This design comes from an exercise in tuning for small area, a short achievable clock period and few clock cycles on the open sky130 flow, not from production work.
At most, simulation tests tie the RTL to the original design; equivalence was not proved.
The series may have gaps, and a smaller design here may also do less where the tests do not look.
No functional check of the RTL was part of run 2.
Power figures rest on the tool's default switching activity, not on a simulated workload.

<file path="constraint.sdc">
create_clock -name core_clock -period 8.5 [get_ports {clk}]
set_input_delay 1.7000 -clock core_clock [delete_from_list [all_inputs] [get_ports {clk}]]
set_output_delay 1.7000 -clock core_clock [all_outputs]
set_load 0.01 [all_outputs]
</file>
<file path="config.mk">
export PLATFORM = sky130hd
export DESIGN_NAME = RISCV
export DESIGN_NICKNAME = RISCV
export VERILOG_FILES = /design/flow/design.v
export SDC_FILE = /design/flow/constraint.sdc
export NUM_CORES = 8
export LEC_CHECK = 0
export CAP_MARGIN = 20
export CORE_MARGIN = 2
export CORE_UTILIZATION = 40
export SLEW_MARGIN = 20
</file>
<file path="design.v">
module RISCV(clk,
            rst,
            mem_wen_D_o,
            mem_addr_D_o,
            mem_wdata_D_o,
            mem_rdata_D,
            mem_addr_I_o,
            mem_rdata_I);
    input               clk, rst;
    input       [31:0]  mem_rdata_I;
    input       [63:0]  mem_rdata_D;
    output              mem_wen_D_o;
    output reg  [31:2]  mem_addr_I_o;
    output      [31:2]  mem_addr_D_o;
    output      [63:0]  mem_wdata_D_o;
    wire    [31:0]  instruction_1;
    reg     [31:0]  instruction_2;
    wire    [31:0]  immediate_2;
    wire            Jal_2;
    wire            Jalr_2;
    wire            MemWrite_2;
    wire            MemtoReg_2;
    wire            RegWrite_2;
    wire            ALUSrc_2;
    wire            ALUOP_2;
    wire    [63:0]  r_data1_2, r_data2_2;
    wire            pre_WB_data1, pre_WB_data2;
    wire            MEM_forwd_in1_2, MEM_forwd_in2_2;
    wire            WB_forwd_in1_2, WB_forwd_in2_2;
    wire            no_forwd_in1_2;
    wire            no_forwd_in2_2;
    reg     [31:0]  instruction_3;
    reg     [31:0]  immediate_3;
    reg             Jal_3;
    reg             Jalr_3;
    reg             MemWrite_3;
    reg             MemtoReg_3;
    reg             RegWrite_3;
    reg             ALUSrc_3;
    reg             ALUOP_3;
    reg     [63:0]  r_data1_3, r_data2_3;
    reg             MEM_forwd_in1_3, MEM_forwd_in2_3;
    reg             WB_forwd_in1_3, WB_forwd_in2_3;
    reg             no_forwd_in1_3;
    reg             no_forwd_in2_3;
    wire            load_use_hazd_in1, load_use_hazd_in2;
    wire    [63:0]  f_data1_3, f_data2_3;
    wire    [63:0]  PC_4_out_3, PC_imm_out, Jalr_adder_out;
    wire            Branch;
    wire    [63:0]  ALU_in2, ALU_result_3;
    wire    [63:0]  nxt_mem_addr_I;
    wire            flush;
    wire            stall;
    reg     [31:0]  instruction_4;
    reg     [63:0]  PC_4_out_4;
    reg     [63:0]  ALU_result_4;
    reg     [63:0]  f_data2_4;
    reg             Jal_4;
    reg             Jalr_4;
    reg             MemtoReg_4;
    reg             MemWrite_4;
    reg             RegWrite_4;
    wire    [63:0]  mem_data_4;
    wire    [63:0]  forwd_data_4;
    reg     [31:0]  instruction_5;
    reg     [63:0]  mem_data_5;
    reg     [63:0]  PC_4_out_5;
    reg     [63:0]  ALU_result_5;
    reg             Jal_5;
    reg             Jalr_5;
    reg             MemtoReg_5;
    reg             RegWrite_5;
    wire    [63:0]  Reg_write_data;
    wire    [63:0]  forwd_data_5;
    assign instruction_1 = {mem_rdata_I[7:0], mem_rdata_I[15:8],
                            mem_rdata_I[23:16], mem_rdata_I[31:24]};
    always @(posedge clk or posedge rst) begin
        if (rst) instruction_2 <= 0;
        else begin
            if (flush) instruction_2 <= 0; 
            else instruction_2 <= instruction_1;
        end
    end
    CONTROL control(
        .clk(clk), .rst(rst), .opcode(instruction_2[6:2]),
        .Jal(Jal_2), .Jalr(Jalr_2), .MemWrite(MemWrite_2),
        .MemtoReg(MemtoReg_2), .RegWrite(RegWrite_2),
        .ALUSrc(ALUSrc_2), .ALUOP(ALUOP_2)
    );
    Imm_Gen imm_gen(
        .immediate(immediate_2), .instruction(instruction_2)
    );
    REGISTERS registers(
        .clk(clk), .rst(rst), .instruction({instruction_2[31:12],instruction_5[11:7],instruction_2[6:0]}),
        .Regwrite(RegWrite_5), .Writedata(Reg_write_data),
        .reg_data1(r_data1_2), .reg_data2(r_data2_2)
    );
    assign  pre_WB_data1 = RegWrite_5&(instruction_5[11:7]==instruction_2[19:15])&(instruction_5[11:7]!=5'b0);
    assign  pre_WB_data2 = RegWrite_5&(instruction_5[11:7]==instruction_2[24:20])&(instruction_5[11:7]!=5'b0);
    assign  MEM_forwd_in1_2   = (instruction_3[11:7]==instruction_2[19:15])&RegWrite_3&(instruction_3[11:7]!=5'b0);
    assign  MEM_forwd_in2_2   = (instruction_3[11:7]==instruction_2[24:20])&RegWrite_3&(instruction_3[11:7]!=5'b0);
    assign  WB_forwd_in1_2    = (instruction_4[11:7]==instruction_2[19:15])&RegWrite_4&(instruction_4[11:7]!=5'b0);
    assign  WB_forwd_in2_2    = (instruction_4[11:7]==instruction_2[24:20])&RegWrite_4&(instruction_4[11:7]!=5'b0);
    always @(posedge clk or posedge rst) begin
        if (rst) begin
            Jal_3           <= 0;
            Jalr_3          <= 0;
            MemWrite_3      <= 0;
            MemtoReg_3      <= 0;
            RegWrite_3      <= 0;
            ALUSrc_3        <= 0;
            ALUOP_3         <= 0;
            instruction_3   <= 0;
            immediate_3     <= 0;
            r_data1_3       <= 0;
            r_data2_3       <= 0;
            MEM_forwd_in1_3 <= 0;
            MEM_forwd_in2_3 <= 0;
            WB_forwd_in1_3  <= 0;
            WB_forwd_in2_3  <= 0;
        end
        else begin
            if (flush|stall) begin
                Jal_3           <= 0;
                Jalr_3          <= 0;
                MemWrite_3      <= 0;
                MemtoReg_3      <= 0;
                RegWrite_3      <= 0;
                ALUSrc_3        <= 0;
                ALUOP_3         <= 0;
                instruction_3   <= 0;
                immediate_3     <= 0;
                r_data1_3       <= 0;
                r_data2_3       <= 0;
                MEM_forwd_in1_3 <= 0;
                MEM_forwd_in2_3 <= 0;
                WB_forwd_in1_3  <= 0;
                WB_forwd_in2_3  <= 0;
            end
            else begin
            Jal_3           <= Jal_2;
            Jalr_3          <= Jalr_2;
            MemWrite_3      <= MemWrite_2;
            MemtoReg_3      <= MemtoReg_2;
            RegWrite_3      <= RegWrite_2;
            ALUSrc_3        <= ALUSrc_2;
            ALUOP_3         <= ALUOP_2;
            instruction_3   <= instruction_2;
            immediate_3     <= immediate_2;
            MEM_forwd_in1_3 <= MEM_forwd_in1_2;
            MEM_forwd_in2_3 <= MEM_forwd_in2_2;
            WB_forwd_in1_3  <= WB_forwd_in1_2;
            WB_forwd_in2_3  <= WB_forwd_in2_2;
            if (pre_WB_data1)   r_data1_3 <= Reg_write_data;
            else                r_data1_3 <= r_data1_2;
            if (pre_WB_data2)   r_data2_3 <= Reg_write_data;
            else                r_data2_3 <= r_data2_2;
            end
        end
    end
    assign  load_use_hazd_in1   = (instruction_5[6:0]==7'b11)&(instruction_5[14:12]==3'b11)&(instruction_5[11:7]==instruction_3[19:15])&(instruction_5[11:7]!=5'b0);
    assign  load_use_hazd_in2   = (instruction_5[6:0]==7'b11)&(instruction_5[14:12]==3'b11)&(instruction_5[11:7]==instruction_3[24:20])&(instruction_5[11:7]!=5'b0);
    assign  flush               = Branch|Jal_3|Jalr_3;
    assign  stall               = ((instruction_3[6:0]==7'b11)&(instruction_3[14:12]==3'b11)
            &((instruction_3[11:7]==instruction_2[19:15])|(instruction_3[11:7]==instruction_2[24:20])));
    assign  f_data1_3   = (MEM_forwd_in1_3)? forwd_data_4 : (WB_forwd_in1_3)?forwd_data_5 : r_data1_3;
    assign  f_data2_3   = (MEM_forwd_in2_3)? forwd_data_4 : (WB_forwd_in2_3)?forwd_data_5 : r_data2_3;
    assign  ALU_in2 = (ALUSrc_3)? {{32{immediate_3[31]}},immediate_3} : f_data2_3;
    assign  PC_4_out_3 = {32'b0,mem_addr_I_o, 2'b0} + 4;
    assign  PC_imm_out = {32'b0,mem_addr_I_o, 2'b0} + {{32{immediate_3[31]}},immediate_3};
    assign  Jalr_adder_out = f_data1_3 + {{32{immediate_3[31]}},immediate_3};
    assign  nxt_mem_addr_I = (Branch || Jal_3)? (PC_imm_out-8) : (Jalr_3) ? Jalr_adder_out : PC_4_out_3;
    Branch_Unit BRANCH(
        .Branch(Branch), .opcode(instruction_3[6:0]), .funct3(instruction_3[14:12]),
        .r_data_1(f_data1_3), .r_data_2(f_data2_3)
    );
    ALU alu(
        .Z(ALU_result_3), .A(f_data1_3), .B(ALU_in2),
        .inst({instruction_3[5],instruction_3[30],instruction_3[14:12]}), .ALUOP(ALUOP_3)
    );
    always @(posedge clk or posedge rst) begin
        if (rst) begin
            mem_addr_I_o      <= 0;
            instruction_4   <= 0;
            PC_4_out_4      <= 0;
            ALU_result_4    <= 0;
            f_data2_4       <= 0;
            Jal_4           <= 0;
            Jalr_4          <= 0;
            MemtoReg_4      <= 0;
            MemWrite_4      <= 0;
            RegWrite_4      <= 0;
        end
        else begin
            if ((instruction_2[6:0]==7'b11)&(instruction_2[14:12]==3'b11)
                &((instruction_2[11:7]==instruction_1[19:15])|(instruction_2[11:7]==instruction_1[24:20]))
                &!flush&!stall)
                mem_addr_I_o <= nxt_mem_addr_I[31:2]-1;
            else mem_addr_I_o <= nxt_mem_addr_I[31:2];
            instruction_4   <= instruction_3;
            PC_4_out_4      <= PC_4_out_3;
            ALU_result_4    <= ALU_result_3;
            f_data2_4       <= f_data2_3;
            Jal_4           <= Jal_3;
            Jalr_4          <= Jalr_3;
            MemtoReg_4      <= MemtoReg_3;
            MemWrite_4      <= MemWrite_3;
            RegWrite_4      <= RegWrite_3;
        end
    end
    assign mem_addr_D_o = ALU_result_4[31:2];
    assign mem_wen_D_o = MemWrite_4;
    assign mem_data_4 = {mem_rdata_D[7:0],mem_rdata_D[15:8],mem_rdata_D[23:16],mem_rdata_D[31:24],
                            mem_rdata_D[39:32],mem_rdata_D[47:40],mem_rdata_D[55:48],mem_rdata_D[63:56]};
    assign mem_wdata_D_o = {f_data2_4[7:0],f_data2_4[15:8],f_data2_4[23:16],f_data2_4[31:24],
                            f_data2_4[39:32],f_data2_4[47:40],f_data2_4[55:48],f_data2_4[63:56]};
    assign forwd_data_4 = ALU_result_4;
    always @(posedge clk or posedge rst)begin
        if (rst) begin
            instruction_5 <= 0;
            mem_data_5  <= 0;
            Jal_5       <= 0;
            Jalr_5      <= 0;
            MemtoReg_5  <= 0;
            RegWrite_5  <= 0;
            PC_4_out_5  <= 0;
            ALU_result_5 <= 0;
        end
        else begin
            instruction_5 <= instruction_4;
            mem_data_5  <= mem_data_4;
            Jal_5       <= Jal_4;
            Jalr_5      <= Jalr_4;
            MemtoReg_5  <= MemtoReg_4;
            RegWrite_5  <= RegWrite_4;
            PC_4_out_5  <= PC_4_out_4;
            ALU_result_5 <= ALU_result_4;
        end
    end
    assign Reg_write_data = (Jalr_5 || Jal_5)? (PC_4_out_5-8) : (MemtoReg_5)? mem_data_5 : ALU_result_5;
    assign forwd_data_5 = (MemtoReg_5)? mem_data_5 : ALU_result_5;
endmodule
module ALU(Z,A,B,inst,ALUOP);
    input  [63:0]   A,B;
    input  [4:0]    inst;
    input           ALUOP;
    output [63:0]   Z;
    reg    [63:0]   Z;
    wire   [3:0]    ctrl;
    assign ctrl = (ALUOP) ? inst[3:0] : 4'b0000;
    always @(*) begin
        case (ctrl)
            4'b0000 : Z = A + B;         
            4'b0001 : Z = A << B[5:0];   
            4'b1001 : Z = A << B[5:0];   
            4'b0010 : Z = ($signed(A)<$signed(B))?1:0;     
            4'b1010 : Z = ($signed(A)<$signed(B))?1:0;     
            4'b0100 : Z = A^B;           
            4'b1100 : Z = A^B;           
            4'b0101 : Z = A >> B[5:0];   
            4'b0110 : Z = A | B;         
            4'b1110 : Z = A | B;         
            4'b0111 : Z = A & B;         
            4'b1111 : Z = A & B;         
            4'b1000 : Z = (inst[4])? (A - B) : (A+B);         
            4'b1101 : Z = $signed(A) >>> B[5:0];   
            default : Z = A;
        endcase
    end
endmodule
module CONTROL(clk,
            rst,
            opcode,
            Jal,
            Jalr,
            MemWrite,
            MemtoReg,
            RegWrite,
            ALUSrc,
            ALUOP
			);
    input           clk, rst;
    input   [6:2]   opcode;
	output          Jal, Jalr, MemWrite, MemtoReg, RegWrite, ALUSrc, ALUOP;
    localparam JAL      = 5'b11011;
    localparam JALR     = 5'b11001;
    localparam LD       = 5'b00000;
    localparam SD       = 5'b01000;
    localparam R_TYPE   = 5'b01100;
    localparam SB       = 5'b11000;
	assign Jal       = (opcode == JAL)? 1 : 0;
    assign Jalr      = (opcode == JALR)? 1 : 0;
    assign MemWrite  = (opcode == SD)? 1 : 0;
    assign MemtoReg  = (opcode == LD)? 1 : 0;
    assign RegWrite  = (opcode == SD || opcode == SB)? 0 : 1; 
    assign ALUSrc    = (opcode == R_TYPE || opcode == JAL || opcode == SB)? 0 : 1;
    assign ALUOP     = (opcode == SD || opcode == LD)? 0 : 1;
endmodule
module Branch_Unit(
                Branch,
                opcode,
                funct3,
                r_data_1,
                r_data_2
);
    input   [6:0]   opcode;
    input   [14:12] funct3;
    input   [63:0]  r_data_1, r_data_2;
    output          Branch;
    localparam SB = 7'b1100011;
    localparam BEQ = 3'b0;
    localparam BNE = 3'b1;
    wire equal, beq, bne;
    assign equal = ~|(r_data_1 ^ r_data_2);
    assign beq = (opcode == SB && funct3 == BEQ)? 1 : 0;
    assign bne = (opcode == SB && funct3 == BNE)? 1 : 0;
    assign Branch = ((beq && equal) || (bne && !equal))? 1 : 0;
endmodule
module Imm_Gen (
            immediate,
            instruction
);
    input      [31:0] instruction;
    output reg [31:0] immediate;
    wire [6:0] opcode;
    assign opcode = instruction[6:0];
    always @(*) begin
        immediate[11:0]  = instruction[31:20];
        immediate[31:12] = { 20{instruction[31]} };
        case (opcode)
            7'b0100011: begin  
                immediate[11:5]  = instruction[31:25];
                immediate[4:0]   = instruction[11:7];
                immediate[31:12] = { 20{instruction[31]} };
            end
            7'b1100011: begin  
                immediate[12]    = instruction[31];
                immediate[10:5]  = instruction[30:25];
                immediate[4:1]   = instruction[11:8];
                immediate[11]    = instruction[7];
                immediate[31:13] = { 19{instruction[31]} };
                immediate[0]     = 0;
            end
            7'b1101111: begin  
                immediate[20]    = instruction[31];
                immediate[10:1]  = instruction[30:21];
                immediate[11]    = instruction[20];
                immediate[19:12] = instruction[19:12];
                immediate[31:21] = { 11{instruction[31]} };
                immediate[0]     = 0;
            end
        endcase
    end
endmodule
module REGISTERS(clk,
                rst,
                instruction,
                Regwrite,
                Writedata,
                reg_data1,
                reg_data2);
    input   [31:0]  instruction;
    input           Regwrite,rst,clk;
    input   [63:0]  Writedata;
    output  [63:0]  reg_data1, reg_data2;
    reg     [63:0]  x[0:31];
    reg     [63:0]  nxt_x[0:31];
    wire    [4:0]   read_1, read_2, write_1;
    assign read_1 = instruction[19:15];
    assign read_2 = instruction[24:20];
    assign write_1 = instruction[11:7];
    assign reg_data1 = x[read_1];
    assign reg_data2 = x[read_2];
    integer i;
    always @(*) begin
        nxt_x[0] = x[0];
        for (i=1; i<32; i=i+1)
            nxt_x[i] = (Regwrite && (write_1 == i)) ? Writedata : x[i];
    end
    always @(posedge clk or posedge rst) begin
        if (rst) begin
            for (i=0; i<32; i=i+1)
                x[i] <= 0;
        end
        else begin
            for (i=0; i<32; i=i+1)
                x[i] <= nxt_x[i];
        end
    end
endmodule
</file>
<file path="run.sh">
#!/bin/bash
# synth_recipe.tcl (not shown) runs the flow's synth.tcl, then flattens the netlist and writes it again
# the make line also repeats each setting of config.mk as NAME=value (left out here)
make -C /OpenROAD-flow-scripts/flow DESIGN_CONFIG=/design/flow/config.mk WORK_HOME=/design/flow/orfs CLKGATE_MAP_FILE= SYNTH_SCRIPT=/design/flow/synth_recipe.tcl finish
</file>
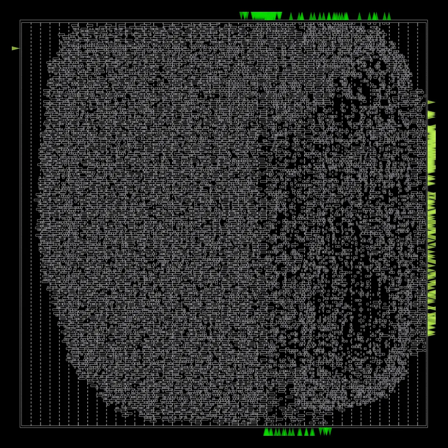
**Above:** run 1 (placement view).
fill count: 34045
non-filler cells, final: 20276
num rows: 217
Final Core Density: 0.455

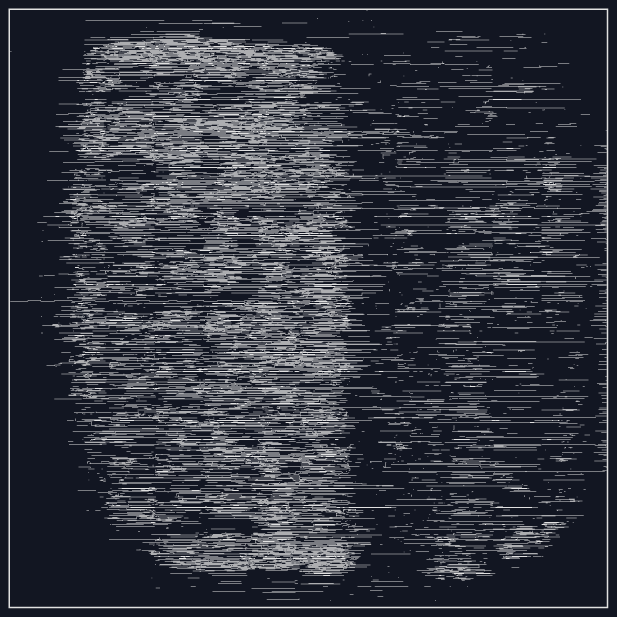
**Above:** run 1 (M3 wires).
(1 px per um)
main direction = horizontal
longest straight run = 224 um
nets with wire on the layer = 2498
met3 usage: 0.177
final WL: 817 mm

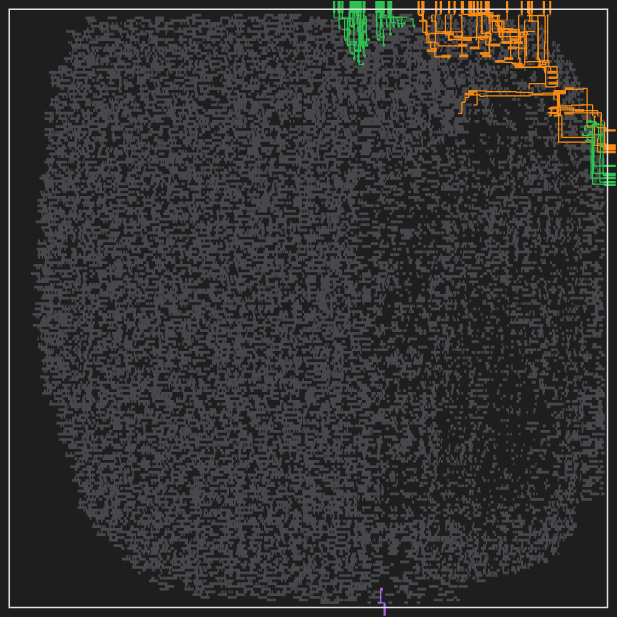
**Above:** run 1 (nets reached from selected ports).
(1 px per um)
green -> mem_rdata_I  # bits 32, direction input, end cells 42, wire 1330 um
purple -> rst  # bits 1, direction input, end cells 1, wire 23.9 um
orange -> mem_addr_I_o  # bits 30, direction output, end cells 30, wire 2820 um
port bufs: 222
io pins: 223

run 1: flip-flops by register name, summed over array words and instances, names as in the netlist, 32 cells and up:
register,count
registers.x,1984
ALU_result_4,64
ALU_result_5,64
f_data2_4,64
mem_data_5,64
r_data1_3,64
r_data2_3,64
instruction_2,32
run 1: stage by stage:
step	hold slack (ns)	instance area, sq um	util	cells
4_1_cts	0.347	159000	0.455	20216
6_report	0.342	159000	0.455	20276
2_1_floorplan	0.331	141000	-	15850
3_5_place_dp	0.336	149000	0.425	19685
5_1_grt	0.352	159000	0.455	20219
3_3_place_gp	0.334	149000	0.425	19685
run 1: critical path, delay by kind of cell, from the launching register on:
family                     cells  cell delay [ns]
xor gates and xnor gates       2             1.09
AOI/OAI and AO/OA              2             0.30
muxes                          2             1.17
DFF                            1             0.70
and+or+nand+nor               10             3.53
adders and majority gates      1             0.18
buffers and inverters          2             0.54
run 1: worst paths after layout:
| path | end |
|---|---|
| min reg2reg | Jal_5 |
| min in group asynchronous | registers.x[27][61] |
| max | mem_addr_I_o[22] |
| min | Jal_5 |
| max in group asynchronous | registers.x[16][42] |
| max reg2reg | mem_addr_I_o[22] |
==> summary.md, run 1 <==
| Metric | Value |
|---|---|
| WP data arrival | `8.54 ns` |
| Mux contribution to synthesized area | `0.0301` |
| Leading cell kind | `multi-input combinational cells` |
| Worst path max stage delay | `0.93 ns` |
| Clock Root Buffer | `clkbuf_16` |
| Seq power | `23.1 mW` |
| Seq cells post-synth | `2558` |
| CTS Sinks | `2558` |
| DP Worst Slack | `1.36 ns` |
| P&R area growth vs syn | `13.3%` |
| Setup-failing EPs final | `0` |
| Static leakage | `68.5 nW` |
| Avg Cell Area, Syn | `8.87 sq um` |
| Unrepaired setup endpoints after global routing | `false` |
| Status | `finished clean` |
| Post-synth EDFFs | `0` |
| Simple-gate share of the synthesized area | `0.136` |
| Setup slack after layout | `0.842 ns` |
| Multi-input gates | `11450` |
| Max IR drop VDD | `0.000203 V` |
| Xor-xnor portion of the synthesized cell area | `0.0163` |
| R2R Setup Slk | `0.84 ns` |
| Max Cap Violations | `0` |
| Final worst path period share | `0.901` |
| Comb power frac | `0.380` |
| Slew headroom | `0.145` |
| Post-CTS Hold Fix Bufs | `0` |
| CP endpoint kind | `flip-flop` |
| Met1 Resource Use GR | `0.547` |
| DR WL met2 | `332 mm` |
| Clk tree area frac | `0.0654` |
Testbench counts for the RTL of run 1, summed over its fixed seeds: cycles 143,235.
## Run 2: files that changed since run 1, shown whole
==> design.v <==
module RISCV(clk,
            rst,
            mem_wen_D_o,
            mem_addr_D_o,
            mem_wdata_D_o,
            mem_rdata_D,
            mem_addr_I_o,
            mem_rdata_I);
    input               clk, rst;
    input       [31:0]  mem_rdata_I;
    input       [63:0]  mem_rdata_D;
    output              mem_wen_D_o;
    output reg  [31:2]  mem_addr_I_o;
    output      [31:2]  mem_addr_D_o;
    output      [63:0]  mem_wdata_D_o;
    integer i;
    wire [31:0] inst = {mem_rdata_I[7:0], mem_rdata_I[15:8],
                        mem_rdata_I[23:16], mem_rdata_I[31:24]};
    wire [29:0] pc = mem_addr_I_o;
    wire [4:0] f_rd  = inst[11:7];
    wire [4:0] f_rs1 = inst[19:15];
    wire [4:0] f_rs2 = inst[24:20];
    wire [2:0] f_f3  = inst[14:12];
    wire f_ctl    =  inst[6];                        
    wire f_br     =  inst[6] & ~inst[2];
    wire f_jalr   =  inst[6] &  inst[2] & ~inst[3];
    wire f_jal    =  inst[6] &  inst[3];
    wire f_load   = ~inst[6] & ~inst[5] & ~inst[4];
    wire f_opimm  = ~inst[6] & ~inst[5] &  inst[4];
    wire f_store  = ~inst[6] &  inst[5] & ~inst[4];
    wire f_op     = ~inst[6] &  inst[5] &  inst[4];
    wire f_alu    = ~inst[6] &  inst[4];             
    wire f_wr     = (f_load | f_alu | f_jal | f_jalr) & (f_rd != 5'd0);
    wire [63:0] f_immi = {{52{inst[31]}}, inst[31:20]};
    wire [11:0] f_imm12 = f_store ? {inst[31:25], inst[11:7]} : inst[31:20];
    wire [29:0] f_offb = {{20{inst[31]}}, inst[7], inst[30:25], inst[11:9]};
    wire [29:0] f_offj = {{12{inst[31]}}, inst[19:12], inst[20], inst[30:22]};
    wire        f_pred   = f_jal | (f_br & inst[31]);
    wire [29:0] f_target = pc + (f_jal ? f_offj : f_offb);
    wire [29:0] f_pc1    = pc + 30'd1;
    reg         x_v;
    reg  [63:0] x_a, x_b;
    reg  [11:0] x_imm;
    reg  [29:0] x_alt;         
    reg  [4:0]  x_rd;
    reg         x_wr, x_load, x_store, x_br, x_bne, x_jalr, x_link, x_pred;
    reg         x_sub, x_cmp;   
    reg         x_s_add, x_s_sh, x_s_slt, x_s_xor, x_s_or, x_s_and;
    reg         x_sh_left, x_sh_arith;
    wire [63:0] x_wb;           
    wire        x_we = x_v & x_wr;
    reg  [31:1] rf_valid;
    reg  [63:0] rf [1:31];
    wire [31:0] dec1 = 32'd1 << f_rs1;
    wire [31:0] dec2 = 32'd1 << f_rs2;
    wire [31:0] sel1 = dec1 & {rf_valid, 1'b0};
    wire [31:0] sel2 = dec2 & {rf_valid, 1'b0};
    reg  [63:0] rd1, rd2;
    always @(*) begin
        rd1 = 64'd0;
        rd2 = 64'd0;
        for (i = 1; i < 32; i = i + 1) begin
            rd1 = rd1 | ({64{sel1[i]}} & rf[i]);
            rd2 = rd2 | ({64{sel2[i]}} & rf[i]);
        end
    end
    wire [31:0] wdec = (32'd1 << x_rd) & {32{x_we}};
    genvar g;
    generate
        for (g = 1; g < 32; g = g + 1) begin : gen_rf
            always @(posedge clk)
                if (wdec[g]) rf[g] <= x_wb;
        end
    endgenerate
    always @(posedge clk or posedge rst) begin
        if (rst) rf_valid <= 31'd0;
        else     rf_valid <= rf_valid | wdec[31:1];
    end
    wire fwd1 = x_we & (x_rd == f_rs1);
    wire fwd2 = x_we & (x_rd == f_rs2);
    wire [63:0] f_a = fwd1 ? x_wb : rd1;
    wire [63:0] f_r2 = fwd2 ? x_wb : rd2;
    wire [63:0] f_b = f_opimm ? f_immi : f_r2;
    wire        x_eq      = (x_a == x_b);
    wire        x_taken   = x_eq ^ x_bne;
    wire [31:0] x_sum     = x_a[31:0] + {{20{x_imm[11]}}, x_imm};
    wire        x_redirect = x_v & (x_jalr | (x_br & (x_taken ^ x_pred)));
    wire [29:0] x_target  = x_jalr ? x_sum[31:2] : x_alt;
    wire [63:0] x_bi   = x_b ^ {64{x_sub}};
    wire [63:0] x_add  = x_a + x_bi + {63'd0, x_sub};
    wire        x_lt   = (x_a[63] ^ x_b[63]) ? x_a[63] : x_add[63];
    reg  [63:0] x_shin, x_shout;
    always @(*) begin
        for (i = 0; i < 64; i = i + 1) x_shin[i] = x_sh_left ? x_a[63-i] : x_a[i];
    end
    wire [63:0] x_shr = $signed({x_sh_arith & x_a[63], x_shin}) >>> x_b[5:0];
    always @(*) begin
        for (i = 0; i < 64; i = i + 1) x_shout[i] = x_sh_left ? x_shr[63-i] : x_shr[i];
    end
    wire [63:0] x_mem  = {mem_rdata_D[7:0],mem_rdata_D[15:8],mem_rdata_D[23:16],mem_rdata_D[31:24],
                          mem_rdata_D[39:32],mem_rdata_D[47:40],mem_rdata_D[55:48],mem_rdata_D[63:56]};
    wire [63:0] x_lnk  = {32'd0, x_alt, 2'b00};
    assign x_wb = ({64{x_s_add}} & x_add)
                | ({64{x_s_sh}}  & x_shout)
                | ({64{x_s_slt}} & {63'd0, x_lt})
                | ({64{x_s_xor}} & (x_a ^ x_b))
                | ({64{x_s_or}}  & (x_a | x_b))
                | ({64{x_s_and}} & (x_a & x_b))
                | ({64{x_load}}  & x_mem)
                | ({64{x_link}}  & x_lnk);
    assign mem_wen_D_o   = x_v & x_store;
    assign mem_addr_D_o  = x_sum[31:2];
    assign mem_wdata_D_o = {x_b[7:0],x_b[15:8],x_b[23:16],x_b[31:24],
                            x_b[39:32],x_b[47:40],x_b[55:48],x_b[63:56]};
    always @(posedge clk or posedge rst) begin
        if (rst) begin
            mem_addr_I_o <= 30'd0;
            x_v          <= 1'b0;
        end else begin
            if (x_redirect)  mem_addr_I_o <= x_target;
            else if (f_pred) mem_addr_I_o <= f_target;
            else             mem_addr_I_o <= f_pc1;
            x_v <= ~x_redirect;
        end
    end
    always @(posedge clk) begin
        x_a      <= f_a;
        x_b      <= f_b;
        x_imm    <= f_imm12;
        x_alt    <= (f_pred | f_jalr) ? f_pc1 : f_target;
        x_rd     <= f_rd;
        x_wr     <= f_wr;
        x_load   <= f_load;
        x_store  <= f_store;
        x_br     <= f_br;
        x_bne    <= f_f3[0];
        x_jalr   <= f_jalr;
        x_link   <= f_jal | f_jalr;
        x_pred   <= inst[31];
        x_sub    <= f_alu & ((f_f3 == 3'd2) | (f_op & inst[30] & (f_f3 == 3'd0)));
        x_s_add  <= f_alu & (f_f3 == 3'd0);
        x_s_sh   <= f_alu & (f_f3[1:0] == 2'd1);
        x_s_slt  <= f_alu & (f_f3 == 3'd2);
        x_s_xor  <= f_alu & (f_f3 == 3'd4);
        x_s_or   <= f_alu & (f_f3 == 3'd6);
        x_s_and  <= f_alu & (f_f3 == 3'd7);
        x_sh_left  <= ~f_f3[2];
        x_sh_arith <= inst[30];
    end
endmodule
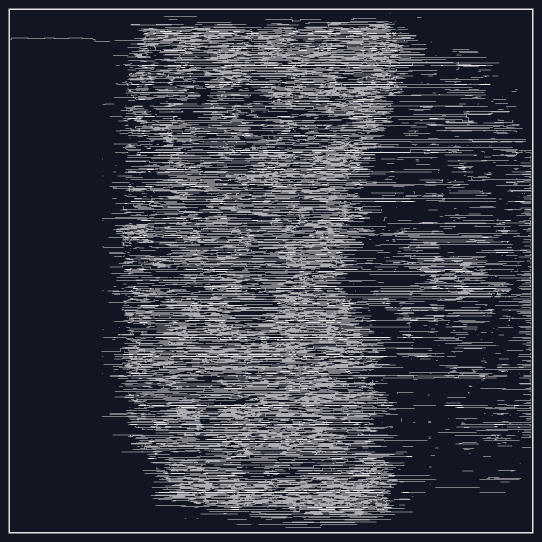
**Above:** run 2 (M3 wires).
(1 px per um)
nets with wire on the layer = 1982
main direction = horizontal
share of all routed wire = 19%
final WL: 582 mm
via count: 95833

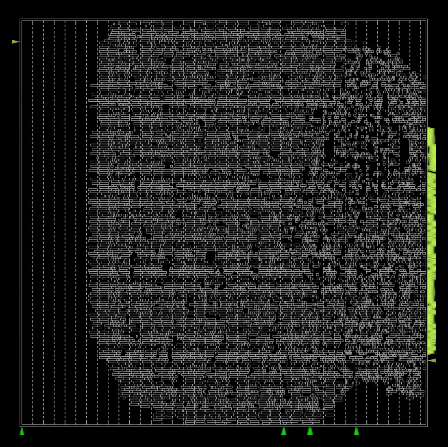
**Above:** run 2 (placement view).
fill count: 23637
FF+latch count: 2236
num rows: 190

==> run 2 against run 1 <==
  * Still clean on timing, DRC and antenna
  * Wire length down 29%
  * Power down 48%
  * Clock-buffer cell count down 140
  * Die area down 24%
  * Cell count down 41%
  * Critical path depth down 8
  * Synthesized cell count down 49%
  * Core utilization up 0.32 points
  * Global-route usage down 3.5 points
  * Setup slack better by 0.41 ns
  * Maximum frequency up 5.6%
  * Design area down 23%
  * Critical endpoint is now mem_addr_D_o[26]
  * Highest routed layer unchanged
==> summary.md, run 2 <==
| Metric | Value |
|---|---|
| HP Start | `rf_valid[18] (was Jal_4)` |
| Top reg by flops | `rf (was registers.x)` |
| Avg Cell Area, Syn | `13.2 sq um (was 8.87 sq um)` |
| Met3 usage | `0.207 (was 0.177)` |
| Worst r2r dst | `rf[9][19] (was mem_addr_I_o[22])` |
| Mux contribution to synthesized area | `0.0376 (was 0.0301)` |
| R2R Setup Slk | `1.87 ns (was 0.84 ns)` |
| Post-CTS Hold Fix Bufs | `0 (unchanged)` |
| Slew headroom | `0.0970 (was 0.145)` |
| WP data arrival | `5.55 ns (was 8.54 ns)` |
| Worst-path clk slew | `0.07 ns (about the same)` |
| Met1 Resource Use GR | `0.483 (was 0.547)` |
| Worst hold slack | `0.500 ns (was 0.342 ns)` |
| Design Area, Final | `123000 sq um (was 159000 sq um)` |
| Clock Root Buffer | `clkbuf_16 (unchanged)` |
| Xor-xnor portion of the synthesized cell area | `0.0170 (was 0.0163)` |
| Port bufs | `220 (was 222)` |
| Post-DP Area | `115000 sq um (was 149000 sq um)` |
| Final worst path period share | `0.853 (was 0.901)` |
| DRT Pass-1 Iters | `17 (was 13)` |
| DP Worst Slack | `2.03 ns (was 1.36 ns)` |
| Max IR drop VDD | `0.000186 V (was 0.000203 V)` |
| Worst Skew | `0.0876 ns (was 0.0602 ns)` |
| Worst-Skew Late Latency | `0.94 ns (was 0.99 ns)` |
| Status | `finished clean (unchanged)` |
| Setup slack after layout | `1.25 ns (was 0.842 ns)` |
| CP endpoint kind | `output pin (was flip-flop)` |
| Endpoint, Worst Hold | `rf_valid[18] (was Jal_5)` |
| Final Core Density | `0.458 (was 0.455)` |
| Non-filler cells, final | `11981 (was 20276)` |
| DP Wirelength | `331 mm (was 513 mm)` |
| Placed cell count | `11541 (was 19685)` |
| H-tree levels | `4 (was 5)` |
| Largest regs | `rf (1984), x_a (64), x_b (64)` |
| Max Cap Violations | `0 (unchanged)` |
| CTS Sinks | `2236 (was 2558)` |
| Post-synthesis compound-gate area fraction | `0.217 (was 0.284)` |
| Static leakage | `41.9 nW (was 68.5 nW)` |
| P&R area growth vs syn | `14.3% (was 13.3%)` |
| Crit path capture | `mem_addr_D_o[26] (was mem_addr_I_o[22])` |
| Setup-failing EPs final | `0 (unchanged)` |
| Worst r2r src | `x_b[0] (was MEM_forwd_in1_3)` |
| Unrepaired setup endpoints after global routing | `false (unchanged)` |
| Post-DR wirelength/cell | `48.6 um (was 40.3 um)` |
| Gr ovfl total | `0 (unchanged)` |
| Post-synth EDFFs | `1984 (was 0)` |
| DR WL met2 | `230 mm (was 332 mm)` |
| Io pins | `223 (unchanged)` |
| Asr flop ratio synth | `0.0277 (was 1.00)` |
| Simple-gate share of the synthesized area | `0.0624 (was 0.136)` |
| Seq cells post-synth | `2236 (was 2558)` |
| Post-synthesis sequential area ratio | `0.605 (was 0.455)` |
| Met2 Use GR | `0.569 (was 0.625)` |
| Number of flip-flops in the largest register | `1984 (unchanged)` |
| Critical path peak fanout | `8 (was 38)` |
## run 2: critical path, stage by stage (launching register included)
cell	delay [ns]
dfxtp_1	0.70
ha_1	0.38
and4_1	0.22
a211o_1	0.29
o21ai_0	0.29
o21ai_0	0.33
or4b_2	0.74
a41oi_1	0.34
o21ai_0	0.20
a21o_1	0.22
xor2_1	0.29
clkdlybuf4s50_1	0.61
## run 2: where the power goes
group	internal (mW)	leakage (nW)	switching, mW	total, mW
clock	5.63	3.52	4.44	10.1
sequential	12.8	20.5	0.987	13.8
combinational	2.59	17.9	5.01	7.60
## run 2: kinds of logic (layout without fill, tap and decap cells)
family	Yosys count	after routing
compound gates	2948	2948
xor+xnor	208	208
simple gates	1320	1320
buf+inv	877	1152
mux	280	280
fa+ha+maj	252	252
other cells	0	33
flops	2236	2236
## run 2: cell type report
cell class	count	area, sq um	share of cell area
multi-input combinational	5008	39900	0.325
sequential	2236	64900	0.530
clock inverter	128	1220	0.00995
clock buffer	276	6020	0.0491
timing repair buffer	533	5210	0.0425
inverter	215	807	0.00658
antenna	33	82.6	0.000673
tap	3552	4440	0.0362
## Run 3: files that changed since run 2, shown whole
removed: run.sh
==> design.v <==
module RISCV(clk,
            rst,
            mem_wen_D_o,
            mem_addr_D_o,
            mem_wdata_D_o,
            mem_rdata_D,
            mem_addr_I_o,
            mem_rdata_I);
    input               clk, rst;
    input       [31:0]  mem_rdata_I;
    input       [63:0]  mem_rdata_D;
    output              mem_wen_D_o;
    output reg  [31:2]  mem_addr_I_o;
    output reg  [31:2]  mem_addr_D_o;
    output      [63:0]  mem_wdata_D_o;
    integer i;
    wire [31:0] inst = {mem_rdata_I[7:0], mem_rdata_I[15:8],
                        mem_rdata_I[23:16], mem_rdata_I[31:24]};
    wire [29:0] pc = mem_addr_I_o;
    wire [4:0] f_rd  = inst[11:7];
    wire [4:0] f_rs1 = inst[19:15];
    wire [4:0] f_rs2 = inst[24:20];
    wire [2:0] f_f3  = inst[14:12];
    wire f_br     =  inst[6] & ~inst[2];
    wire f_jalr   =  inst[6] &  inst[2] & ~inst[3];
    wire f_jal    =  inst[6] &  inst[3];
    wire f_load   = ~inst[6] & ~inst[5] & ~inst[4];
    wire f_opimm  = ~inst[6] & ~inst[5] &  inst[4];
    wire f_store  = ~inst[6] &  inst[5] & ~inst[4];
    wire f_op     = ~inst[6] &  inst[5] &  inst[4];
    wire f_alu    = ~inst[6] &  inst[4];             
    wire f_wr     = (f_load | f_alu | f_jal | f_jalr) & (f_rd != 5'd0);
    wire [63:0] f_immi  = {{52{inst[31]}}, inst[31:20]};
    wire [11:0] f_imm12 = f_store ? {inst[31:25], inst[11:7]} :
                          f_br    ? {inst[31], inst[31], inst[7], inst[30:25], inst[11:9]} :
                                    inst[31:20];
    wire [29:0] f_offb  = {{20{inst[31]}}, inst[7], inst[30:25], inst[11:9]};
    wire [29:0] f_offj  = {{12{inst[31]}}, inst[19:12], inst[20], inst[30:22]};
    wire        f_same   = (f_rs1 == f_rs2);
    wire        f_bpred  = f_same ? ~f_f3[0] : inst[31];
    wire        f_pred   = f_jal | (f_br & f_bpred);
    wire [10:0] f_fb     = {1'b0, pc[9:0]} + {1'b0, f_offb[9:0]};
    wire [10:0] f_fj     = {1'b0, pc[9:0]} + {1'b0, f_offj[9:0]};
    wire        f_fb_ok  = (f_fb[10] == inst[31]);
    wire        f_fj_ok  = (f_fj[10] == inst[31]) & (f_offj[17:10] == {8{inst[31]}});
    wire [29:0] f_ftb    = {pc[29:10], f_fb[9:0]};
    wire [29:0] f_ftj    = {pc[29:10], f_fj[9:0]};
    reg         fx_pend;       
    reg  [18:0] fx_off;
    wire [29:0] fx_tgt   = pc + {{11{fx_off[18]}}, fx_off};
    wire        f_slow   = ~fx_pend & ((f_jal & ~f_fj_ok) | (f_br & f_bpred & ~f_fb_ok));
    wire [29:0] f_pc1    = pc + 30'd1;
    reg  [4:0]  lk_reg, kc_reg;
    reg  [9:0]  lk_val, kc_val;
    wire        f_lk_hit = f_jalr & (f_rs1 == lk_reg);
    wire        f_kc_hit = f_jalr & (f_rs1 == kc_reg);
    wire [9:0]  f_jbase  = f_lk_hit ? lk_val : kc_val;
    wire [10:0] f_jl     = {1'b0, lk_val} + {1'b0, inst[31:22]};
    wire [10:0] f_jk     = {1'b0, kc_val} + {1'b0, inst[31:22]};
    wire [29:0] f_jtgt   = {20'd0, ({10{f_lk_hit}} & f_jl[9:0]) | ({10{~f_lk_hit}} & f_jk[9:0])};
    wire        f_jpred  = f_lk_hit | f_kc_hit;
    wire        f_jok    = f_lk_hit ? (f_jl[10] == inst[31]) : (f_kc_hit & (f_jk[10] == inst[31]));
    wire        f_li     = f_opimm & (f_f3 == 3'd0) & (f_rs1 == 5'd0);
    always @(posedge clk or posedge rst) begin
        if (rst) begin
            lk_reg <= 5'd0; lk_val <= 10'd0;
            kc_reg <= 5'd0; kc_val <= 10'd0;
        end else begin
            if ((f_jal | f_jalr) & (f_rd != 5'd0)) begin
                lk_reg <= f_rd; lk_val <= f_pc1[9:0];
            end
            if (f_li & (f_rd != 5'd0)) begin
                kc_reg <= f_rd; kc_val <= inst[31:22];
            end
        end
    end
    reg         x_v;
    reg  [63:0] x_a, x_b;
    reg  [11:0] x_imm;
    reg  [29:0] x_alt;         
    reg  [4:0]  x_rd;
    reg         x_wr, x_load, x_store, x_br, x_bne, x_jalr, x_link, x_pred;
    reg         x_sub;
    reg         x_s_add, x_s_sll, x_s_sr, x_s_slt, x_s_xor, x_s_or, x_s_and;
    reg         x_sh_arith;
    reg  [63:0] x_bn;          
    reg  [9:0]  x_jb;          
    reg         x_jp;          
    reg         m_v;
    reg  [63:0] m_res;         
    reg  [4:0]  m_rd;
    reg         m_wr, m_load, m_store;
    wire        x_we = x_v & x_wr;
    wire        m_we = m_v & m_wr;
    wire [63:0] m_mem = {mem_rdata_D[7:0],mem_rdata_D[15:8],mem_rdata_D[23:16],mem_rdata_D[31:24],
                         mem_rdata_D[39:32],mem_rdata_D[47:40],mem_rdata_D[55:48],mem_rdata_D[63:56]};
    wire [63:0] m_wb  = m_load ? m_mem : m_res;
    wire [63:0] x_res;
    reg  [31:1] rf_valid;
    reg  [63:0] rf [1:31];
    wire [31:0] dec1 = 32'd1 << f_rs1;
    wire [31:0] dec2 = 32'd1 << f_rs2;
    wire [31:0] sel1 = dec1 & {rf_valid, 1'b0};
    wire [31:0] sel2 = dec2 & {rf_valid, 1'b0};
    reg  [63:0] rd1, rd2;
    always @(*) begin
        rd1 = 64'd0;
        rd2 = 64'd0;
        for (i = 1; i < 32; i = i + 1) begin
            rd1 = rd1 | ({64{sel1[i]}} & rf[i]);
            rd2 = rd2 | ({64{sel2[i]}} & rf[i]);
        end
    end
    wire [31:0] wdec = (32'd1 << m_rd) & {32{m_we}};
    genvar g;
    generate
        for (g = 1; g < 32; g = g + 1) begin : gen_rf
            always @(posedge clk)
                if (wdec[g]) rf[g] <= m_wb;
        end
    endgenerate
    always @(posedge clk or posedge rst) begin
        if (rst) rf_valid <= 31'd0;
        else     rf_valid <= rf_valid | wdec[31:1];
    end
    wire fx1 = x_we & ~x_load & (x_rd == f_rs1);
    wire fx2 = x_we & ~x_load & (x_rd == f_rs2);
    wire fm1 = m_we & (m_rd == f_rs1);
    wire fm2 = m_we & (m_rd == f_rs2);
    wire [63:0] f_a  = fx1 ? x_res : fm1 ? m_wb : rd1;
    wire [63:0] f_r2 = fx2 ? x_res : fm2 ? m_wb : rd2;
    wire [63:0] f_b  = f_opimm ? f_immi : f_r2;
    wire f_sub = f_alu & ((f_f3 == 3'd2) | (f_op & inst[30] & (f_f3 == 3'd0)));
    wire f_use2 = (~inst[6] & inst[5]) | f_br;      
    wire f_ldwait = x_we & x_load & (((x_rd == f_rs1) & ~f_jal) | ((x_rd == f_rs2) & f_use2));
    wire f_stall = f_ldwait | f_slow;
    wire [63:0] a = x_a;
    wire [63:0] b = x_b;
    wire        x_eq      = (a == b);
    wire        x_jok     = x_jp & (a[31:0] == {20'd0, x_jb, 2'b00});
    wire [31:0] x_sum     = a[31:0] + {{20{x_imm[11]}}, x_imm};
    wire        x_redirect = x_v & ((x_jalr & ~x_jok) | (x_br & (x_eq ^ x_bne ^ x_pred)));
    wire [29:0] x_pc1     = x_alt + 30'd1;
    wire [29:0] x_btgt    = x_alt + {{19{x_imm[10]}}, x_imm[10:0]};
    wire [29:0] x_target  = x_jalr ? x_sum[31:2] : (x_eq ^ x_bne) ? x_btgt : x_pc1;
    wire [64:0] x_add1 = {a, 1'b1} + {x_bn, x_sub};
    wire [63:0] x_add  = x_add1[64:1];
    wire        x_lt   = (a[63] ^ b[63]) ? a[63] : x_add[63];
    wire [63:0] x_sll  = a << b[5:0];
    wire [63:0] x_sr   = $signed({x_sh_arith & a[63], a}) >>> b[5:0];
    wire [63:0] x_lnk  = {32'd0, x_pc1, 2'b00};
    assign x_res = ({64{x_s_add}} & x_add)
                 | ({64{x_s_sll}} & x_sll)
                 | ({64{x_s_sr}}  & x_sr)
                 | ({64{x_s_slt}} & {63'd0, x_lt})
                 | ({64{x_s_xor}} & (a ^ b))
                 | ({64{x_s_or}}  & (a | b))
                 | ({64{x_s_and}} & (a & b))
                 | ({64{x_link}}  & x_lnk)
                 | ({64{x_store}} & b);
    assign mem_wen_D_o   = m_v & m_store;
    assign mem_wdata_D_o = {m_res[7:0],m_res[15:8],m_res[23:16],m_res[31:24],
                            m_res[39:32],m_res[47:40],m_res[55:48],m_res[63:56]};
    wire s_hold = f_stall;
    wire s_fx   = ~f_stall & fx_pend;
    wire s_j    = ~f_stall & ~fx_pend & f_jal;
    wire s_b    = ~f_stall & ~fx_pend & f_br & f_bpred;
    wire s_jr   = ~f_stall & f_jpred;
    wire s_n    = ~f_stall & ~f_jal & ~(f_br & f_bpred) & ~f_jpred;
    wire [29:0] f_next = ({30{s_hold}} & pc)
                       | ({30{s_fx}}   & fx_tgt)
                       | ({30{s_j}}    & f_ftj)
                       | ({30{s_b}}    & f_ftb)
                       | ({30{s_jr}}   & f_jtgt)
                       | ({30{s_n}}    & f_pc1);
    always @(posedge clk or posedge rst) begin
        if (rst) begin
            mem_addr_I_o <= 30'd0;
            fx_pend      <= 1'b0;
            x_v          <= 1'b0;
            m_v          <= 1'b0;
        end else begin
            mem_addr_I_o <= x_redirect ? x_target : f_next;
            fx_pend      <= ~x_redirect & (fx_pend ? f_ldwait : f_slow);
            x_v <= ~x_redirect & ~f_stall;
            m_v <= x_v;
        end
    end
    always @(posedge clk) begin
        x_a      <= f_a;
        x_b      <= f_b;
        x_bn     <= f_b ^ {64{f_sub}};
        x_jb     <= f_jbase;
        x_jp     <= f_jok;
        x_imm    <= f_imm12;
        x_alt    <= pc;
        fx_off   <= f_jal ? f_offj[18:0] : f_offb[18:0];
        x_rd     <= f_rd;
        x_wr     <= f_wr;
        x_load   <= f_load;
        x_store  <= f_store;
        x_br     <= f_br;
        x_bne    <= f_f3[0];
        x_jalr   <= f_jalr;
        x_link   <= f_jal | f_jalr;
        x_pred   <= f_bpred;
        x_sub    <= f_sub;
        x_s_add  <= f_alu & (f_f3 == 3'd0);
        x_s_sll  <= f_alu & (f_f3 == 3'd1);
        x_s_sr   <= f_alu & (f_f3 == 3'd5);
        x_s_slt  <= f_alu & (f_f3 == 3'd2);
        x_s_xor  <= f_alu & (f_f3 == 3'd4);
        x_s_or   <= f_alu & (f_f3 == 3'd6);
        x_s_and  <= f_alu & (f_f3 == 3'd7);
        x_sh_arith <= inst[30];
        m_res        <= x_res;
        mem_addr_D_o <= x_sum[31:2];
        m_rd         <= x_rd;
        m_wr         <= x_wr;
        m_load       <= x_load;
        m_store      <= x_store;
    end
endmodule
==> flow/run.sh <==
#!/bin/bash
set -euo pipefail
bash standard.sh \
  'BUFFER_PORTS_ARGS=-buffer_cell sky130_fd_sc_hd__buf_4' \
  'CTS_ARGS=-sink_clustering_enable -repair_clock_nets -dont_use_dummy_load -buf_list sky130_fd_sc_hd__clkbuf_8' \
  finish > make.log 2>&1
==> standard.sh <==
#!/bin/bash
# synth_recipe.tcl (not shown) runs the flow's synth.tcl, then flattens the netlist and writes it again
# the make line also repeats each setting of config.mk as NAME=value (left out here)
make -C /OpenROAD-flow-scripts/flow DESIGN_CONFIG=/design/flow/config.mk WORK_HOME=/design/flow/orfs CLKGATE_MAP_FILE= SYNTH_SCRIPT=/design/flow/synth_recipe.tcl "${@:-finish}"
==> config.mk <==
export PLATFORM = sky130hd
export DESIGN_NAME = RISCV
export DESIGN_NICKNAME = RISCV
export VERILOG_FILES = /design/flow/design.v
export SDC_FILE = /design/flow/constraint.sdc
export NUM_CORES = 8
export LEC_CHECK = 0
export CAP_MARGIN = 20
export CELL_PAD_IN_SITES_DETAIL_PLACEMENT = 1
export CORE_MARGIN = 2
export CORE_UTILIZATION = 42
export PLACE_DENSITY = 0.5
export SETUP_SLACK_MARGIN = 5
export SLEW_MARGIN = 20
==> run 3 against run 2 <==
  * Largest power group is now combinational logic
  * Design area is 28% higher
  * Still clean on timing, DRC and antenna
  * Cell count up 26%
  * Sequential power is 12% higher
  * Power increased by 30%
  * First-iteration DRC count rose by 18%
  * Combinational power up 120%
==> summary.md, run 3 <==
| Metric | Value |
|---|---|
| Fill count | `28294 (was 23637)` |
| N_taps | `3781 (was 3552)` |
| Port bufs | `220 (unchanged)` |
| Cell family with most CP delay | `simple AND/OR/NAND/NOR gates (was compound AO/OA/AOI/OAI gates)` |
| Final worst path period share | `0.498 (was 0.853)` |
| Comb power frac | `0.399 (was 0.241)` |
| Endpoint, Worst Hold | `m_wr (was rf_valid[18])` |
| Unrepaired setup endpoints after global routing | `true (was false)` |
| Slew headroom | `0.106 (was 0.0970)` |
| Seq pwr share | `0.378 (was 0.439)` |
| Multi-input gates | `6527 (was 5008)` |
| CTS Sinks | `2464 (was 2236)` |
| Critical path peak fanout | `6 (was 8)` |
| Switching share of power | `0.401 (was 0.332)` |
| Worst hold slack | `0.399 ns (was 0.500 ns)` |
| Design Area, Final | `157000 sq um (was 123000 sq um)` |
| Gr ovfl total | `0 (unchanged)` |
| Clock-net power | `9.14 mW (was 10.1 mW)` |
| Worst r2r dst | `mem_addr_I_o[11] (was rf[9][19])` |
| Cell-internal power | `24.6 mW (was 21.0 mW)` |
| Avg Cell Area, Syn | `12.2 sq um (was 13.2 sq um)` |
| CP endpoint kind | `flip-flop (was output pin)` |
| Simple-gate share of the synthesized area | `0.0813 (was 0.0624)` |
| Post-synthesis sequential area ratio | `0.572 (was 0.605)` |
| Slowest CP cell | `nand4_1 (was or4b_2)` |
| Num rows | `197 (was 190)` |
| Setup-failing EPs final | `0 (unchanged)` |
| Status | `finished clean (unchanged)` |
| Seq cells post-synth | `2464 (was 2236)` |
| DP Worst Slack | `2.34 ns (was 2.03 ns)` |
| Area of the multi-input gates | `57200 sq um (was 39900 sq um)` |
| Stages on worst setup path | `14 (was 11)` |
| Net Sw Power | `16.5 mW (was 10.4 mW)` |
| Asr flop ratio synth | `0.0381 (was 0.0277)` |
| Critical path, cell by cell | `inv_1 > ha_4 > nor4_4 > nand4_1 > nor4_2 > buf_4 > xor2_4 > xor2_1 > a22o_1 > and2_4 > buf_12 > a221oi_4 > o21ai_1 > o32a_1 (was ha_1 > and4_1 > a211o_1 > o21ai_0 > o21ai_0 > or4b_2 > a41oi_1 > o21ai_0 > a21o_1 > xor2_1 > clkdlybuf4s50_1)` |
| Non-filler cells, final | `15123 (was 11981)` |
| Multi-input combinational area share | `0.364 (was 0.325)` |
| # diodes | `97 (was 33)` |
| Non-clock inverters | `240 (was 215)` |
| Static leakage | `56.5 nW (was 41.9 nW)` |
| P&R area growth vs syn | `29.1% (was 14.3%)` |
| Clk network pwr share | `0.222 (was 0.320)` |
| Max Cap Violations | `0 (unchanged)` |
| CP Buf/Inv Count | `3 (was 1)` |
Testbench counts for the RTL of run 3, summed over its fixed seeds: cycles 120,139.
-- run 3: cell types whose count changed after synthesis, sizes merged, moves of 162 or more --
cell,before,now
a22o,726,535
o21ai,155,409
nand3,144,306
dfxtp,190,386
nor2,271,514
nand2,258,510
a22oi,382,789
-- run 3: metal layers --
metal / wire (um) / GRT usage / vias up
met5: 2320 / 0.0390 / -
met4: 89100 / 0.417 / 68
met3: 136000 / 0.232 / 4626
met2: 320000 / 0.716 / 14023
met1: 267000 / 0.613 / 61297
li1: - / - / 43087
-- run 3: worst reg2reg max path, delay by kind of cell, from the launching register on --
kind,cells,cell delay [ns]
adders and majority gates,1,0.25
buffers and inverters,3,0.47
xor gates and xnor gates,2,0.29
and+or+nand+nor,4,1.88
AOI/OAI and AO/OA,4,0.85
DFF,1,0.38
-- run 3: timing repair --
action | in CTS | in global routing
pin swaps | 296 | 378
resized for setup | 1226 | 751
setup endpoints to repair | 643 | 410
buffers inserted | 591 | 309
gates cloned | 74 | 49
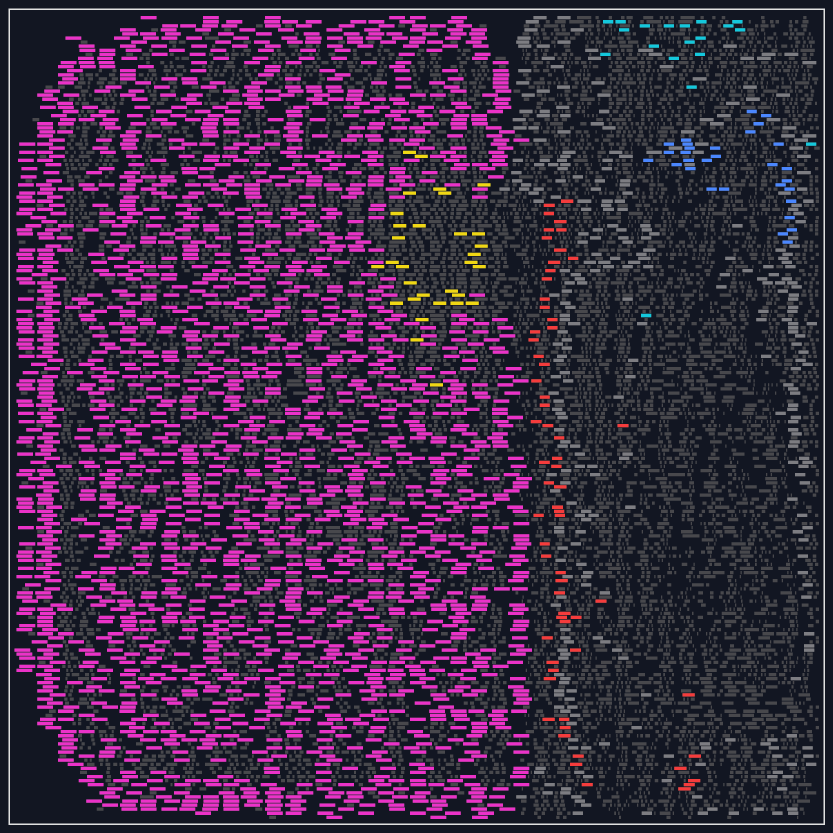
**Above:** run 3 (sequential cells colored by netlist name).
(1.5 px per um)
cyan -> fx_off  # flops 19, where top right
magenta -> rf  # flops 1984
red -> x_a  # flops 64
blue -> x_alt  # flops 30, where top right
yellow -> rf_valid  # flops 31
not colored = 336
fraction of area in registers: 0.444
register area: 69800 sq um
Final Core Density: 0.545
Seq power: 15.5 mW

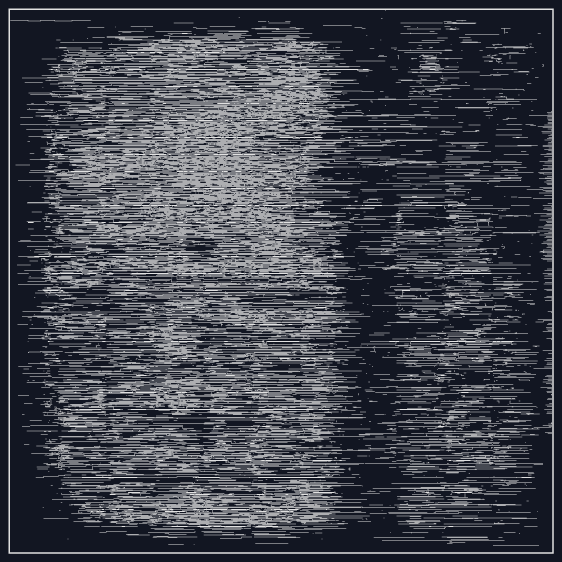
**Above:** run 3 (M3 wires).
(1 px per um)
share of all routed wire = 17%
wire length on this layer = 136 mm
longest straight run = 299 um
via count: 123101
final WL: 815 mm
met3 usage: 0.232

==> inputs of run 4 (changes only) <==
--- a/design.v
+++ b/design.v
@@ -31,9 +31,7 @@
     wire f_alu    = ~inst[6] &  inst[4];             
     wire f_wr     = (f_load | f_alu | f_jal | f_jalr) & (f_rd != 5'd0);
     wire [63:0] f_immi  = {{52{inst[31]}}, inst[31:20]};
-    wire [11:0] f_imm12 = f_store ? {inst[31:25], inst[11:7]} :
-                          f_br    ? {inst[31], inst[31], inst[7], inst[30:25], inst[11:9]} :
-                                    inst[31:20];
+    wire [11:0] f_imm12 = f_store ? {inst[31:25], inst[11:7]} : inst[31:20];
     wire [29:0] f_offb  = {{20{inst[31]}}, inst[7], inst[30:25], inst[11:9]};
     wire [29:0] f_offj  = {{12{inst[31]}}, inst[19:12], inst[20], inst[30:22]};
     wire        f_same   = (f_rs1 == f_rs2);
@@ -45,10 +43,7 @@
     wire        f_fj_ok  = (f_fj[10] == inst[31]) & (f_offj[17:10] == {8{inst[31]}});
     wire [29:0] f_ftb    = {pc[29:10], f_fb[9:0]};
     wire [29:0] f_ftj    = {pc[29:10], f_fj[9:0]};
-    reg         fx_pend;       
-    reg  [18:0] fx_off;
-    wire [29:0] fx_tgt   = pc + {{11{fx_off[18]}}, fx_off};
-    wire        f_slow   = ~fx_pend & ((f_jal & ~f_fj_ok) | (f_br & f_bpred & ~f_fb_ok));
+    wire        f_fix    = (f_jal & ~f_fj_ok) | (f_br & f_bpred & ~f_fb_ok);
     wire [29:0] f_pc1    = pc + 30'd1;
     reg  [4:0]  lk_reg, kc_reg;
     reg  [9:0]  lk_val, kc_val;
@@ -75,11 +70,13 @@
         end
     end
     reg         x_v;
-    reg  [63:0] x_a, x_b;
+    reg  [63:0] x_a;
     reg  [11:0] x_imm;
     reg  [29:0] x_alt;         
     reg  [4:0]  x_rd;
-    reg         x_wr, x_load, x_store, x_br, x_bne, x_jalr, x_link, x_pred;
+    reg         x_wr, x_load, x_store, x_br, x_bne, x_jal, x_jalr, x_link, x_pred;
+    reg  [18:0] x_off;         
+    reg         x_fix;         
     reg         x_sub;
     reg         x_s_add, x_s_sll, x_s_sr, x_s_slt, x_s_xor, x_s_or, x_s_and;
     reg         x_sh_arith;
@@ -132,20 +129,21 @@
     wire [63:0] f_b  = f_opimm ? f_immi : f_r2;
     wire f_sub = f_alu & ((f_f3 == 3'd2) | (f_op & inst[30] & (f_f3 == 3'd0)));
     wire f_use2 = (~inst[6] & inst[5]) | f_br;      
-    wire f_ldwait = x_we & x_load & (((x_rd == f_rs1) & ~f_jal) | ((x_rd == f_rs2) & f_use2));
-    wire f_stall = f_ldwait | f_slow;
+    wire f_stall = x_we & x_load & (((x_rd == f_rs1) & ~f_jal) | ((x_rd == f_rs2) & f_use2));
     wire [63:0] a = x_a;
-    wire [63:0] b = x_b;
+    wire [63:0] b = x_bn;
     wire        x_eq      = (a == b);
     wire        x_jok     = x_jp & (a[31:0] == {20'd0, x_jb, 2'b00});
     wire [31:0] x_sum     = a[31:0] + {{20{x_imm[11]}}, x_imm};
-    wire        x_redirect = x_v & ((x_jalr & ~x_jok) | (x_br & (x_eq ^ x_bne ^ x_pred)));
+    wire        x_taken   = x_eq ^ x_bne;
+    wire        x_redirect = x_v & ((x_jalr & ~x_jok) | (x_jal & x_fix) |
+                                    (x_br & ((x_taken ^ x_pred) | (x_taken & x_fix))));
     wire [29:0] x_pc1     = x_alt + 30'd1;
-    wire [29:0] x_btgt    = x_alt + {{19{x_imm[10]}}, x_imm[10:0]};
-    wire [29:0] x_target  = x_jalr ? x_sum[31:2] : (x_eq ^ x_bne) ? x_btgt : x_pc1;
+    wire [29:0] x_btgt    = x_alt + {{11{x_off[18]}}, x_off};
+    wire [29:0] x_target  = x_jalr ? x_sum[31:2] : (x_jal | x_taken) ? x_btgt : x_pc1;
     wire [64:0] x_add1 = {a, 1'b1} + {x_bn, x_sub};
     wire [63:0] x_add  = x_add1[64:1];
-    wire        x_lt   = (a[63] ^ b[63]) ? a[63] : x_add[63];
+    wire        x_lt   = (a[63] ^ ~x_bn[63]) ? a[63] : x_add[63];
     wire [63:0] x_sll  = a << b[5:0];
     wire [63:0] x_sr   = $signed({x_sh_arith & a[63], a}) >>> b[5:0];
     wire [63:0] x_lnk  = {32'd0, x_pc1, 2'b00};
@@ -161,40 +159,35 @@
     assign mem_wen_D_o   = m_v & m_store;
     assign mem_wdata_D_o = {m_res[7:0],m_res[15:8],m_res[23:16],m_res[31:24],
                             m_res[39:32],m_res[47:40],m_res[55:48],m_res[63:56]};
-    wire s_hold = f_stall;
-    wire s_fx   = ~f_stall & fx_pend;
-    wire s_j    = ~f_stall & ~fx_pend & f_jal;
-    wire s_b    = ~f_stall & ~fx_pend & f_br & f_bpred;
-    wire s_jr   = ~f_stall & f_jpred;
-    wire s_n    = ~f_stall & ~f_jal & ~(f_br & f_bpred) & ~f_jpred;
-    wire [29:0] f_next = ({30{s_hold}} & pc)
-                       | ({30{s_fx}}   & fx_tgt)
-                       | ({30{s_j}}    & f_ftj)
+    wire s_j    = f_jal;
+    wire s_b    = f_br & f_bpred;
+    wire s_jr   = f_jpred;
+    wire s_n    = ~f_jal & ~(f_br & f_bpred) & ~f_jpred;
+    wire [29:0] f_next = ({30{s_j}}    & f_ftj)
                        | ({30{s_b}}    & f_ftb)
                        | ({30{s_jr}}   & f_jtgt)
                        | ({30{s_n}}    & f_pc1);
     always @(posedge clk or posedge rst) begin
         if (rst) begin
             mem_addr_I_o <= 30'd0;
-            fx_pend      <= 1'b0;
             x_v          <= 1'b0;
             m_v          <= 1'b0;
         end else begin
-            mem_addr_I_o <= x_redirect ? x_target : f_next;
-            fx_pend      <= ~x_redirect & (fx_pend ? f_ldwait : f_slow);
+            if (!f_stall) mem_addr_I_o <= x_redirect ? x_target : f_next;
             x_v <= ~x_redirect & ~f_stall;
             m_v <= x_v;
         end
     end
     always @(posedge clk) begin
         x_a      <= f_a;
-        x_b      <= f_b;
         x_bn     <= f_b ^ {64{f_sub}};
         x_jb     <= f_jbase;
         x_jp     <= f_jok;
         x_imm    <= f_imm12;
         x_alt    <= pc;
-        fx_off   <= f_jal ? f_offj[18:0] : f_offb[18:0];
+        x_off    <= f_jal ? f_offj[18:0] : f_offb[18:0];
+        x_fix    <= f_fix;
+        x_jal    <= f_jal;
         x_rd     <= f_rd;
         x_wr     <= f_wr;
         x_load   <= f_load;
==> flow/run.sh (replaced) <==
#!/bin/bash
set -euo pipefail
here=$(pwd)
bash standard.sh \
  'ADDER_MAP_FILE=' \
  'BUFFER_PORTS_ARGS=-buffer_cell sky130_fd_sc_hd__buf_4' \
  'CTS_ARGS=-sink_clustering_enable -repair_clock_nets -dont_use_dummy_load -buf_list sky130_fd_sc_hd__clkbuf_8' \
  "POST_GLOBAL_ROUTE_TCL=$here/flow/post_grt.tcl" \
  finish > make.log 2>&1
==> flow/post_grt.tcl (new file) <==
# After global routing: repair antennas again with a 30% ratio margin, so
# that detailed routing rarely leaves antenna violations to repair (each
# repair after detailed routing reroutes the design).
repair_antennas -ratio_margin 30 -iterations 3
check_placement -verbose
==> run 4 against run 3 <==
  * Now fails the layout checks on max-slew violations
  * Sequential power is essentially flat
  * Register-to-register slack worse by 0.24 ns
  * Die area shrank 3.9%
  * Maximum frequency fell by 5.3%
  * Clock-buffer cell count shrank 13
  * Critical path type unchanged
==> summary.md, run 4 <==
| Metric | Value |
|---|---|
| Number of flip-flops in the largest register | `1984 (unchanged)` |
| Leading cell kind | `registers (unchanged)` |
| Multi-input combinational area share | `0.358 (was 0.364)` |
| Pins Over Slew Limit | `25 (was 0)` |
| Top reg by flops | `rf (unchanged)` |
| Static leakage | `51.6 nW (was 56.5 nW)` |
| Post-synthesis compound-gate area fraction | `0.215 (was 0.213)` |
| Worst hold slack | `0.384 ns (was 0.399 ns)` |
| Area of the multi-input gates | `53400 sq um (was 57200 sq um)` |
| Post-CTS Hold Fix Bufs | `0 (unchanged)` |
| Layout check faults | `max-slew violations` |
| Placed cell count | `13236 (was 13583)` |
| Setup-failing EPs final | `0 (unchanged)` |
| Signal buffers | `1442 (was 1594)` |
| P&R area growth vs syn | `27.7% (was 29.1%)` |
| DR WL met2 | `306 mm (was 320 mm)` |
| Worst r2r dst | `mem_addr_I_o[18] (was mem_addr_I_o[11])` |
| Comb pwr | `13.9 mW (was 16.4 mW)` |
| HP Start | `x_wr (unchanged)` |
| Multi-input gates | `6518 (was 6527)` |
| Io pins | `223 (unchanged)` |
| Gr ovfl total | `0 (unchanged)` |
| Post-DR wirelength/cell | `52.8 um (was 53.9 um)` |
| Clk network pwr share | `0.231 (was 0.222)` |
| Post-synthesis sequential area ratio | `0.584 (was 0.572)` |
| Net Sw Power | `15.1 mW (was 16.5 mW)` |
| R2R Setup Slk | `4.03 ns (was 4.27 ns)` |
| Slew headroom | `-0.0754 (was 0.106)` |
| Max IR drop VDD | `0.000141 V (was 0.000171 V)` |
| Worst-Skew Late Latency | `1.20 ns (was 1.18 ns)` |
| Clk tree area frac | `0.0375 (was 0.0368)` |
| Final WL | `774 mm (was 815 mm)` |
| Top pwr grp | `registers (was combinational logic)` |
| Port bufs | `220 (unchanged)` |
| Cell-internal power | `23.1 mW (was 24.6 mW)` |
| Avg Cell Area, Syn | `11.8 sq um (was 12.2 sq um)` |
| Setup slack after layout | `4.03 ns (was 4.27 ns)` |
| Status | `failed layout checks (was finished clean)` |
| WP data arrival | `5.46 ns (was 5.22 ns)` |
| Uppermost layer routed | `met5 (unchanged)` |
| Simple-gate share of the synthesized area | `0.0867 (was 0.0813)` |
| Crit path capture | `mem_addr_I_o[18] (was mem_addr_I_o[11])` |
| DRT Pass-1 Iters | `21 (was 15)` |
| Seq pwr share | `0.404 (was 0.378)` |
Testbench counts for the RTL of run 4, summed over its fixed seeds: cycles 120,139.
[run 4: cell types whose count changed after synthesis, sizes merged, moves of 82 or more]
cell	before	now
a22oi	789	703
clkbuf	511	677
ha	316	0
inv	237	75
maj3	0	82
mux2i	124	288
mux4	147	16
o21ai	409	529
xnor2	141	264
[run 4: cell families after synthesis]
kind of cell | count (synthesis)
AO/OA/AOI/OAI | 3418
XOR/XNOR | 437
adder cells (fa/ha/maj) | 82
buffers and inverters | 1001
flip-flops | 2395
multiplexers | 446
AND/OR/NAND/NOR | 2095
[run 4: critical path, stage by stage, from the launching register on]
cell and delay (ns):
dfxtp_1 0.29, buf_4 0.21, xnor2_4 0.32, nand4_1 0.35, nor4_4 0.49, nand4_1 0.53, xor2_2 0.32, xnor2_1 0.15
a222oi_1 0.40, nor2b_4 0.14, or3_4 0.37, or4_4 0.47, o21ai_2 0.17, a221o_1 0.15
[run 4: layer usage]
layer | vias up | global-route usage
met4 | 125 | 0.400
met5 | - | 0.0405
met1 | 58497 | 0.615
li1 | 41708 | -
met2 | 13361 | 0.715
met3 | 4115 | 0.224
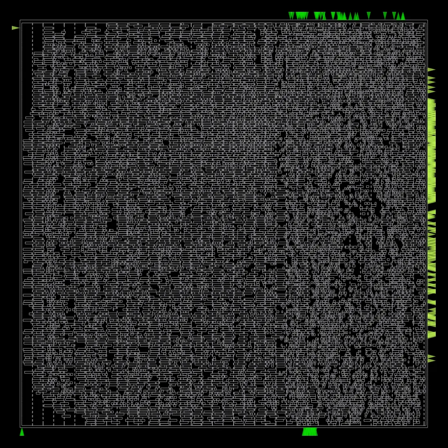
**Above:** run 4 (placement view).
fraction of area in registers: 0.459
FF+latch count: 2395
non-filler cells, final: 14653
n_taps: 3705
num rows: 193

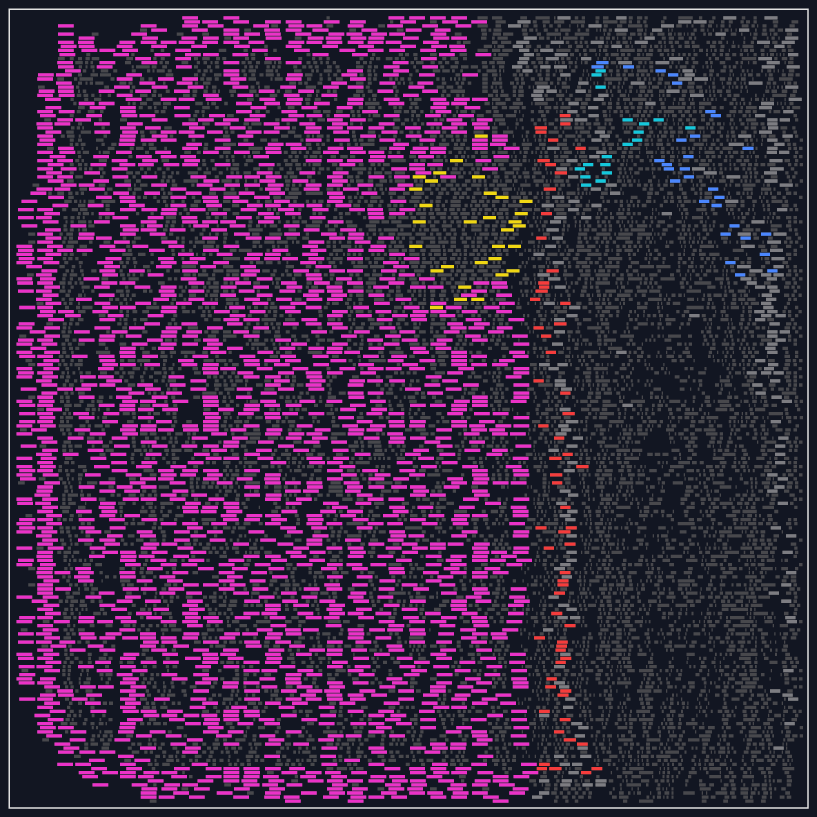
**Above:** run 4 (sequential cells colored by netlist name).
(1.5 px per um)
Seq power: 15.4 mW
register area: 68500 sq um
Final Core Density: 0.539

**Run 4: M3 wires**

(1 px per um)
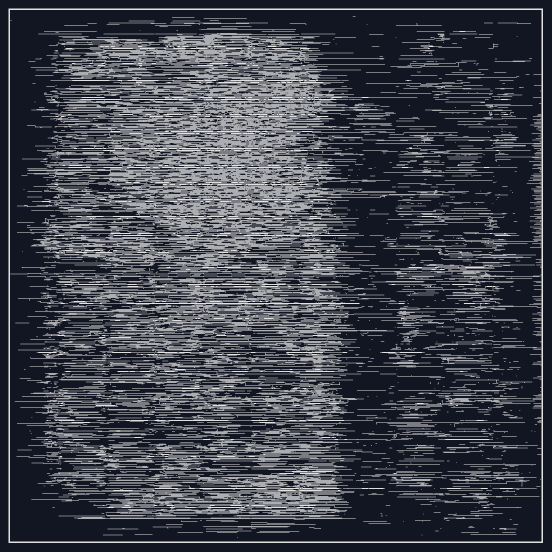

==> inputs of run 5 (changes only) <==
==> flow/run.sh (replaced) <==
#!/bin/bash
set -euo pipefail
here=$(pwd)
bash standard.sh \
  'ADDER_MAP_FILE=' \
  'BUFFER_PORTS_ARGS=-buffer_cell sky130_fd_sc_hd__buf_4' \
  'CTS_ARGS=-sink_clustering_enable -repair_clock_nets -dont_use_dummy_load -buf_list sky130_fd_sc_hd__clkbuf_16 -sink_clustering_size 20 -sink_clustering_max_diameter 80' \
  "POST_GLOBAL_ROUTE_TCL=$here/flow/post_grt.tcl" \
  finish > make.log 2>&1
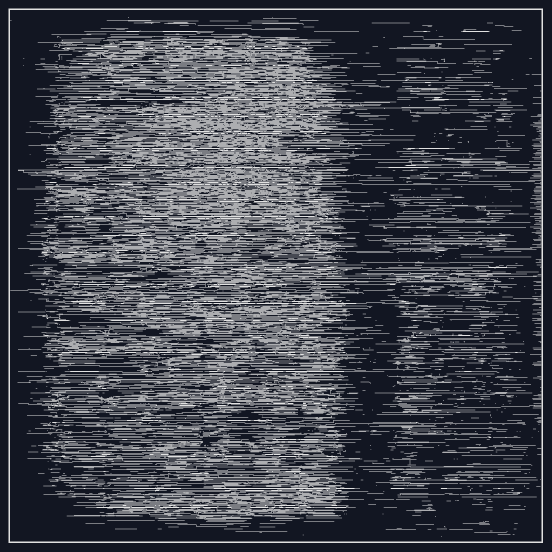
**Above:** run 5 (M3 wires).
(1 px per um)
via count: 118059
met3 usage: 0.235

==> run 5 against run 4 <==
  * Power fell by 2.9%
  * Sequential cell count did not move
  * Highest routed layer unchanged
  * Global-route usage rose by 0.52 points
  * Combinational power barely moved
  * Clock skew fell by 0.040 ns
  * The layout still fails its checks (max-slew violations)
  * Largest power group unchanged
  * Worst hold slack improved by 0.0048 ns
  * Clock-buffer cell count fell by 251
  * Register-to-register slack improved by 0.08 ns
  * Largest cell class unchanged
==> summary.md, run 5 <==
| Metric | Value |
|---|---|
| Pins Over Slew Limit | `19 (was 25)` |
| Final worst path period share | `0.517 (was 0.526)` |
| Seq cells post-synth | `2395 (unchanged)` |
| Comb power frac | `0.381 (was 0.365)` |
| Status | `failed layout checks (unchanged)` |
| Net Sw Power | `14.8 mW (was 15.1 mW)` |
| Max IR drop VDD | `0.000192 V (was 0.000141 V)` |
| Met1 Resource Use GR | `0.616 (was 0.615)` |
| Layout check faults | `max-slew violations (unchanged)` |
| Avg Cell Area, Syn | `11.8 sq um (unchanged)` |
| N_taps | `3705 (unchanged)` |
| Placed cell count | `13236 (unchanged)` |
| Worst path max stage delay | `0.53 ns (about the same)` |
| Clock Root Buffer | `clkbuf_16 (was clkbuf_8)` |
| Clk network pwr share | `0.202 (was 0.231)` |
| Gr ovfl total | `0 (unchanged)` |
| Signal buffers | `1691 (was 1442)` |
| Met2 Use GR | `0.719 (was 0.715)` |
| Resized Gates After CTS | `1652 (was 1316)` |
| HP Start | `x_wr (unchanged)` |
| Endpoint, Worst Hold | `m_wr (unchanged)` |
| Critical path, cell by cell | `buf_6 > xnor2_1 > nand3_1 > nor4_4 > nand4_1 > xor2_2 > xnor2_1 > a222oi_1 > nor2b_4 > or3_4 > or4_4 > o21ai_2 > a221o_1 (was buf_4 > xnor2_4 > nand4_1 > nor4_4 > nand4_1 > xor2_2 > xnor2_1 > a222oi_1 > nor2b_4 > or3_4 > or4_4 > o21ai_2 > a221o_1)` |
| CP endpoint kind | `flip-flop (unchanged)` |
| Worst Skew | `0.127 ns (was 0.166 ns)` |
| Max Cap Violations | `0 (unchanged)` |
| Setup-failing EPs final | `0 (unchanged)` |
| R2R Setup Slk | `4.11 ns (was 4.03 ns)` |
| GR peak layer | `met2 (unchanged)` |
| Fraction of area in registers | `0.450 (was 0.459)` |
| Seq pwr share | `0.417 (was 0.404)` |
| Post-CTS Hold Fix Bufs | `0 (unchanged)` |
| Layout clock buffers | `156 (was 407)` |
| Asr flop ratio synth | `0.0388 (unchanged)` |
| Switching share of power | `0.398 (was 0.395)` |
| Design Area, Final | `152000 sq um (was 149000 sq um)` |
| Worst-Skew Late Latency | `0.98 ns (was 1.20 ns)` |
| Clk tree area frac | `0.0256 (was 0.0375)` |
| Area of the multi-input gates | `54700 sq um (was 53400 sq um)` |
| Critical path peak fanout | `17 (was 15)` |
| Num rows | `193 (unchanged)` |
| Slowest CP cell | `xnor2_1 (was nand4_1)` |
| DRT Pass-1 Iters | `28 (was 21)` |
| FF+latch count | `2395 (unchanged)` |
| Number of flip-flops in the largest register | `1984 (unchanged)` |
| Worst hold slack | `0.389 ns (was 0.384 ns)` |
| Worst-path clk slew | `0.08 ns (was 0.06 ns)` |
| CP most frequent cell | `xnor2_1 (was nand4_1)` |
| Post-DR wirelength/cell | `53.6 um (was 52.8 um)` |
| Slew headroom | `-0.0373 (was -0.0754)` |
| Non-filler cells, final | `14646 (was 14653)` |
| Fill count | `27146 (was 27433)` |
| Setup slack after layout | `4.11 ns (was 4.03 ns)` |
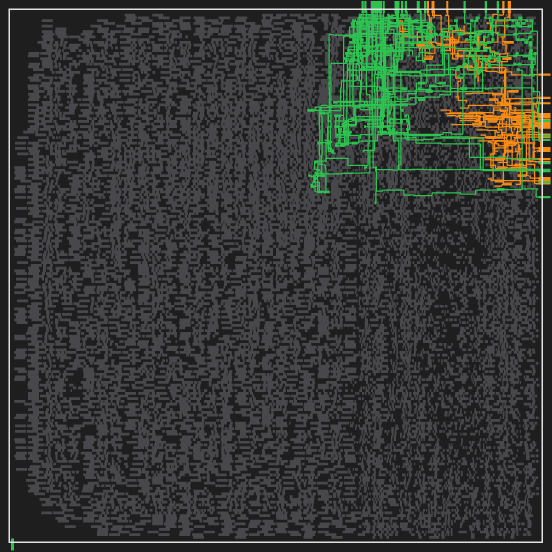
**Above:** run 5 (nets reached from selected ports).
(1 px per um)
port bufs: 220

==> run 5: cell families after synthesis <==
group | synth area share
AOI/OAI and AO/OA | 0.215
xor gates and xnor gates | 0.0327
adders and majority gates | 0.00717
buffers and inverters | 0.0327
DFF | 0.584
muxes | 0.0414
and+or+nand+nor | 0.0867
==> run 5: layer usage <==
layer | wire length (um) | up-vias
li1 | - | 41764
met3 | 132000 | 4343
met4 | 84800 | 92
met2 | 309000 | 13138
met5 | 3130 | -
met1 | 255000 | 58722
==> run 5: worst max path at each step <==
stage / start / to / slack, ns / depth (start not counted)
6_report: x_a[15] / mem_addr_I_o[18] / 4.11 / 13
4_1_cts: x_a[11] / mem_addr_I_o[18] / 4.14 / 13
3_5_place_dp: mem_rdata_I[14] / x_bn[46] / 2.56 / 14
3_3_place_gp: mem_rdata_I[15] / x_bn[57] / 2.51 / 14
2_1_floorplan: mem_rdata_I[15] / mem_addr_I_o[11] / 3.62 / 14
==> run 5: power groups by stage <==
stage          clock network, mW  logic (mW)  registers, mW
6_report                    7.49        14.1           15.4
4_1_cts                     7.33        12.1           15.3
3_5_place_dp                   0        9.97           15.4
3_3_place_gp                   0        9.87           15.3
2_1_floorplan                  0        5.68           14.7
==> inputs of run 6 (changes only) <==
--- a/config.mk
+++ b/config.mk
@@ -5,10 +5,11 @@
 export SDC_FILE = /design/flow/constraint.sdc
 export NUM_CORES = 8
 export LEC_CHECK = 0
-export CAP_MARGIN = 20
+export CAP_MARGIN = 30
 export CELL_PAD_IN_SITES_DETAIL_PLACEMENT = 1
 export CORE_MARGIN = 2
 export CORE_UTILIZATION = 42
 export PLACE_DENSITY = 0.5
 export SETUP_SLACK_MARGIN = 5
-export SLEW_MARGIN = 20
+export SLEW_MARGIN = 40
+export TNS_END_PERCENT = 10
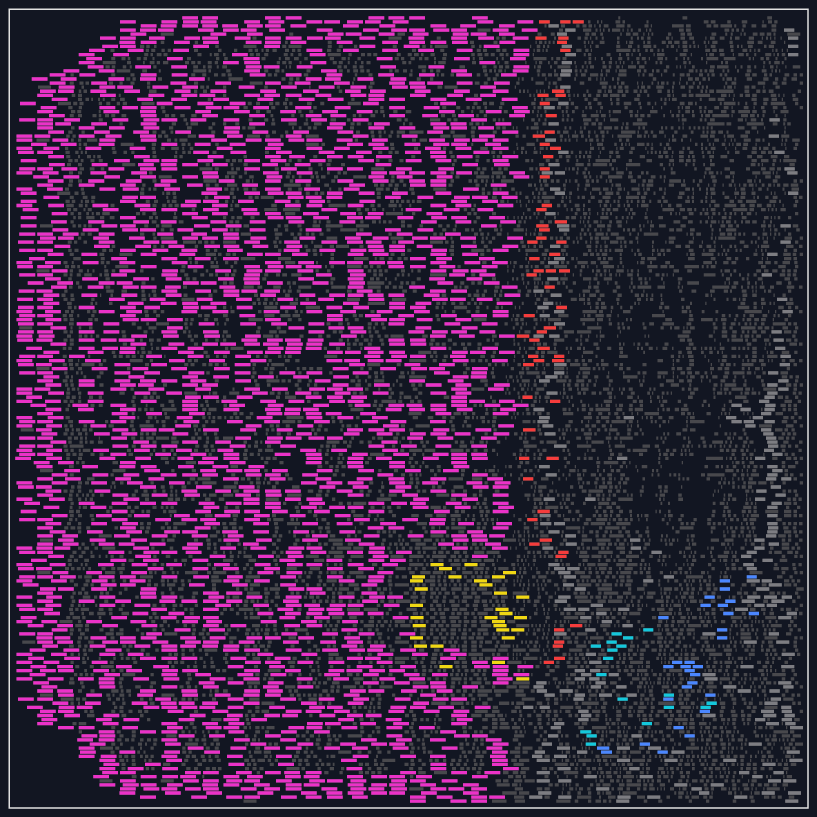
**Above:** run 6 (sequential cells colored by netlist name).
(1.5 px per um)
blue -> x_alt  # flops 30, where bottom right
magenta -> rf  # flops 1984
cyan -> x_off  # flops 18, where bottom right
yellow -> rf_valid  # flops 31, where bottom middle
red -> x_a  # flops 64
not colored = 268
Final Core Density: 0.510
Seq power: 15.3 mW
fraction of area in registers: 0.484
register area: 68400 sq um

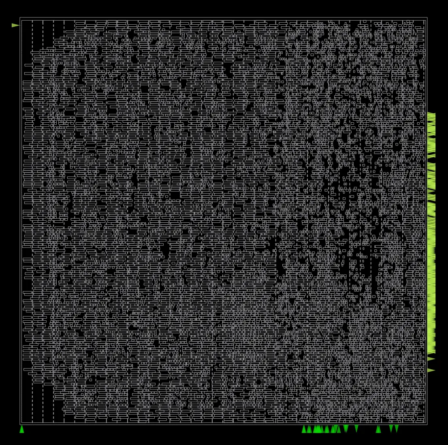
**Above:** run 6 (placement view).
fill count: 27774
non-filler cells, final: 14203
core area: 277000 sq um

==> run 6 against run 5 <==
  * The run now finishes clean
  * Combinational power is 9% lower
  * Synthesized area did not move
  * Die area unchanged
  * Wire length shrank 3.4%
  * Design area shrank 7.2%
  * Core utilization shrank 4.0 points
  * Critical path type is now primary input to flip-flop
  * Highest routed layer unchanged
==> summary.md, run 6 <==
| Metric | Value |
|---|---|
| DRT Pass-1 Iters | `14 (was 28)` |
| Io pins | `223 (unchanged)` |
| Comb power frac | `0.360 (was 0.381)` |
| Main combinational cell family by area after synthesis | `compound AO/OA/AOI/OAI gates (unchanged)` |
| DR WL met2 | `304 mm (was 309 mm)` |
| Met2 Use GR | `0.709 (was 0.719)` |
| Mux contribution to synthesized area | `0.0414 (unchanged)` |
| Pins Over Slew Limit | `0 (was 19)` |
| Post-DR wirelength/cell | `53.4 um (was 53.6 um)` |
| Xor-xnor portion of the synthesized cell area | `0.0327 (unchanged)` |
| Seq cells post-synth | `2395 (unchanged)` |
| Post-synthesis sequential area ratio | `0.584 (unchanged)` |
| Post-CTS Setup Inserts | `334 (was 585)` |
| WP data arrival | `5.19 ns (was 5.20 ns)` |
| Met1 Resource Use GR | `0.617 (was 0.616)` |
| NonClk Buf Share | `0.0967 (was 0.131)` |
| Design Area, Final | `141000 sq um (was 152000 sq um)` |
| Met3 usage | `0.203 (was 0.235)` |
| Critical path peak fanout | `11 (was 17)` |
| Total length of routed met3 wires | `124 mm (was 132 mm)` |
| Post-synth EDFFs | `1984 (unchanged)` |
| Status | `finished clean (was failed layout checks)` |
| Avg Cell Area, Syn | `11.8 sq um (unchanged)` |
| Seq pwr share | `0.430 (was 0.417)` |
| Post-synthesis compound-gate area fraction | `0.215 (unchanged)` |
| # diodes | `133 (was 104)` |
| Leading cell kind | `registers (unchanged)` |
| Clock-net power | `7.48 mW (was 7.49 mW)` |
| Clock Root Buffer | `clkbuf_16 (unchanged)` |
| Post-DP Area | `125000 sq um (about the same)` |
| Clk tree area frac | `0.0280 (was 0.0256)` |
| Max IR drop VDD | `0.000201 V (was 0.000192 V)` |
| CTS Sinks | `2395 (unchanged)` |
| P&R area growth vs syn | `20.9% (was 30.2%)` |
run 6: cell count changes in the layout (fill, tap and decap cells not counted), moves of 49 or more:
| cell | delta |
|---|---|
| buf_12 | -108 |
| buf_6 | -127 |
| nor3_1 | +53 |
| a221oi_1 | +292 |
| buf_4 | -167 |
| o21ai_0 | +166 |
| o21ai_1 | -98 |
| a21oi_1 | +49 |
| a221oi_2 | -281 |
run 6: critical path, cell delays in order:
cell and delay [ns]:
bufbuf_16 0.28, nor3_4 0.34, buf_4 0.26, and3_4 0.36, buf_4 0.38, a22oi_1 0.12, nand4_1 0.12, nor3_1 0.06
nand2_1 0.42, o21ai_2 0.23, nand2_2 0.26, o21ai_0 0.14, a21oi_1 0.36, xor2_1 0.12
run 6: worst paths after layout:
check,start,endpoint,slack (ns),cells after the start
worst max register to register,x_bn[51],mem_addr_I_o[14],4.12,12
max in group asynchronous,rst,mem_addr_I_o[27],6.31,3
worst min register to register,x_wr,m_wr,0.38,0
min in group asynchronous,rst,lk_val[0],0.90,2
worst min-delay path,x_wr,m_wr,0.38,0
worst max-delay path,mem_rdata_I[0],x_bn[61],4.03,14
**Run 6: M3 wires**

(1 px per um)
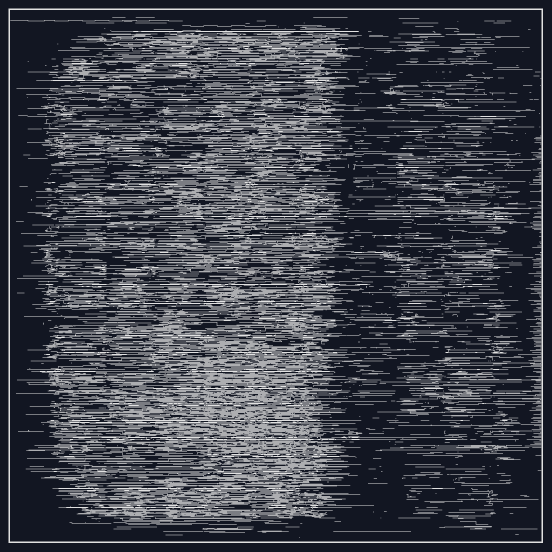

==> inputs of run 7 (changes only) <==
--- a/design.v
+++ b/design.v
@@ -77,6 +77,8 @@
     reg         x_wr, x_load, x_store, x_br, x_bne, x_jal, x_jalr, x_link, x_pred;
     reg  [18:0] x_off;         
     reg         x_fix;         
+    reg         x_r_eq, x_r_ne;    
+    reg         x_t_eq, x_t_ne;    
     reg         x_sub;
     reg         x_s_add, x_s_sll, x_s_sr, x_s_slt, x_s_xor, x_s_or, x_s_and;
     reg         x_sh_arith;
@@ -135,12 +137,10 @@
     wire        x_eq      = (a == b);
     wire        x_jok     = x_jp & (a[31:0] == {20'd0, x_jb, 2'b00});
     wire [31:0] x_sum     = a[31:0] + {{20{x_imm[11]}}, x_imm};
-    wire        x_taken   = x_eq ^ x_bne;
-    wire        x_redirect = x_v & ((x_jalr & ~x_jok) | (x_jal & x_fix) |
-                                    (x_br & ((x_taken ^ x_pred) | (x_taken & x_fix))));
+    wire        x_redirect = (x_eq ? x_r_eq : x_r_ne) | (x_v & x_jalr & ~x_jok);
     wire [29:0] x_pc1     = x_alt + 30'd1;
     wire [29:0] x_btgt    = x_alt + {{11{x_off[18]}}, x_off};
-    wire [29:0] x_target  = x_jalr ? x_sum[31:2] : (x_jal | x_taken) ? x_btgt : x_pc1;
+    wire [29:0] x_target  = x_jalr ? x_sum[31:2] : (x_eq ? x_t_eq : x_t_ne) ? x_btgt : x_pc1;
     wire [64:0] x_add1 = {a, 1'b1} + {x_bn, x_sub};
     wire [63:0] x_add  = x_add1[64:1];
     wire        x_lt   = (a[63] ^ ~x_bn[63]) ? a[63] : x_add[63];
@@ -171,10 +171,16 @@
         if (rst) begin
             mem_addr_I_o <= 30'd0;
             x_v          <= 1'b0;
+            x_r_eq       <= 1'b0;
+            x_r_ne       <= 1'b0;
             m_v          <= 1'b0;
         end else begin
             if (!f_stall) mem_addr_I_o <= x_redirect ? x_target : f_next;
             x_v <= ~x_redirect & ~f_stall;
+            x_r_eq <= ~x_redirect & ~f_stall &
+                      ((f_br & (f_f3[0] ? f_bpred : (~f_bpred | f_fix))) | (f_jal & f_fix));
+            x_r_ne <= ~x_redirect & ~f_stall &
+                      ((f_br & (f_f3[0] ? (~f_bpred | f_fix) : f_bpred)) | (f_jal & f_fix));
             m_v <= x_v;
         end
     end
@@ -187,6 +193,8 @@
         x_alt    <= pc;
         x_off    <= f_jal ? f_offj[18:0] : f_offb[18:0];
         x_fix    <= f_fix;
+        x_t_eq   <= f_jal | (f_br & ~f_f3[0]);
+        x_t_ne   <= f_jal | (f_br &  f_f3[0]);
         x_jal    <= f_jal;
         x_rd     <= f_rd;
         x_wr     <= f_wr;
--- a/config.mk
+++ b/config.mk
@@ -12,4 +12,4 @@
 export PLACE_DENSITY = 0.5
 export SETUP_SLACK_MARGIN = 5
 export SLEW_MARGIN = 40
-export TNS_END_PERCENT = 10
+export TNS_END_PERCENT = 3
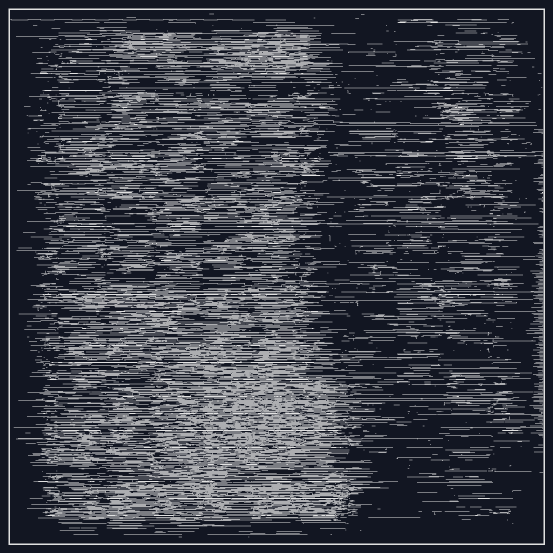
**Above:** run 7 (M3 wires).
(1 px per um)
main direction = horizontal
share of all routed wire = 16%
longest straight run = 264 um
wire length on this layer = 119 mm
final WL: 739 mm
via count: 112294

==> run 7 against run 6 <==
  * Still clean
  * Clock-buffer cell count increased by 2
  * Core utilization decreased by 2.1 points
  * Sequential cell count decreased by 1
==> summary.md, run 7 <==
| Metric | Value |
|---|---|
| Status | `finished clean (unchanged)` |
| Gr ovfl total | `0 (unchanged)` |
| Post-DR wirelength/cell | `53.0 um (was 53.4 um)` |
| Seq power | `15.3 mW (about the same)` |
| Total length of routed met3 wires | `119 mm (was 124 mm)` |
| Clock-net power | `7.51 mW (was 7.48 mW)` |
| Seq cells post-synth | `2394 (was 2395)` |
| Asr flop ratio synth | `0.0397 (was 0.0388)` |
| Post-synth EDFFs | `1984 (unchanged)` |
| Final Core Density | `0.490 (was 0.510)` |
| Worst r2r src | `x_bn[3] (was x_bn[51])` |
| Net Sw Power | `13.6 mW (was 14.1 mW)` |
| Post-CTS Setup Inserts | `180 (was 334)` |
| Resized Gates After CTS | `304 (was 828)` |
| Worst-path clk slew | `0.07 ns (was 0.08 ns)` |
| Avg Cell Area, Syn | `11.9 sq um (was 11.8 sq um)` |
| Io pins | `223 (unchanged)` |
| DP Worst Slack | `2.66 ns (was 2.40 ns)` |
| Pins Over Slew Limit | `0 (unchanged)` |
| R2R Setup Slk | `4.10 ns (was 4.12 ns)` |
| Hold Path Cell Cnt | `0 (unchanged)` |
| Clock Root Buffer | `clkbuf_16 (unchanged)` |
| Setup-failing EPs final | `0 (unchanged)` |
| Max Cap Violations | `0 (unchanged)` |
| Worst setup path startpoint | `mem_rdata_I[13] (was mem_rdata_I[0])` |
| Placed cell count | `13269 (was 13291)` |
| Cell-internal power | `21.0 mW (was 21.5 mW)` |
| Critical path peak fanout | `13 (was 11)` |
| Worst hold slack | `0.382 ns (was 0.381 ns)` |
| GR peak layer | `met2 (unchanged)` |
| DP Wirelength | `423 mm (was 425 mm)` |
| Top reg by flops | `rf (unchanged)` |
| Crit path capture | `x_bn[52] (was x_bn[61])` |
| Endpoint, Worst Hold | `m_wr (unchanged)` |
| Clk network pwr share | `0.217 (was 0.210)` |
| Worst r2r dst | `x_bn[58] (was mem_addr_I_o[14])` |
| Comb power frac | `0.342 (was 0.360)` |
| DRT Pass-1 Iters | `12 (was 14)` |
| Post-CTS Hold Fix Bufs | `0 (unchanged)` |
| Top pwr grp | `registers (unchanged)` |
| Port bufs | `220 (unchanged)` |
| Switching share of power | `0.393 (was 0.396)` |
Testbench counts for the RTL of run 7, summed over its fixed seeds: cycles 120,139.
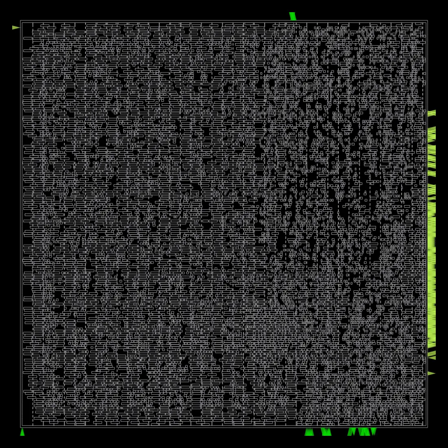
**Above:** run 7 (placement view).
core area: 279000 sq um
non-filler cells, final: 13932
num rows: 194
n_taps: 3724
fraction of area in registers: 0.500

-- run 7: final cells by class --
cell class | count | area [sq um]
Timing Repair Buffer | 934 | 9470
Sequential cell | 2394 | 68400
Fill cell | 28220 | 142000
Tap cell | 3724 | 4660
Multi-Input combinational cell | 6472 | 49400
Antenna cell | 160 | 400
Inverter | 88 | 342
Clock buffer | 160 | 4000
-- run 7: kinds of logic (layout without fill, tap and decap cells) --
logic type      after synthesis  in the layout  share of synthesized area
flops                      2394           2394                      0.580
compound gates             3384           3384                      0.214
other cells                   0            160                          0
buf+inv                    1027           1182                     0.0333
xor+xnor                    430            430                     0.0322
simple gates               2184           2207                     0.0882
mux                         368            369                     0.0453
fa+ha+maj                    82             82                    0.00720
-- run 7: critical path, cell delays in order --
cell     delay [ns]
buf_4          0.28
nor3b_4        0.39
buf_4          0.26
and3_4         0.61
buf_4          0.46
a22oi_2        0.14
nand4_1        0.17
nor3_4         0.11
a21oi_4        0.55
nor2_1         0.10
a21oi_1        0.14
o21ai_1        0.12
xnor2_1        0.16
==> inputs of run 8 (changes only) <==
--- a/config.mk
+++ b/config.mk
@@ -12,4 +12,4 @@
 export PLACE_DENSITY = 0.5
 export SETUP_SLACK_MARGIN = 5
 export SLEW_MARGIN = 40
-export TNS_END_PERCENT = 3
+export TNS_END_PERCENT = 20
==> run 8 against run 7 <==
  * Sequential share of layout area is 3.0 points lower
  * Highest routed layer unchanged
  * Sequential cell count is the same
  * Clock skew is 0.019 ns higher
==> summary.md, run 8 <==
| Metric | Value |
|---|---|
| Gr ovfl total | `0 (unchanged)` |
| Endpoint, Worst Hold | `m_wr (unchanged)` |
| Worst-path clk slew | `0.08 ns (was 0.07 ns)` |
| Max IR drop VDD | `0.000198 V (was 0.000191 V)` |
| Die height | `533 um (unchanged)` |
| Design Area, Final | `146000 sq um (was 137000 sq um)` |
| Mux contribution to synthesized area | `0.0453 (unchanged)` |
| Post-synthesis sequential area ratio | `0.580 (unchanged)` |
| WP data arrival | `4.97 ns (was 5.24 ns)` |
| CP Buf/Inv Count | `3 (unchanged)` |
| H-tree levels | `4 (unchanged)` |
| Post-Synth Adder-Cell Area | `0.00720 (unchanged)` |
| Port bufs | `220 (unchanged)` |
| Simple-gate share of the synthesized area | `0.0882 (unchanged)` |
| Hold Path Cell Cnt | `0 (unchanged)` |
| Critical path, cell by cell | `buf_16 > buf_12 > and2_4 > and3_4 > buf_4 > a22o_1 > a221oi_1 > nand4_1 > nor3_4 > nand2_1 > o21ai_1 > nand2_1 > o21ai_1 > o21ai_4 > xor2_1 (was buf_4 > nor3b_4 > buf_4 > and3_4 > buf_4 > a22oi_2 > nand4_1 > nor3_4 > a21oi_4 > nor2_1 > a21oi_1 > o21ai_1 > xnor2_1)` |
| Setup-failing EPs final | `0 (unchanged)` |
| R2R Setup Slk | `4.31 ns (was 4.10 ns)` |
| Placed cell count | `13300 (was 13269)` |
| Worst path max stage delay | `0.52 ns (was 0.61 ns)` |
| Post-DP Area | `127000 sq um (was 126000 sq um)` |
| Slew headroom | `0.146 (was 0.0729)` |
| Post-CTS Hold Fix Bufs | `0 (unchanged)` |
| DP Worst Slack | `2.86 ns (was 2.66 ns)` |
| Setup slack after layout | `4.21 ns (was 3.95 ns)` |
| Cell family with most CP delay | `simple AND/OR/NAND/NOR gates (unchanged)` |
| DP Wirelength | `436 mm (was 423 mm)` |
| Clock Root Buffer | `clkbuf_16 (unchanged)` |
| Drt first-iter violations | `26739 (was 26998)` |
| Worst hold slack | `0.386 ns (was 0.382 ns)` |
| Asr flop ratio synth | `0.0397 (unchanged)` |
| P&R area growth vs syn | `23.6% (was 16.1%)` |
| Initial antenna violation count | `97 (was 106)` |
| Core area | `279000 sq um (unchanged)` |
| Avg Cell Area, Syn | `11.9 sq um (unchanged)` |
| Seq cells post-synth | `2394 (unchanged)` |
| Worst-Skew Late Latency | `0.97 ns (was 0.94 ns)` |
| Worst r2r src | `x_bn[0] (was x_bn[3])` |
| Worst-case reg-to-reg path depth | `16 (was 13)` |
| Xor-xnor portion of the synthesized cell area | `0.0322 (unchanged)` |
| Post-synth EDFFs | `1984 (unchanged)` |
| Num rows | `194 (unchanged)` |
| DRT Pass-1 Iters | `12 (unchanged)` |
| Worst r2r dst | `x_bn[10] (was x_bn[58])` |
| Final worst path period share | `0.505 (was 0.535)` |
| Max Cap Violations | `0 (unchanged)` |
| Number of flip-flops in the largest register | `1984 (unchanged)` |
| Static leakage | `50.2 nW (was 46.2 nW)` |
| Post-synthesis compound-gate area fraction | `0.214 (unchanged)` |
| Resized Gates After CTS | `821 (was 304)` |
| Status | `finished clean (unchanged)` |
| Critical path peak fanout | `9 (was 13)` |
| Slowest CP cell | `nor3_4 (was and3_4)` |
| Worst Skew | `0.156 ns (was 0.137 ns)` |
| Post-DR wirelength/cell | `53.6 um (was 53.0 um)` |
| CTS Sinks | `2394 (unchanged)` |
| Io pins | `223 (unchanged)` |
run 8: worst max path at each step:
| stage | startpoint | to | slack [ns] | cells after the start |
|---|---|---|---|---|
| global placement | mem_rdata_I[14] | x_bn[51] | 2.67 | 14 |
| floorplan | mem_rdata_I[18] | x_r_eq | 3.70 | 14 |
| detailed placement | mem_rdata_I[12] | x_bn[58] | 2.86 | 12 |
| CTS | mem_rdata_I[18] | mem_addr_I_o[11] | 4.31 | 14 |
| finish | mem_rdata_I[14] | x_bn[51] | 4.21 | 15 |
run 8: metal layers:
metal  vias up  track usage  routed length [um]
met5         -       0.0360                1800
met4        90        0.403               77600
met3      3709        0.220              126000
met2     12899        0.715              309000
met1     58168        0.616              256000
li1      41166            -                   -
run 8: power breakdown:
| group | total [mW] | internal, mW | switching, mW |
|---|---|---|---|
| Sequential | 15.3 | 14.0 | 1.24 |
| Combinational | 13.5 | 4.60 | 8.94 |
| Clock | 7.48 | 3.28 | 4.20 |
| Total | 36.3 | 21.9 | 14.4 |
run 8: layout make-up:
cell class	instances	area, sq um
diodes	126	315
repair buffers	1411	15600
inverters	88	355
well taps	3724	4660
clock buffers	157	3930
multi-input cells	6476	52300
fillers	27796	134000
flip-flops and latches	2394	68400
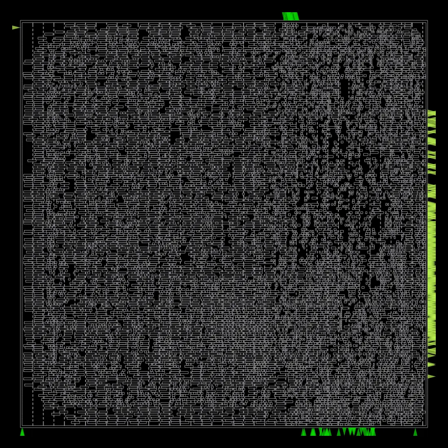
**Above:** run 8 (placement view).
non-filler cells, final: 14376
fill count: 27796
FF+latch count: 2394
fraction of area in registers: 0.470
Final Core Density: 0.521

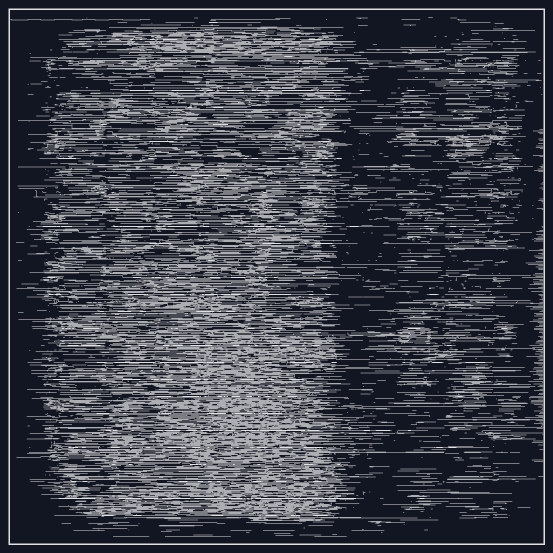
**Above:** run 8 (M3 wires).
(1 px per um)
wire length on this layer = 126 mm
share of all routed wire = 16%
main direction = horizontal
nets with wire on the layer = 2568
longest straight run = 279 um
via count: 116032
met3 usage: 0.220

==> inputs of run 9 (changes only) <==
--- a/config.mk
+++ b/config.mk
@@ -12,4 +12,4 @@
 export PLACE_DENSITY = 0.5
 export SETUP_SLACK_MARGIN = 5
 export SLEW_MARGIN = 40
-export TNS_END_PERCENT = 20
+export TNS_END_PERCENT = 0
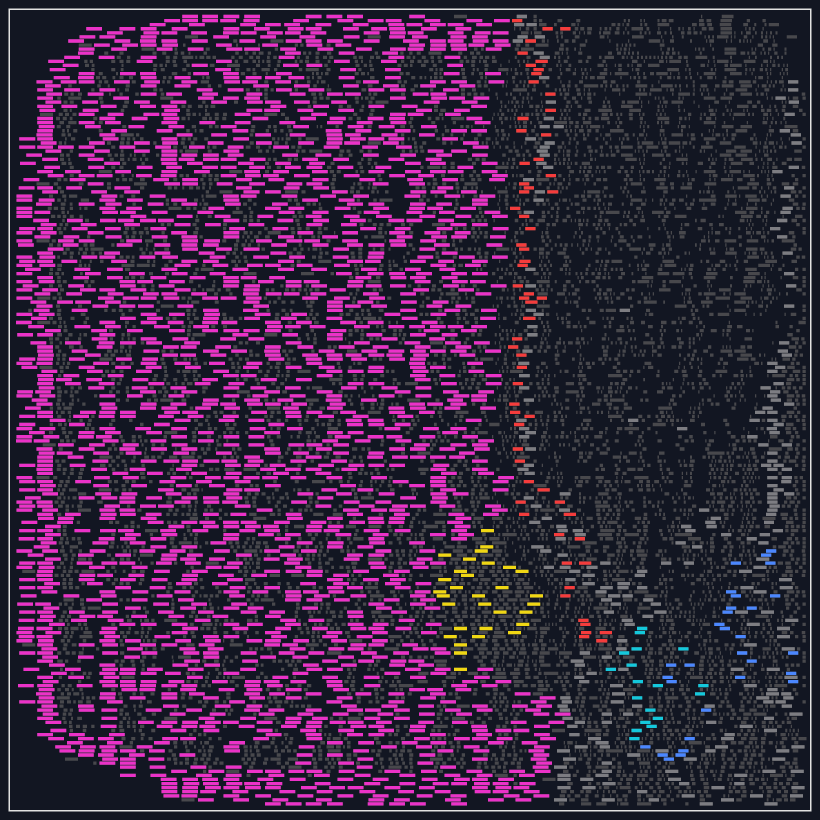
**Above:** run 9 (sequential cells colored by netlist name).
(1.5 px per um)
red -> x_a  # flops 64
magenta -> rf  # flops 1984
blue -> x_alt  # flops 30, where bottom right
cyan -> x_off  # flops 18, where bottom right
yellow -> rf_valid  # flops 31, where bottom middle
not colored = 267
Seq power: 15.2 mW
register area: 68300 sq um
fraction of area in registers: 0.510

==> run 9 against run 8 <==
  * Synthesized area unchanged
  * Still clean
  * Critical path type unchanged
  * Design area is 7.8% lower
  * Synthesized cell count is the same
  * Highest routed layer unchanged
  * Power shrank 5.5%
==> summary.md, run 9 <==
| Metric | Value |
|---|---|
| Slowest CP cell | `a21oi_1 (was nor3_4)` |
| Port bufs | `220 (unchanged)` |
| Post-synthesis sequential area ratio | `0.580 (unchanged)` |
| Io pins | `223 (unchanged)` |
| Setup-failing EPs final | `0 (unchanged)` |
| Avg Cell Area, Syn | `11.9 sq um (unchanged)` |
| Design Area, Final | `134000 sq um (was 146000 sq um)` |
| Cell-internal power | `20.9 mW (was 21.9 mW)` |
| Post-CTS Hold Fix Bufs | `0 (unchanged)` |
| CP Buf/Inv Count | `3 (unchanged)` |
| Drt first-iter violations | `26454 (was 26739)` |
| Placed cell count | `13324 (was 13300)` |
| HP Start | `x_wr (unchanged)` |
| P&R area growth vs syn | `13.9% (was 23.6%)` |
| Clock Root Buffer | `clkbuf_16 (unchanged)` |
| Worst path max stage delay | `0.54 ns (was 0.52 ns)` |
| DR WL met2 | `295 mm (was 309 mm)` |
| Uppermost layer routed | `met5 (unchanged)` |
| Core area | `279000 sq um (unchanged)` |
| Die height | `533 um (unchanged)` |
| H-tree levels | `4 (unchanged)` |
| Endpoint, Worst Hold | `m_wr (unchanged)` |
| DP Wirelength | `432 mm (was 436 mm)` |
| Hold Path Cell Cnt | `0 (unchanged)` |
| Status | `finished clean (unchanged)` |
| Static leakage | `45.3 nW (was 50.2 nW)` |
| Gr ovfl total | `0 (unchanged)` |
| Comb pwr | `11.6 mW (was 13.5 mW)` |
| Worst r2r src | `x_bn[1] (was x_bn[0])` |
| WP data arrival | `5.26 ns (was 4.97 ns)` |
| Slew headroom | `0.274 (was 0.146)` |
| Clk network pwr share | `0.217 (was 0.206)` |
| Clock-net power | `7.42 mW (was 7.48 mW)` |
| Initial antenna violation count | `102 (was 97)` |
| Worst hold slack | `0.377 ns (was 0.386 ns)` |
| Worst-case reg-to-reg path depth | `15 (was 16)` |
| Post-DR wirelength/cell | `53.1 um (was 53.6 um)` |
| Final worst path period share | `0.526 (was 0.505)` |
| Worst-path clk slew | `0.08 ns (about the same)` |
| DRT Pass-1 Iters | `17 (was 12)` |
| Seq cells post-synth | `2394 (unchanged)` |
| Worst Skew | `0.109 ns (was 0.156 ns)` |
| Worst-Skew Late Latency | `0.93 ns (was 0.97 ns)` |
| Max IR drop VDD | `0.000182 V (was 0.000198 V)` |
| Asr flop ratio synth | `0.0397 (unchanged)` |
| Number of flip-flops in the largest register | `1984 (unchanged)` |
| Cell family with most CP delay | `simple AND/OR/NAND/NOR gates (unchanged)` |
| Post-CTS Setup Inserts | `163 (was 402)` |
| Top reg by flops | `rf (unchanged)` |
| Metal-1 WL | `251 mm (was 256 mm)` |
| Max Cap Violations | `0 (unchanged)` |
| Switching share of power | `0.392 (was 0.396)` |
| Met3 usage | `0.204 (was 0.220)` |
| Net Sw Power | `13.4 mW (was 14.4 mW)` |
| Post-synth EDFFs | `1984 (unchanged)` |
| Setup slack after layout | `4.03 ns (was 4.21 ns)` |
| CP endpoint kind | `flip-flop (unchanged)` |
| Pins Over Slew Limit | `0 (unchanged)` |
| Met2 Use GR | `0.694 (was 0.715)` |
| Met1 Resource Use GR | `0.613 (was 0.616)` |
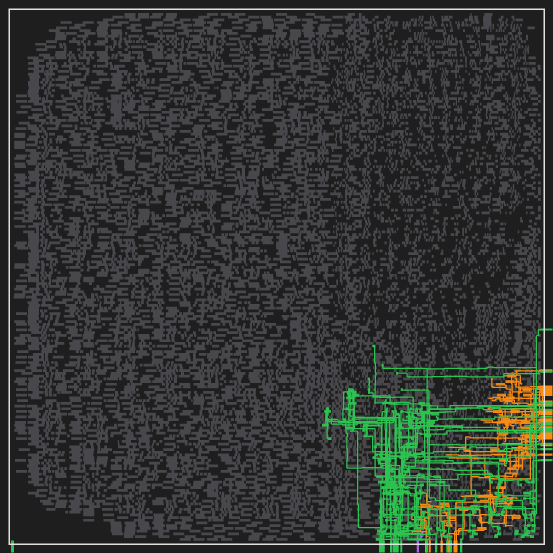
**Above:** run 9 (nets reached from selected ports).
(1 px per um)
green -> mem_rdata_I  # bits 32, direction input, end cells 258, wire 9170 um
purple -> rst  # bits 1, direction input, end cells 1, wire 24.1 um
orange -> mem_addr_I_o  # bits 30, direction output, end cells 30, wire 3350 um

==> run 9: cell count changes in the layout (fill, tap and decap cells not counted), sizes merged <==
cell	before	now
inv	82	84
bufbuf	21	5
buf	1370	879
diode	126	131
clkinvlp	3	1
or3	21	19
clkdlybuf4s18	0	1
clkbuf	177	158
and2	36	35
==> run 9: layout make-up <==
class,instances,area (sq um)
antenna,131,328
multi-input combinational,6473,48000
timing repair buffer,886,8470
clock buffer,157,3930
fill,28425,145000
inverter,88,343
sequential,2394,68300
tap,3724,4660
==> run 9: how the worst max path moves through the flow <==
stage | depth (start not counted) | to
after floorplan | 14 | x_r_eq
after global placement | 13 | x_bn[58]
after detailed placement | 11 | mem_addr_I_o[17]
after CTS | 14 | mem_addr_I_o[11]
final | 15 | x_bn[57]
==> run 9: cells by family after synthesis <==
family                   Yosys count  share of synthesized area
AND/OR/NAND/NOR                 2184                     0.0882
adder cells (fa/ha/maj)           82                    0.00720
buffers and inverters           1027                     0.0333
XOR/XNOR                         430                     0.0322
AO/OA/AOI/OAI                   3384                      0.214
multiplexers                     368                     0.0453
flip-flops                      2394                      0.580

-- afterwards: timing with drivers on the ports --
How much do the figures lean on ideal ports? The routed layouts below were timed once more, with nothing changed but the port constraints.
Step 1 assumes that a clkbuf_16 drives the clock port and a buf_2 every other input.
Step 2, shift: input delay + t, output delay - t, t = (earliest + latest rising clock arrival at the registers) / 2. This alone moves slack from input paths to output paths.
Three values: no drivers, after step 1, after step 2; two values: the first two.
run	t, ns	setup slack, ns	worst slew at a driven data input, ns
run 1	1.063	0.842 / 0.842 / 0.842	0.08
run 2	1.014	1.248 / 1.126 / 1.857	0.17
run 3	1.221	4.265 / 4.208 / 2.987	0.39
run 4	1.206	4.028 / 4.028 / 3.126	0.28
run 5	1.010	4.106 / 4.106 / 3.271	0.19
run 6	1.008	4.029 / 4.001 / 2.994	0.30
run 7	0.993	3.949 / 4.038 / 3.045	0.22
run 8	1.010	4.209 / 4.141 / 3.131	0.28
run 9	0.978	4.029 / 4.025 / 3.047	0.16
For run 3, which loses most, drivers alone change the setup slack by -0.057 ns; drivers and shift together by -1.278 ns.
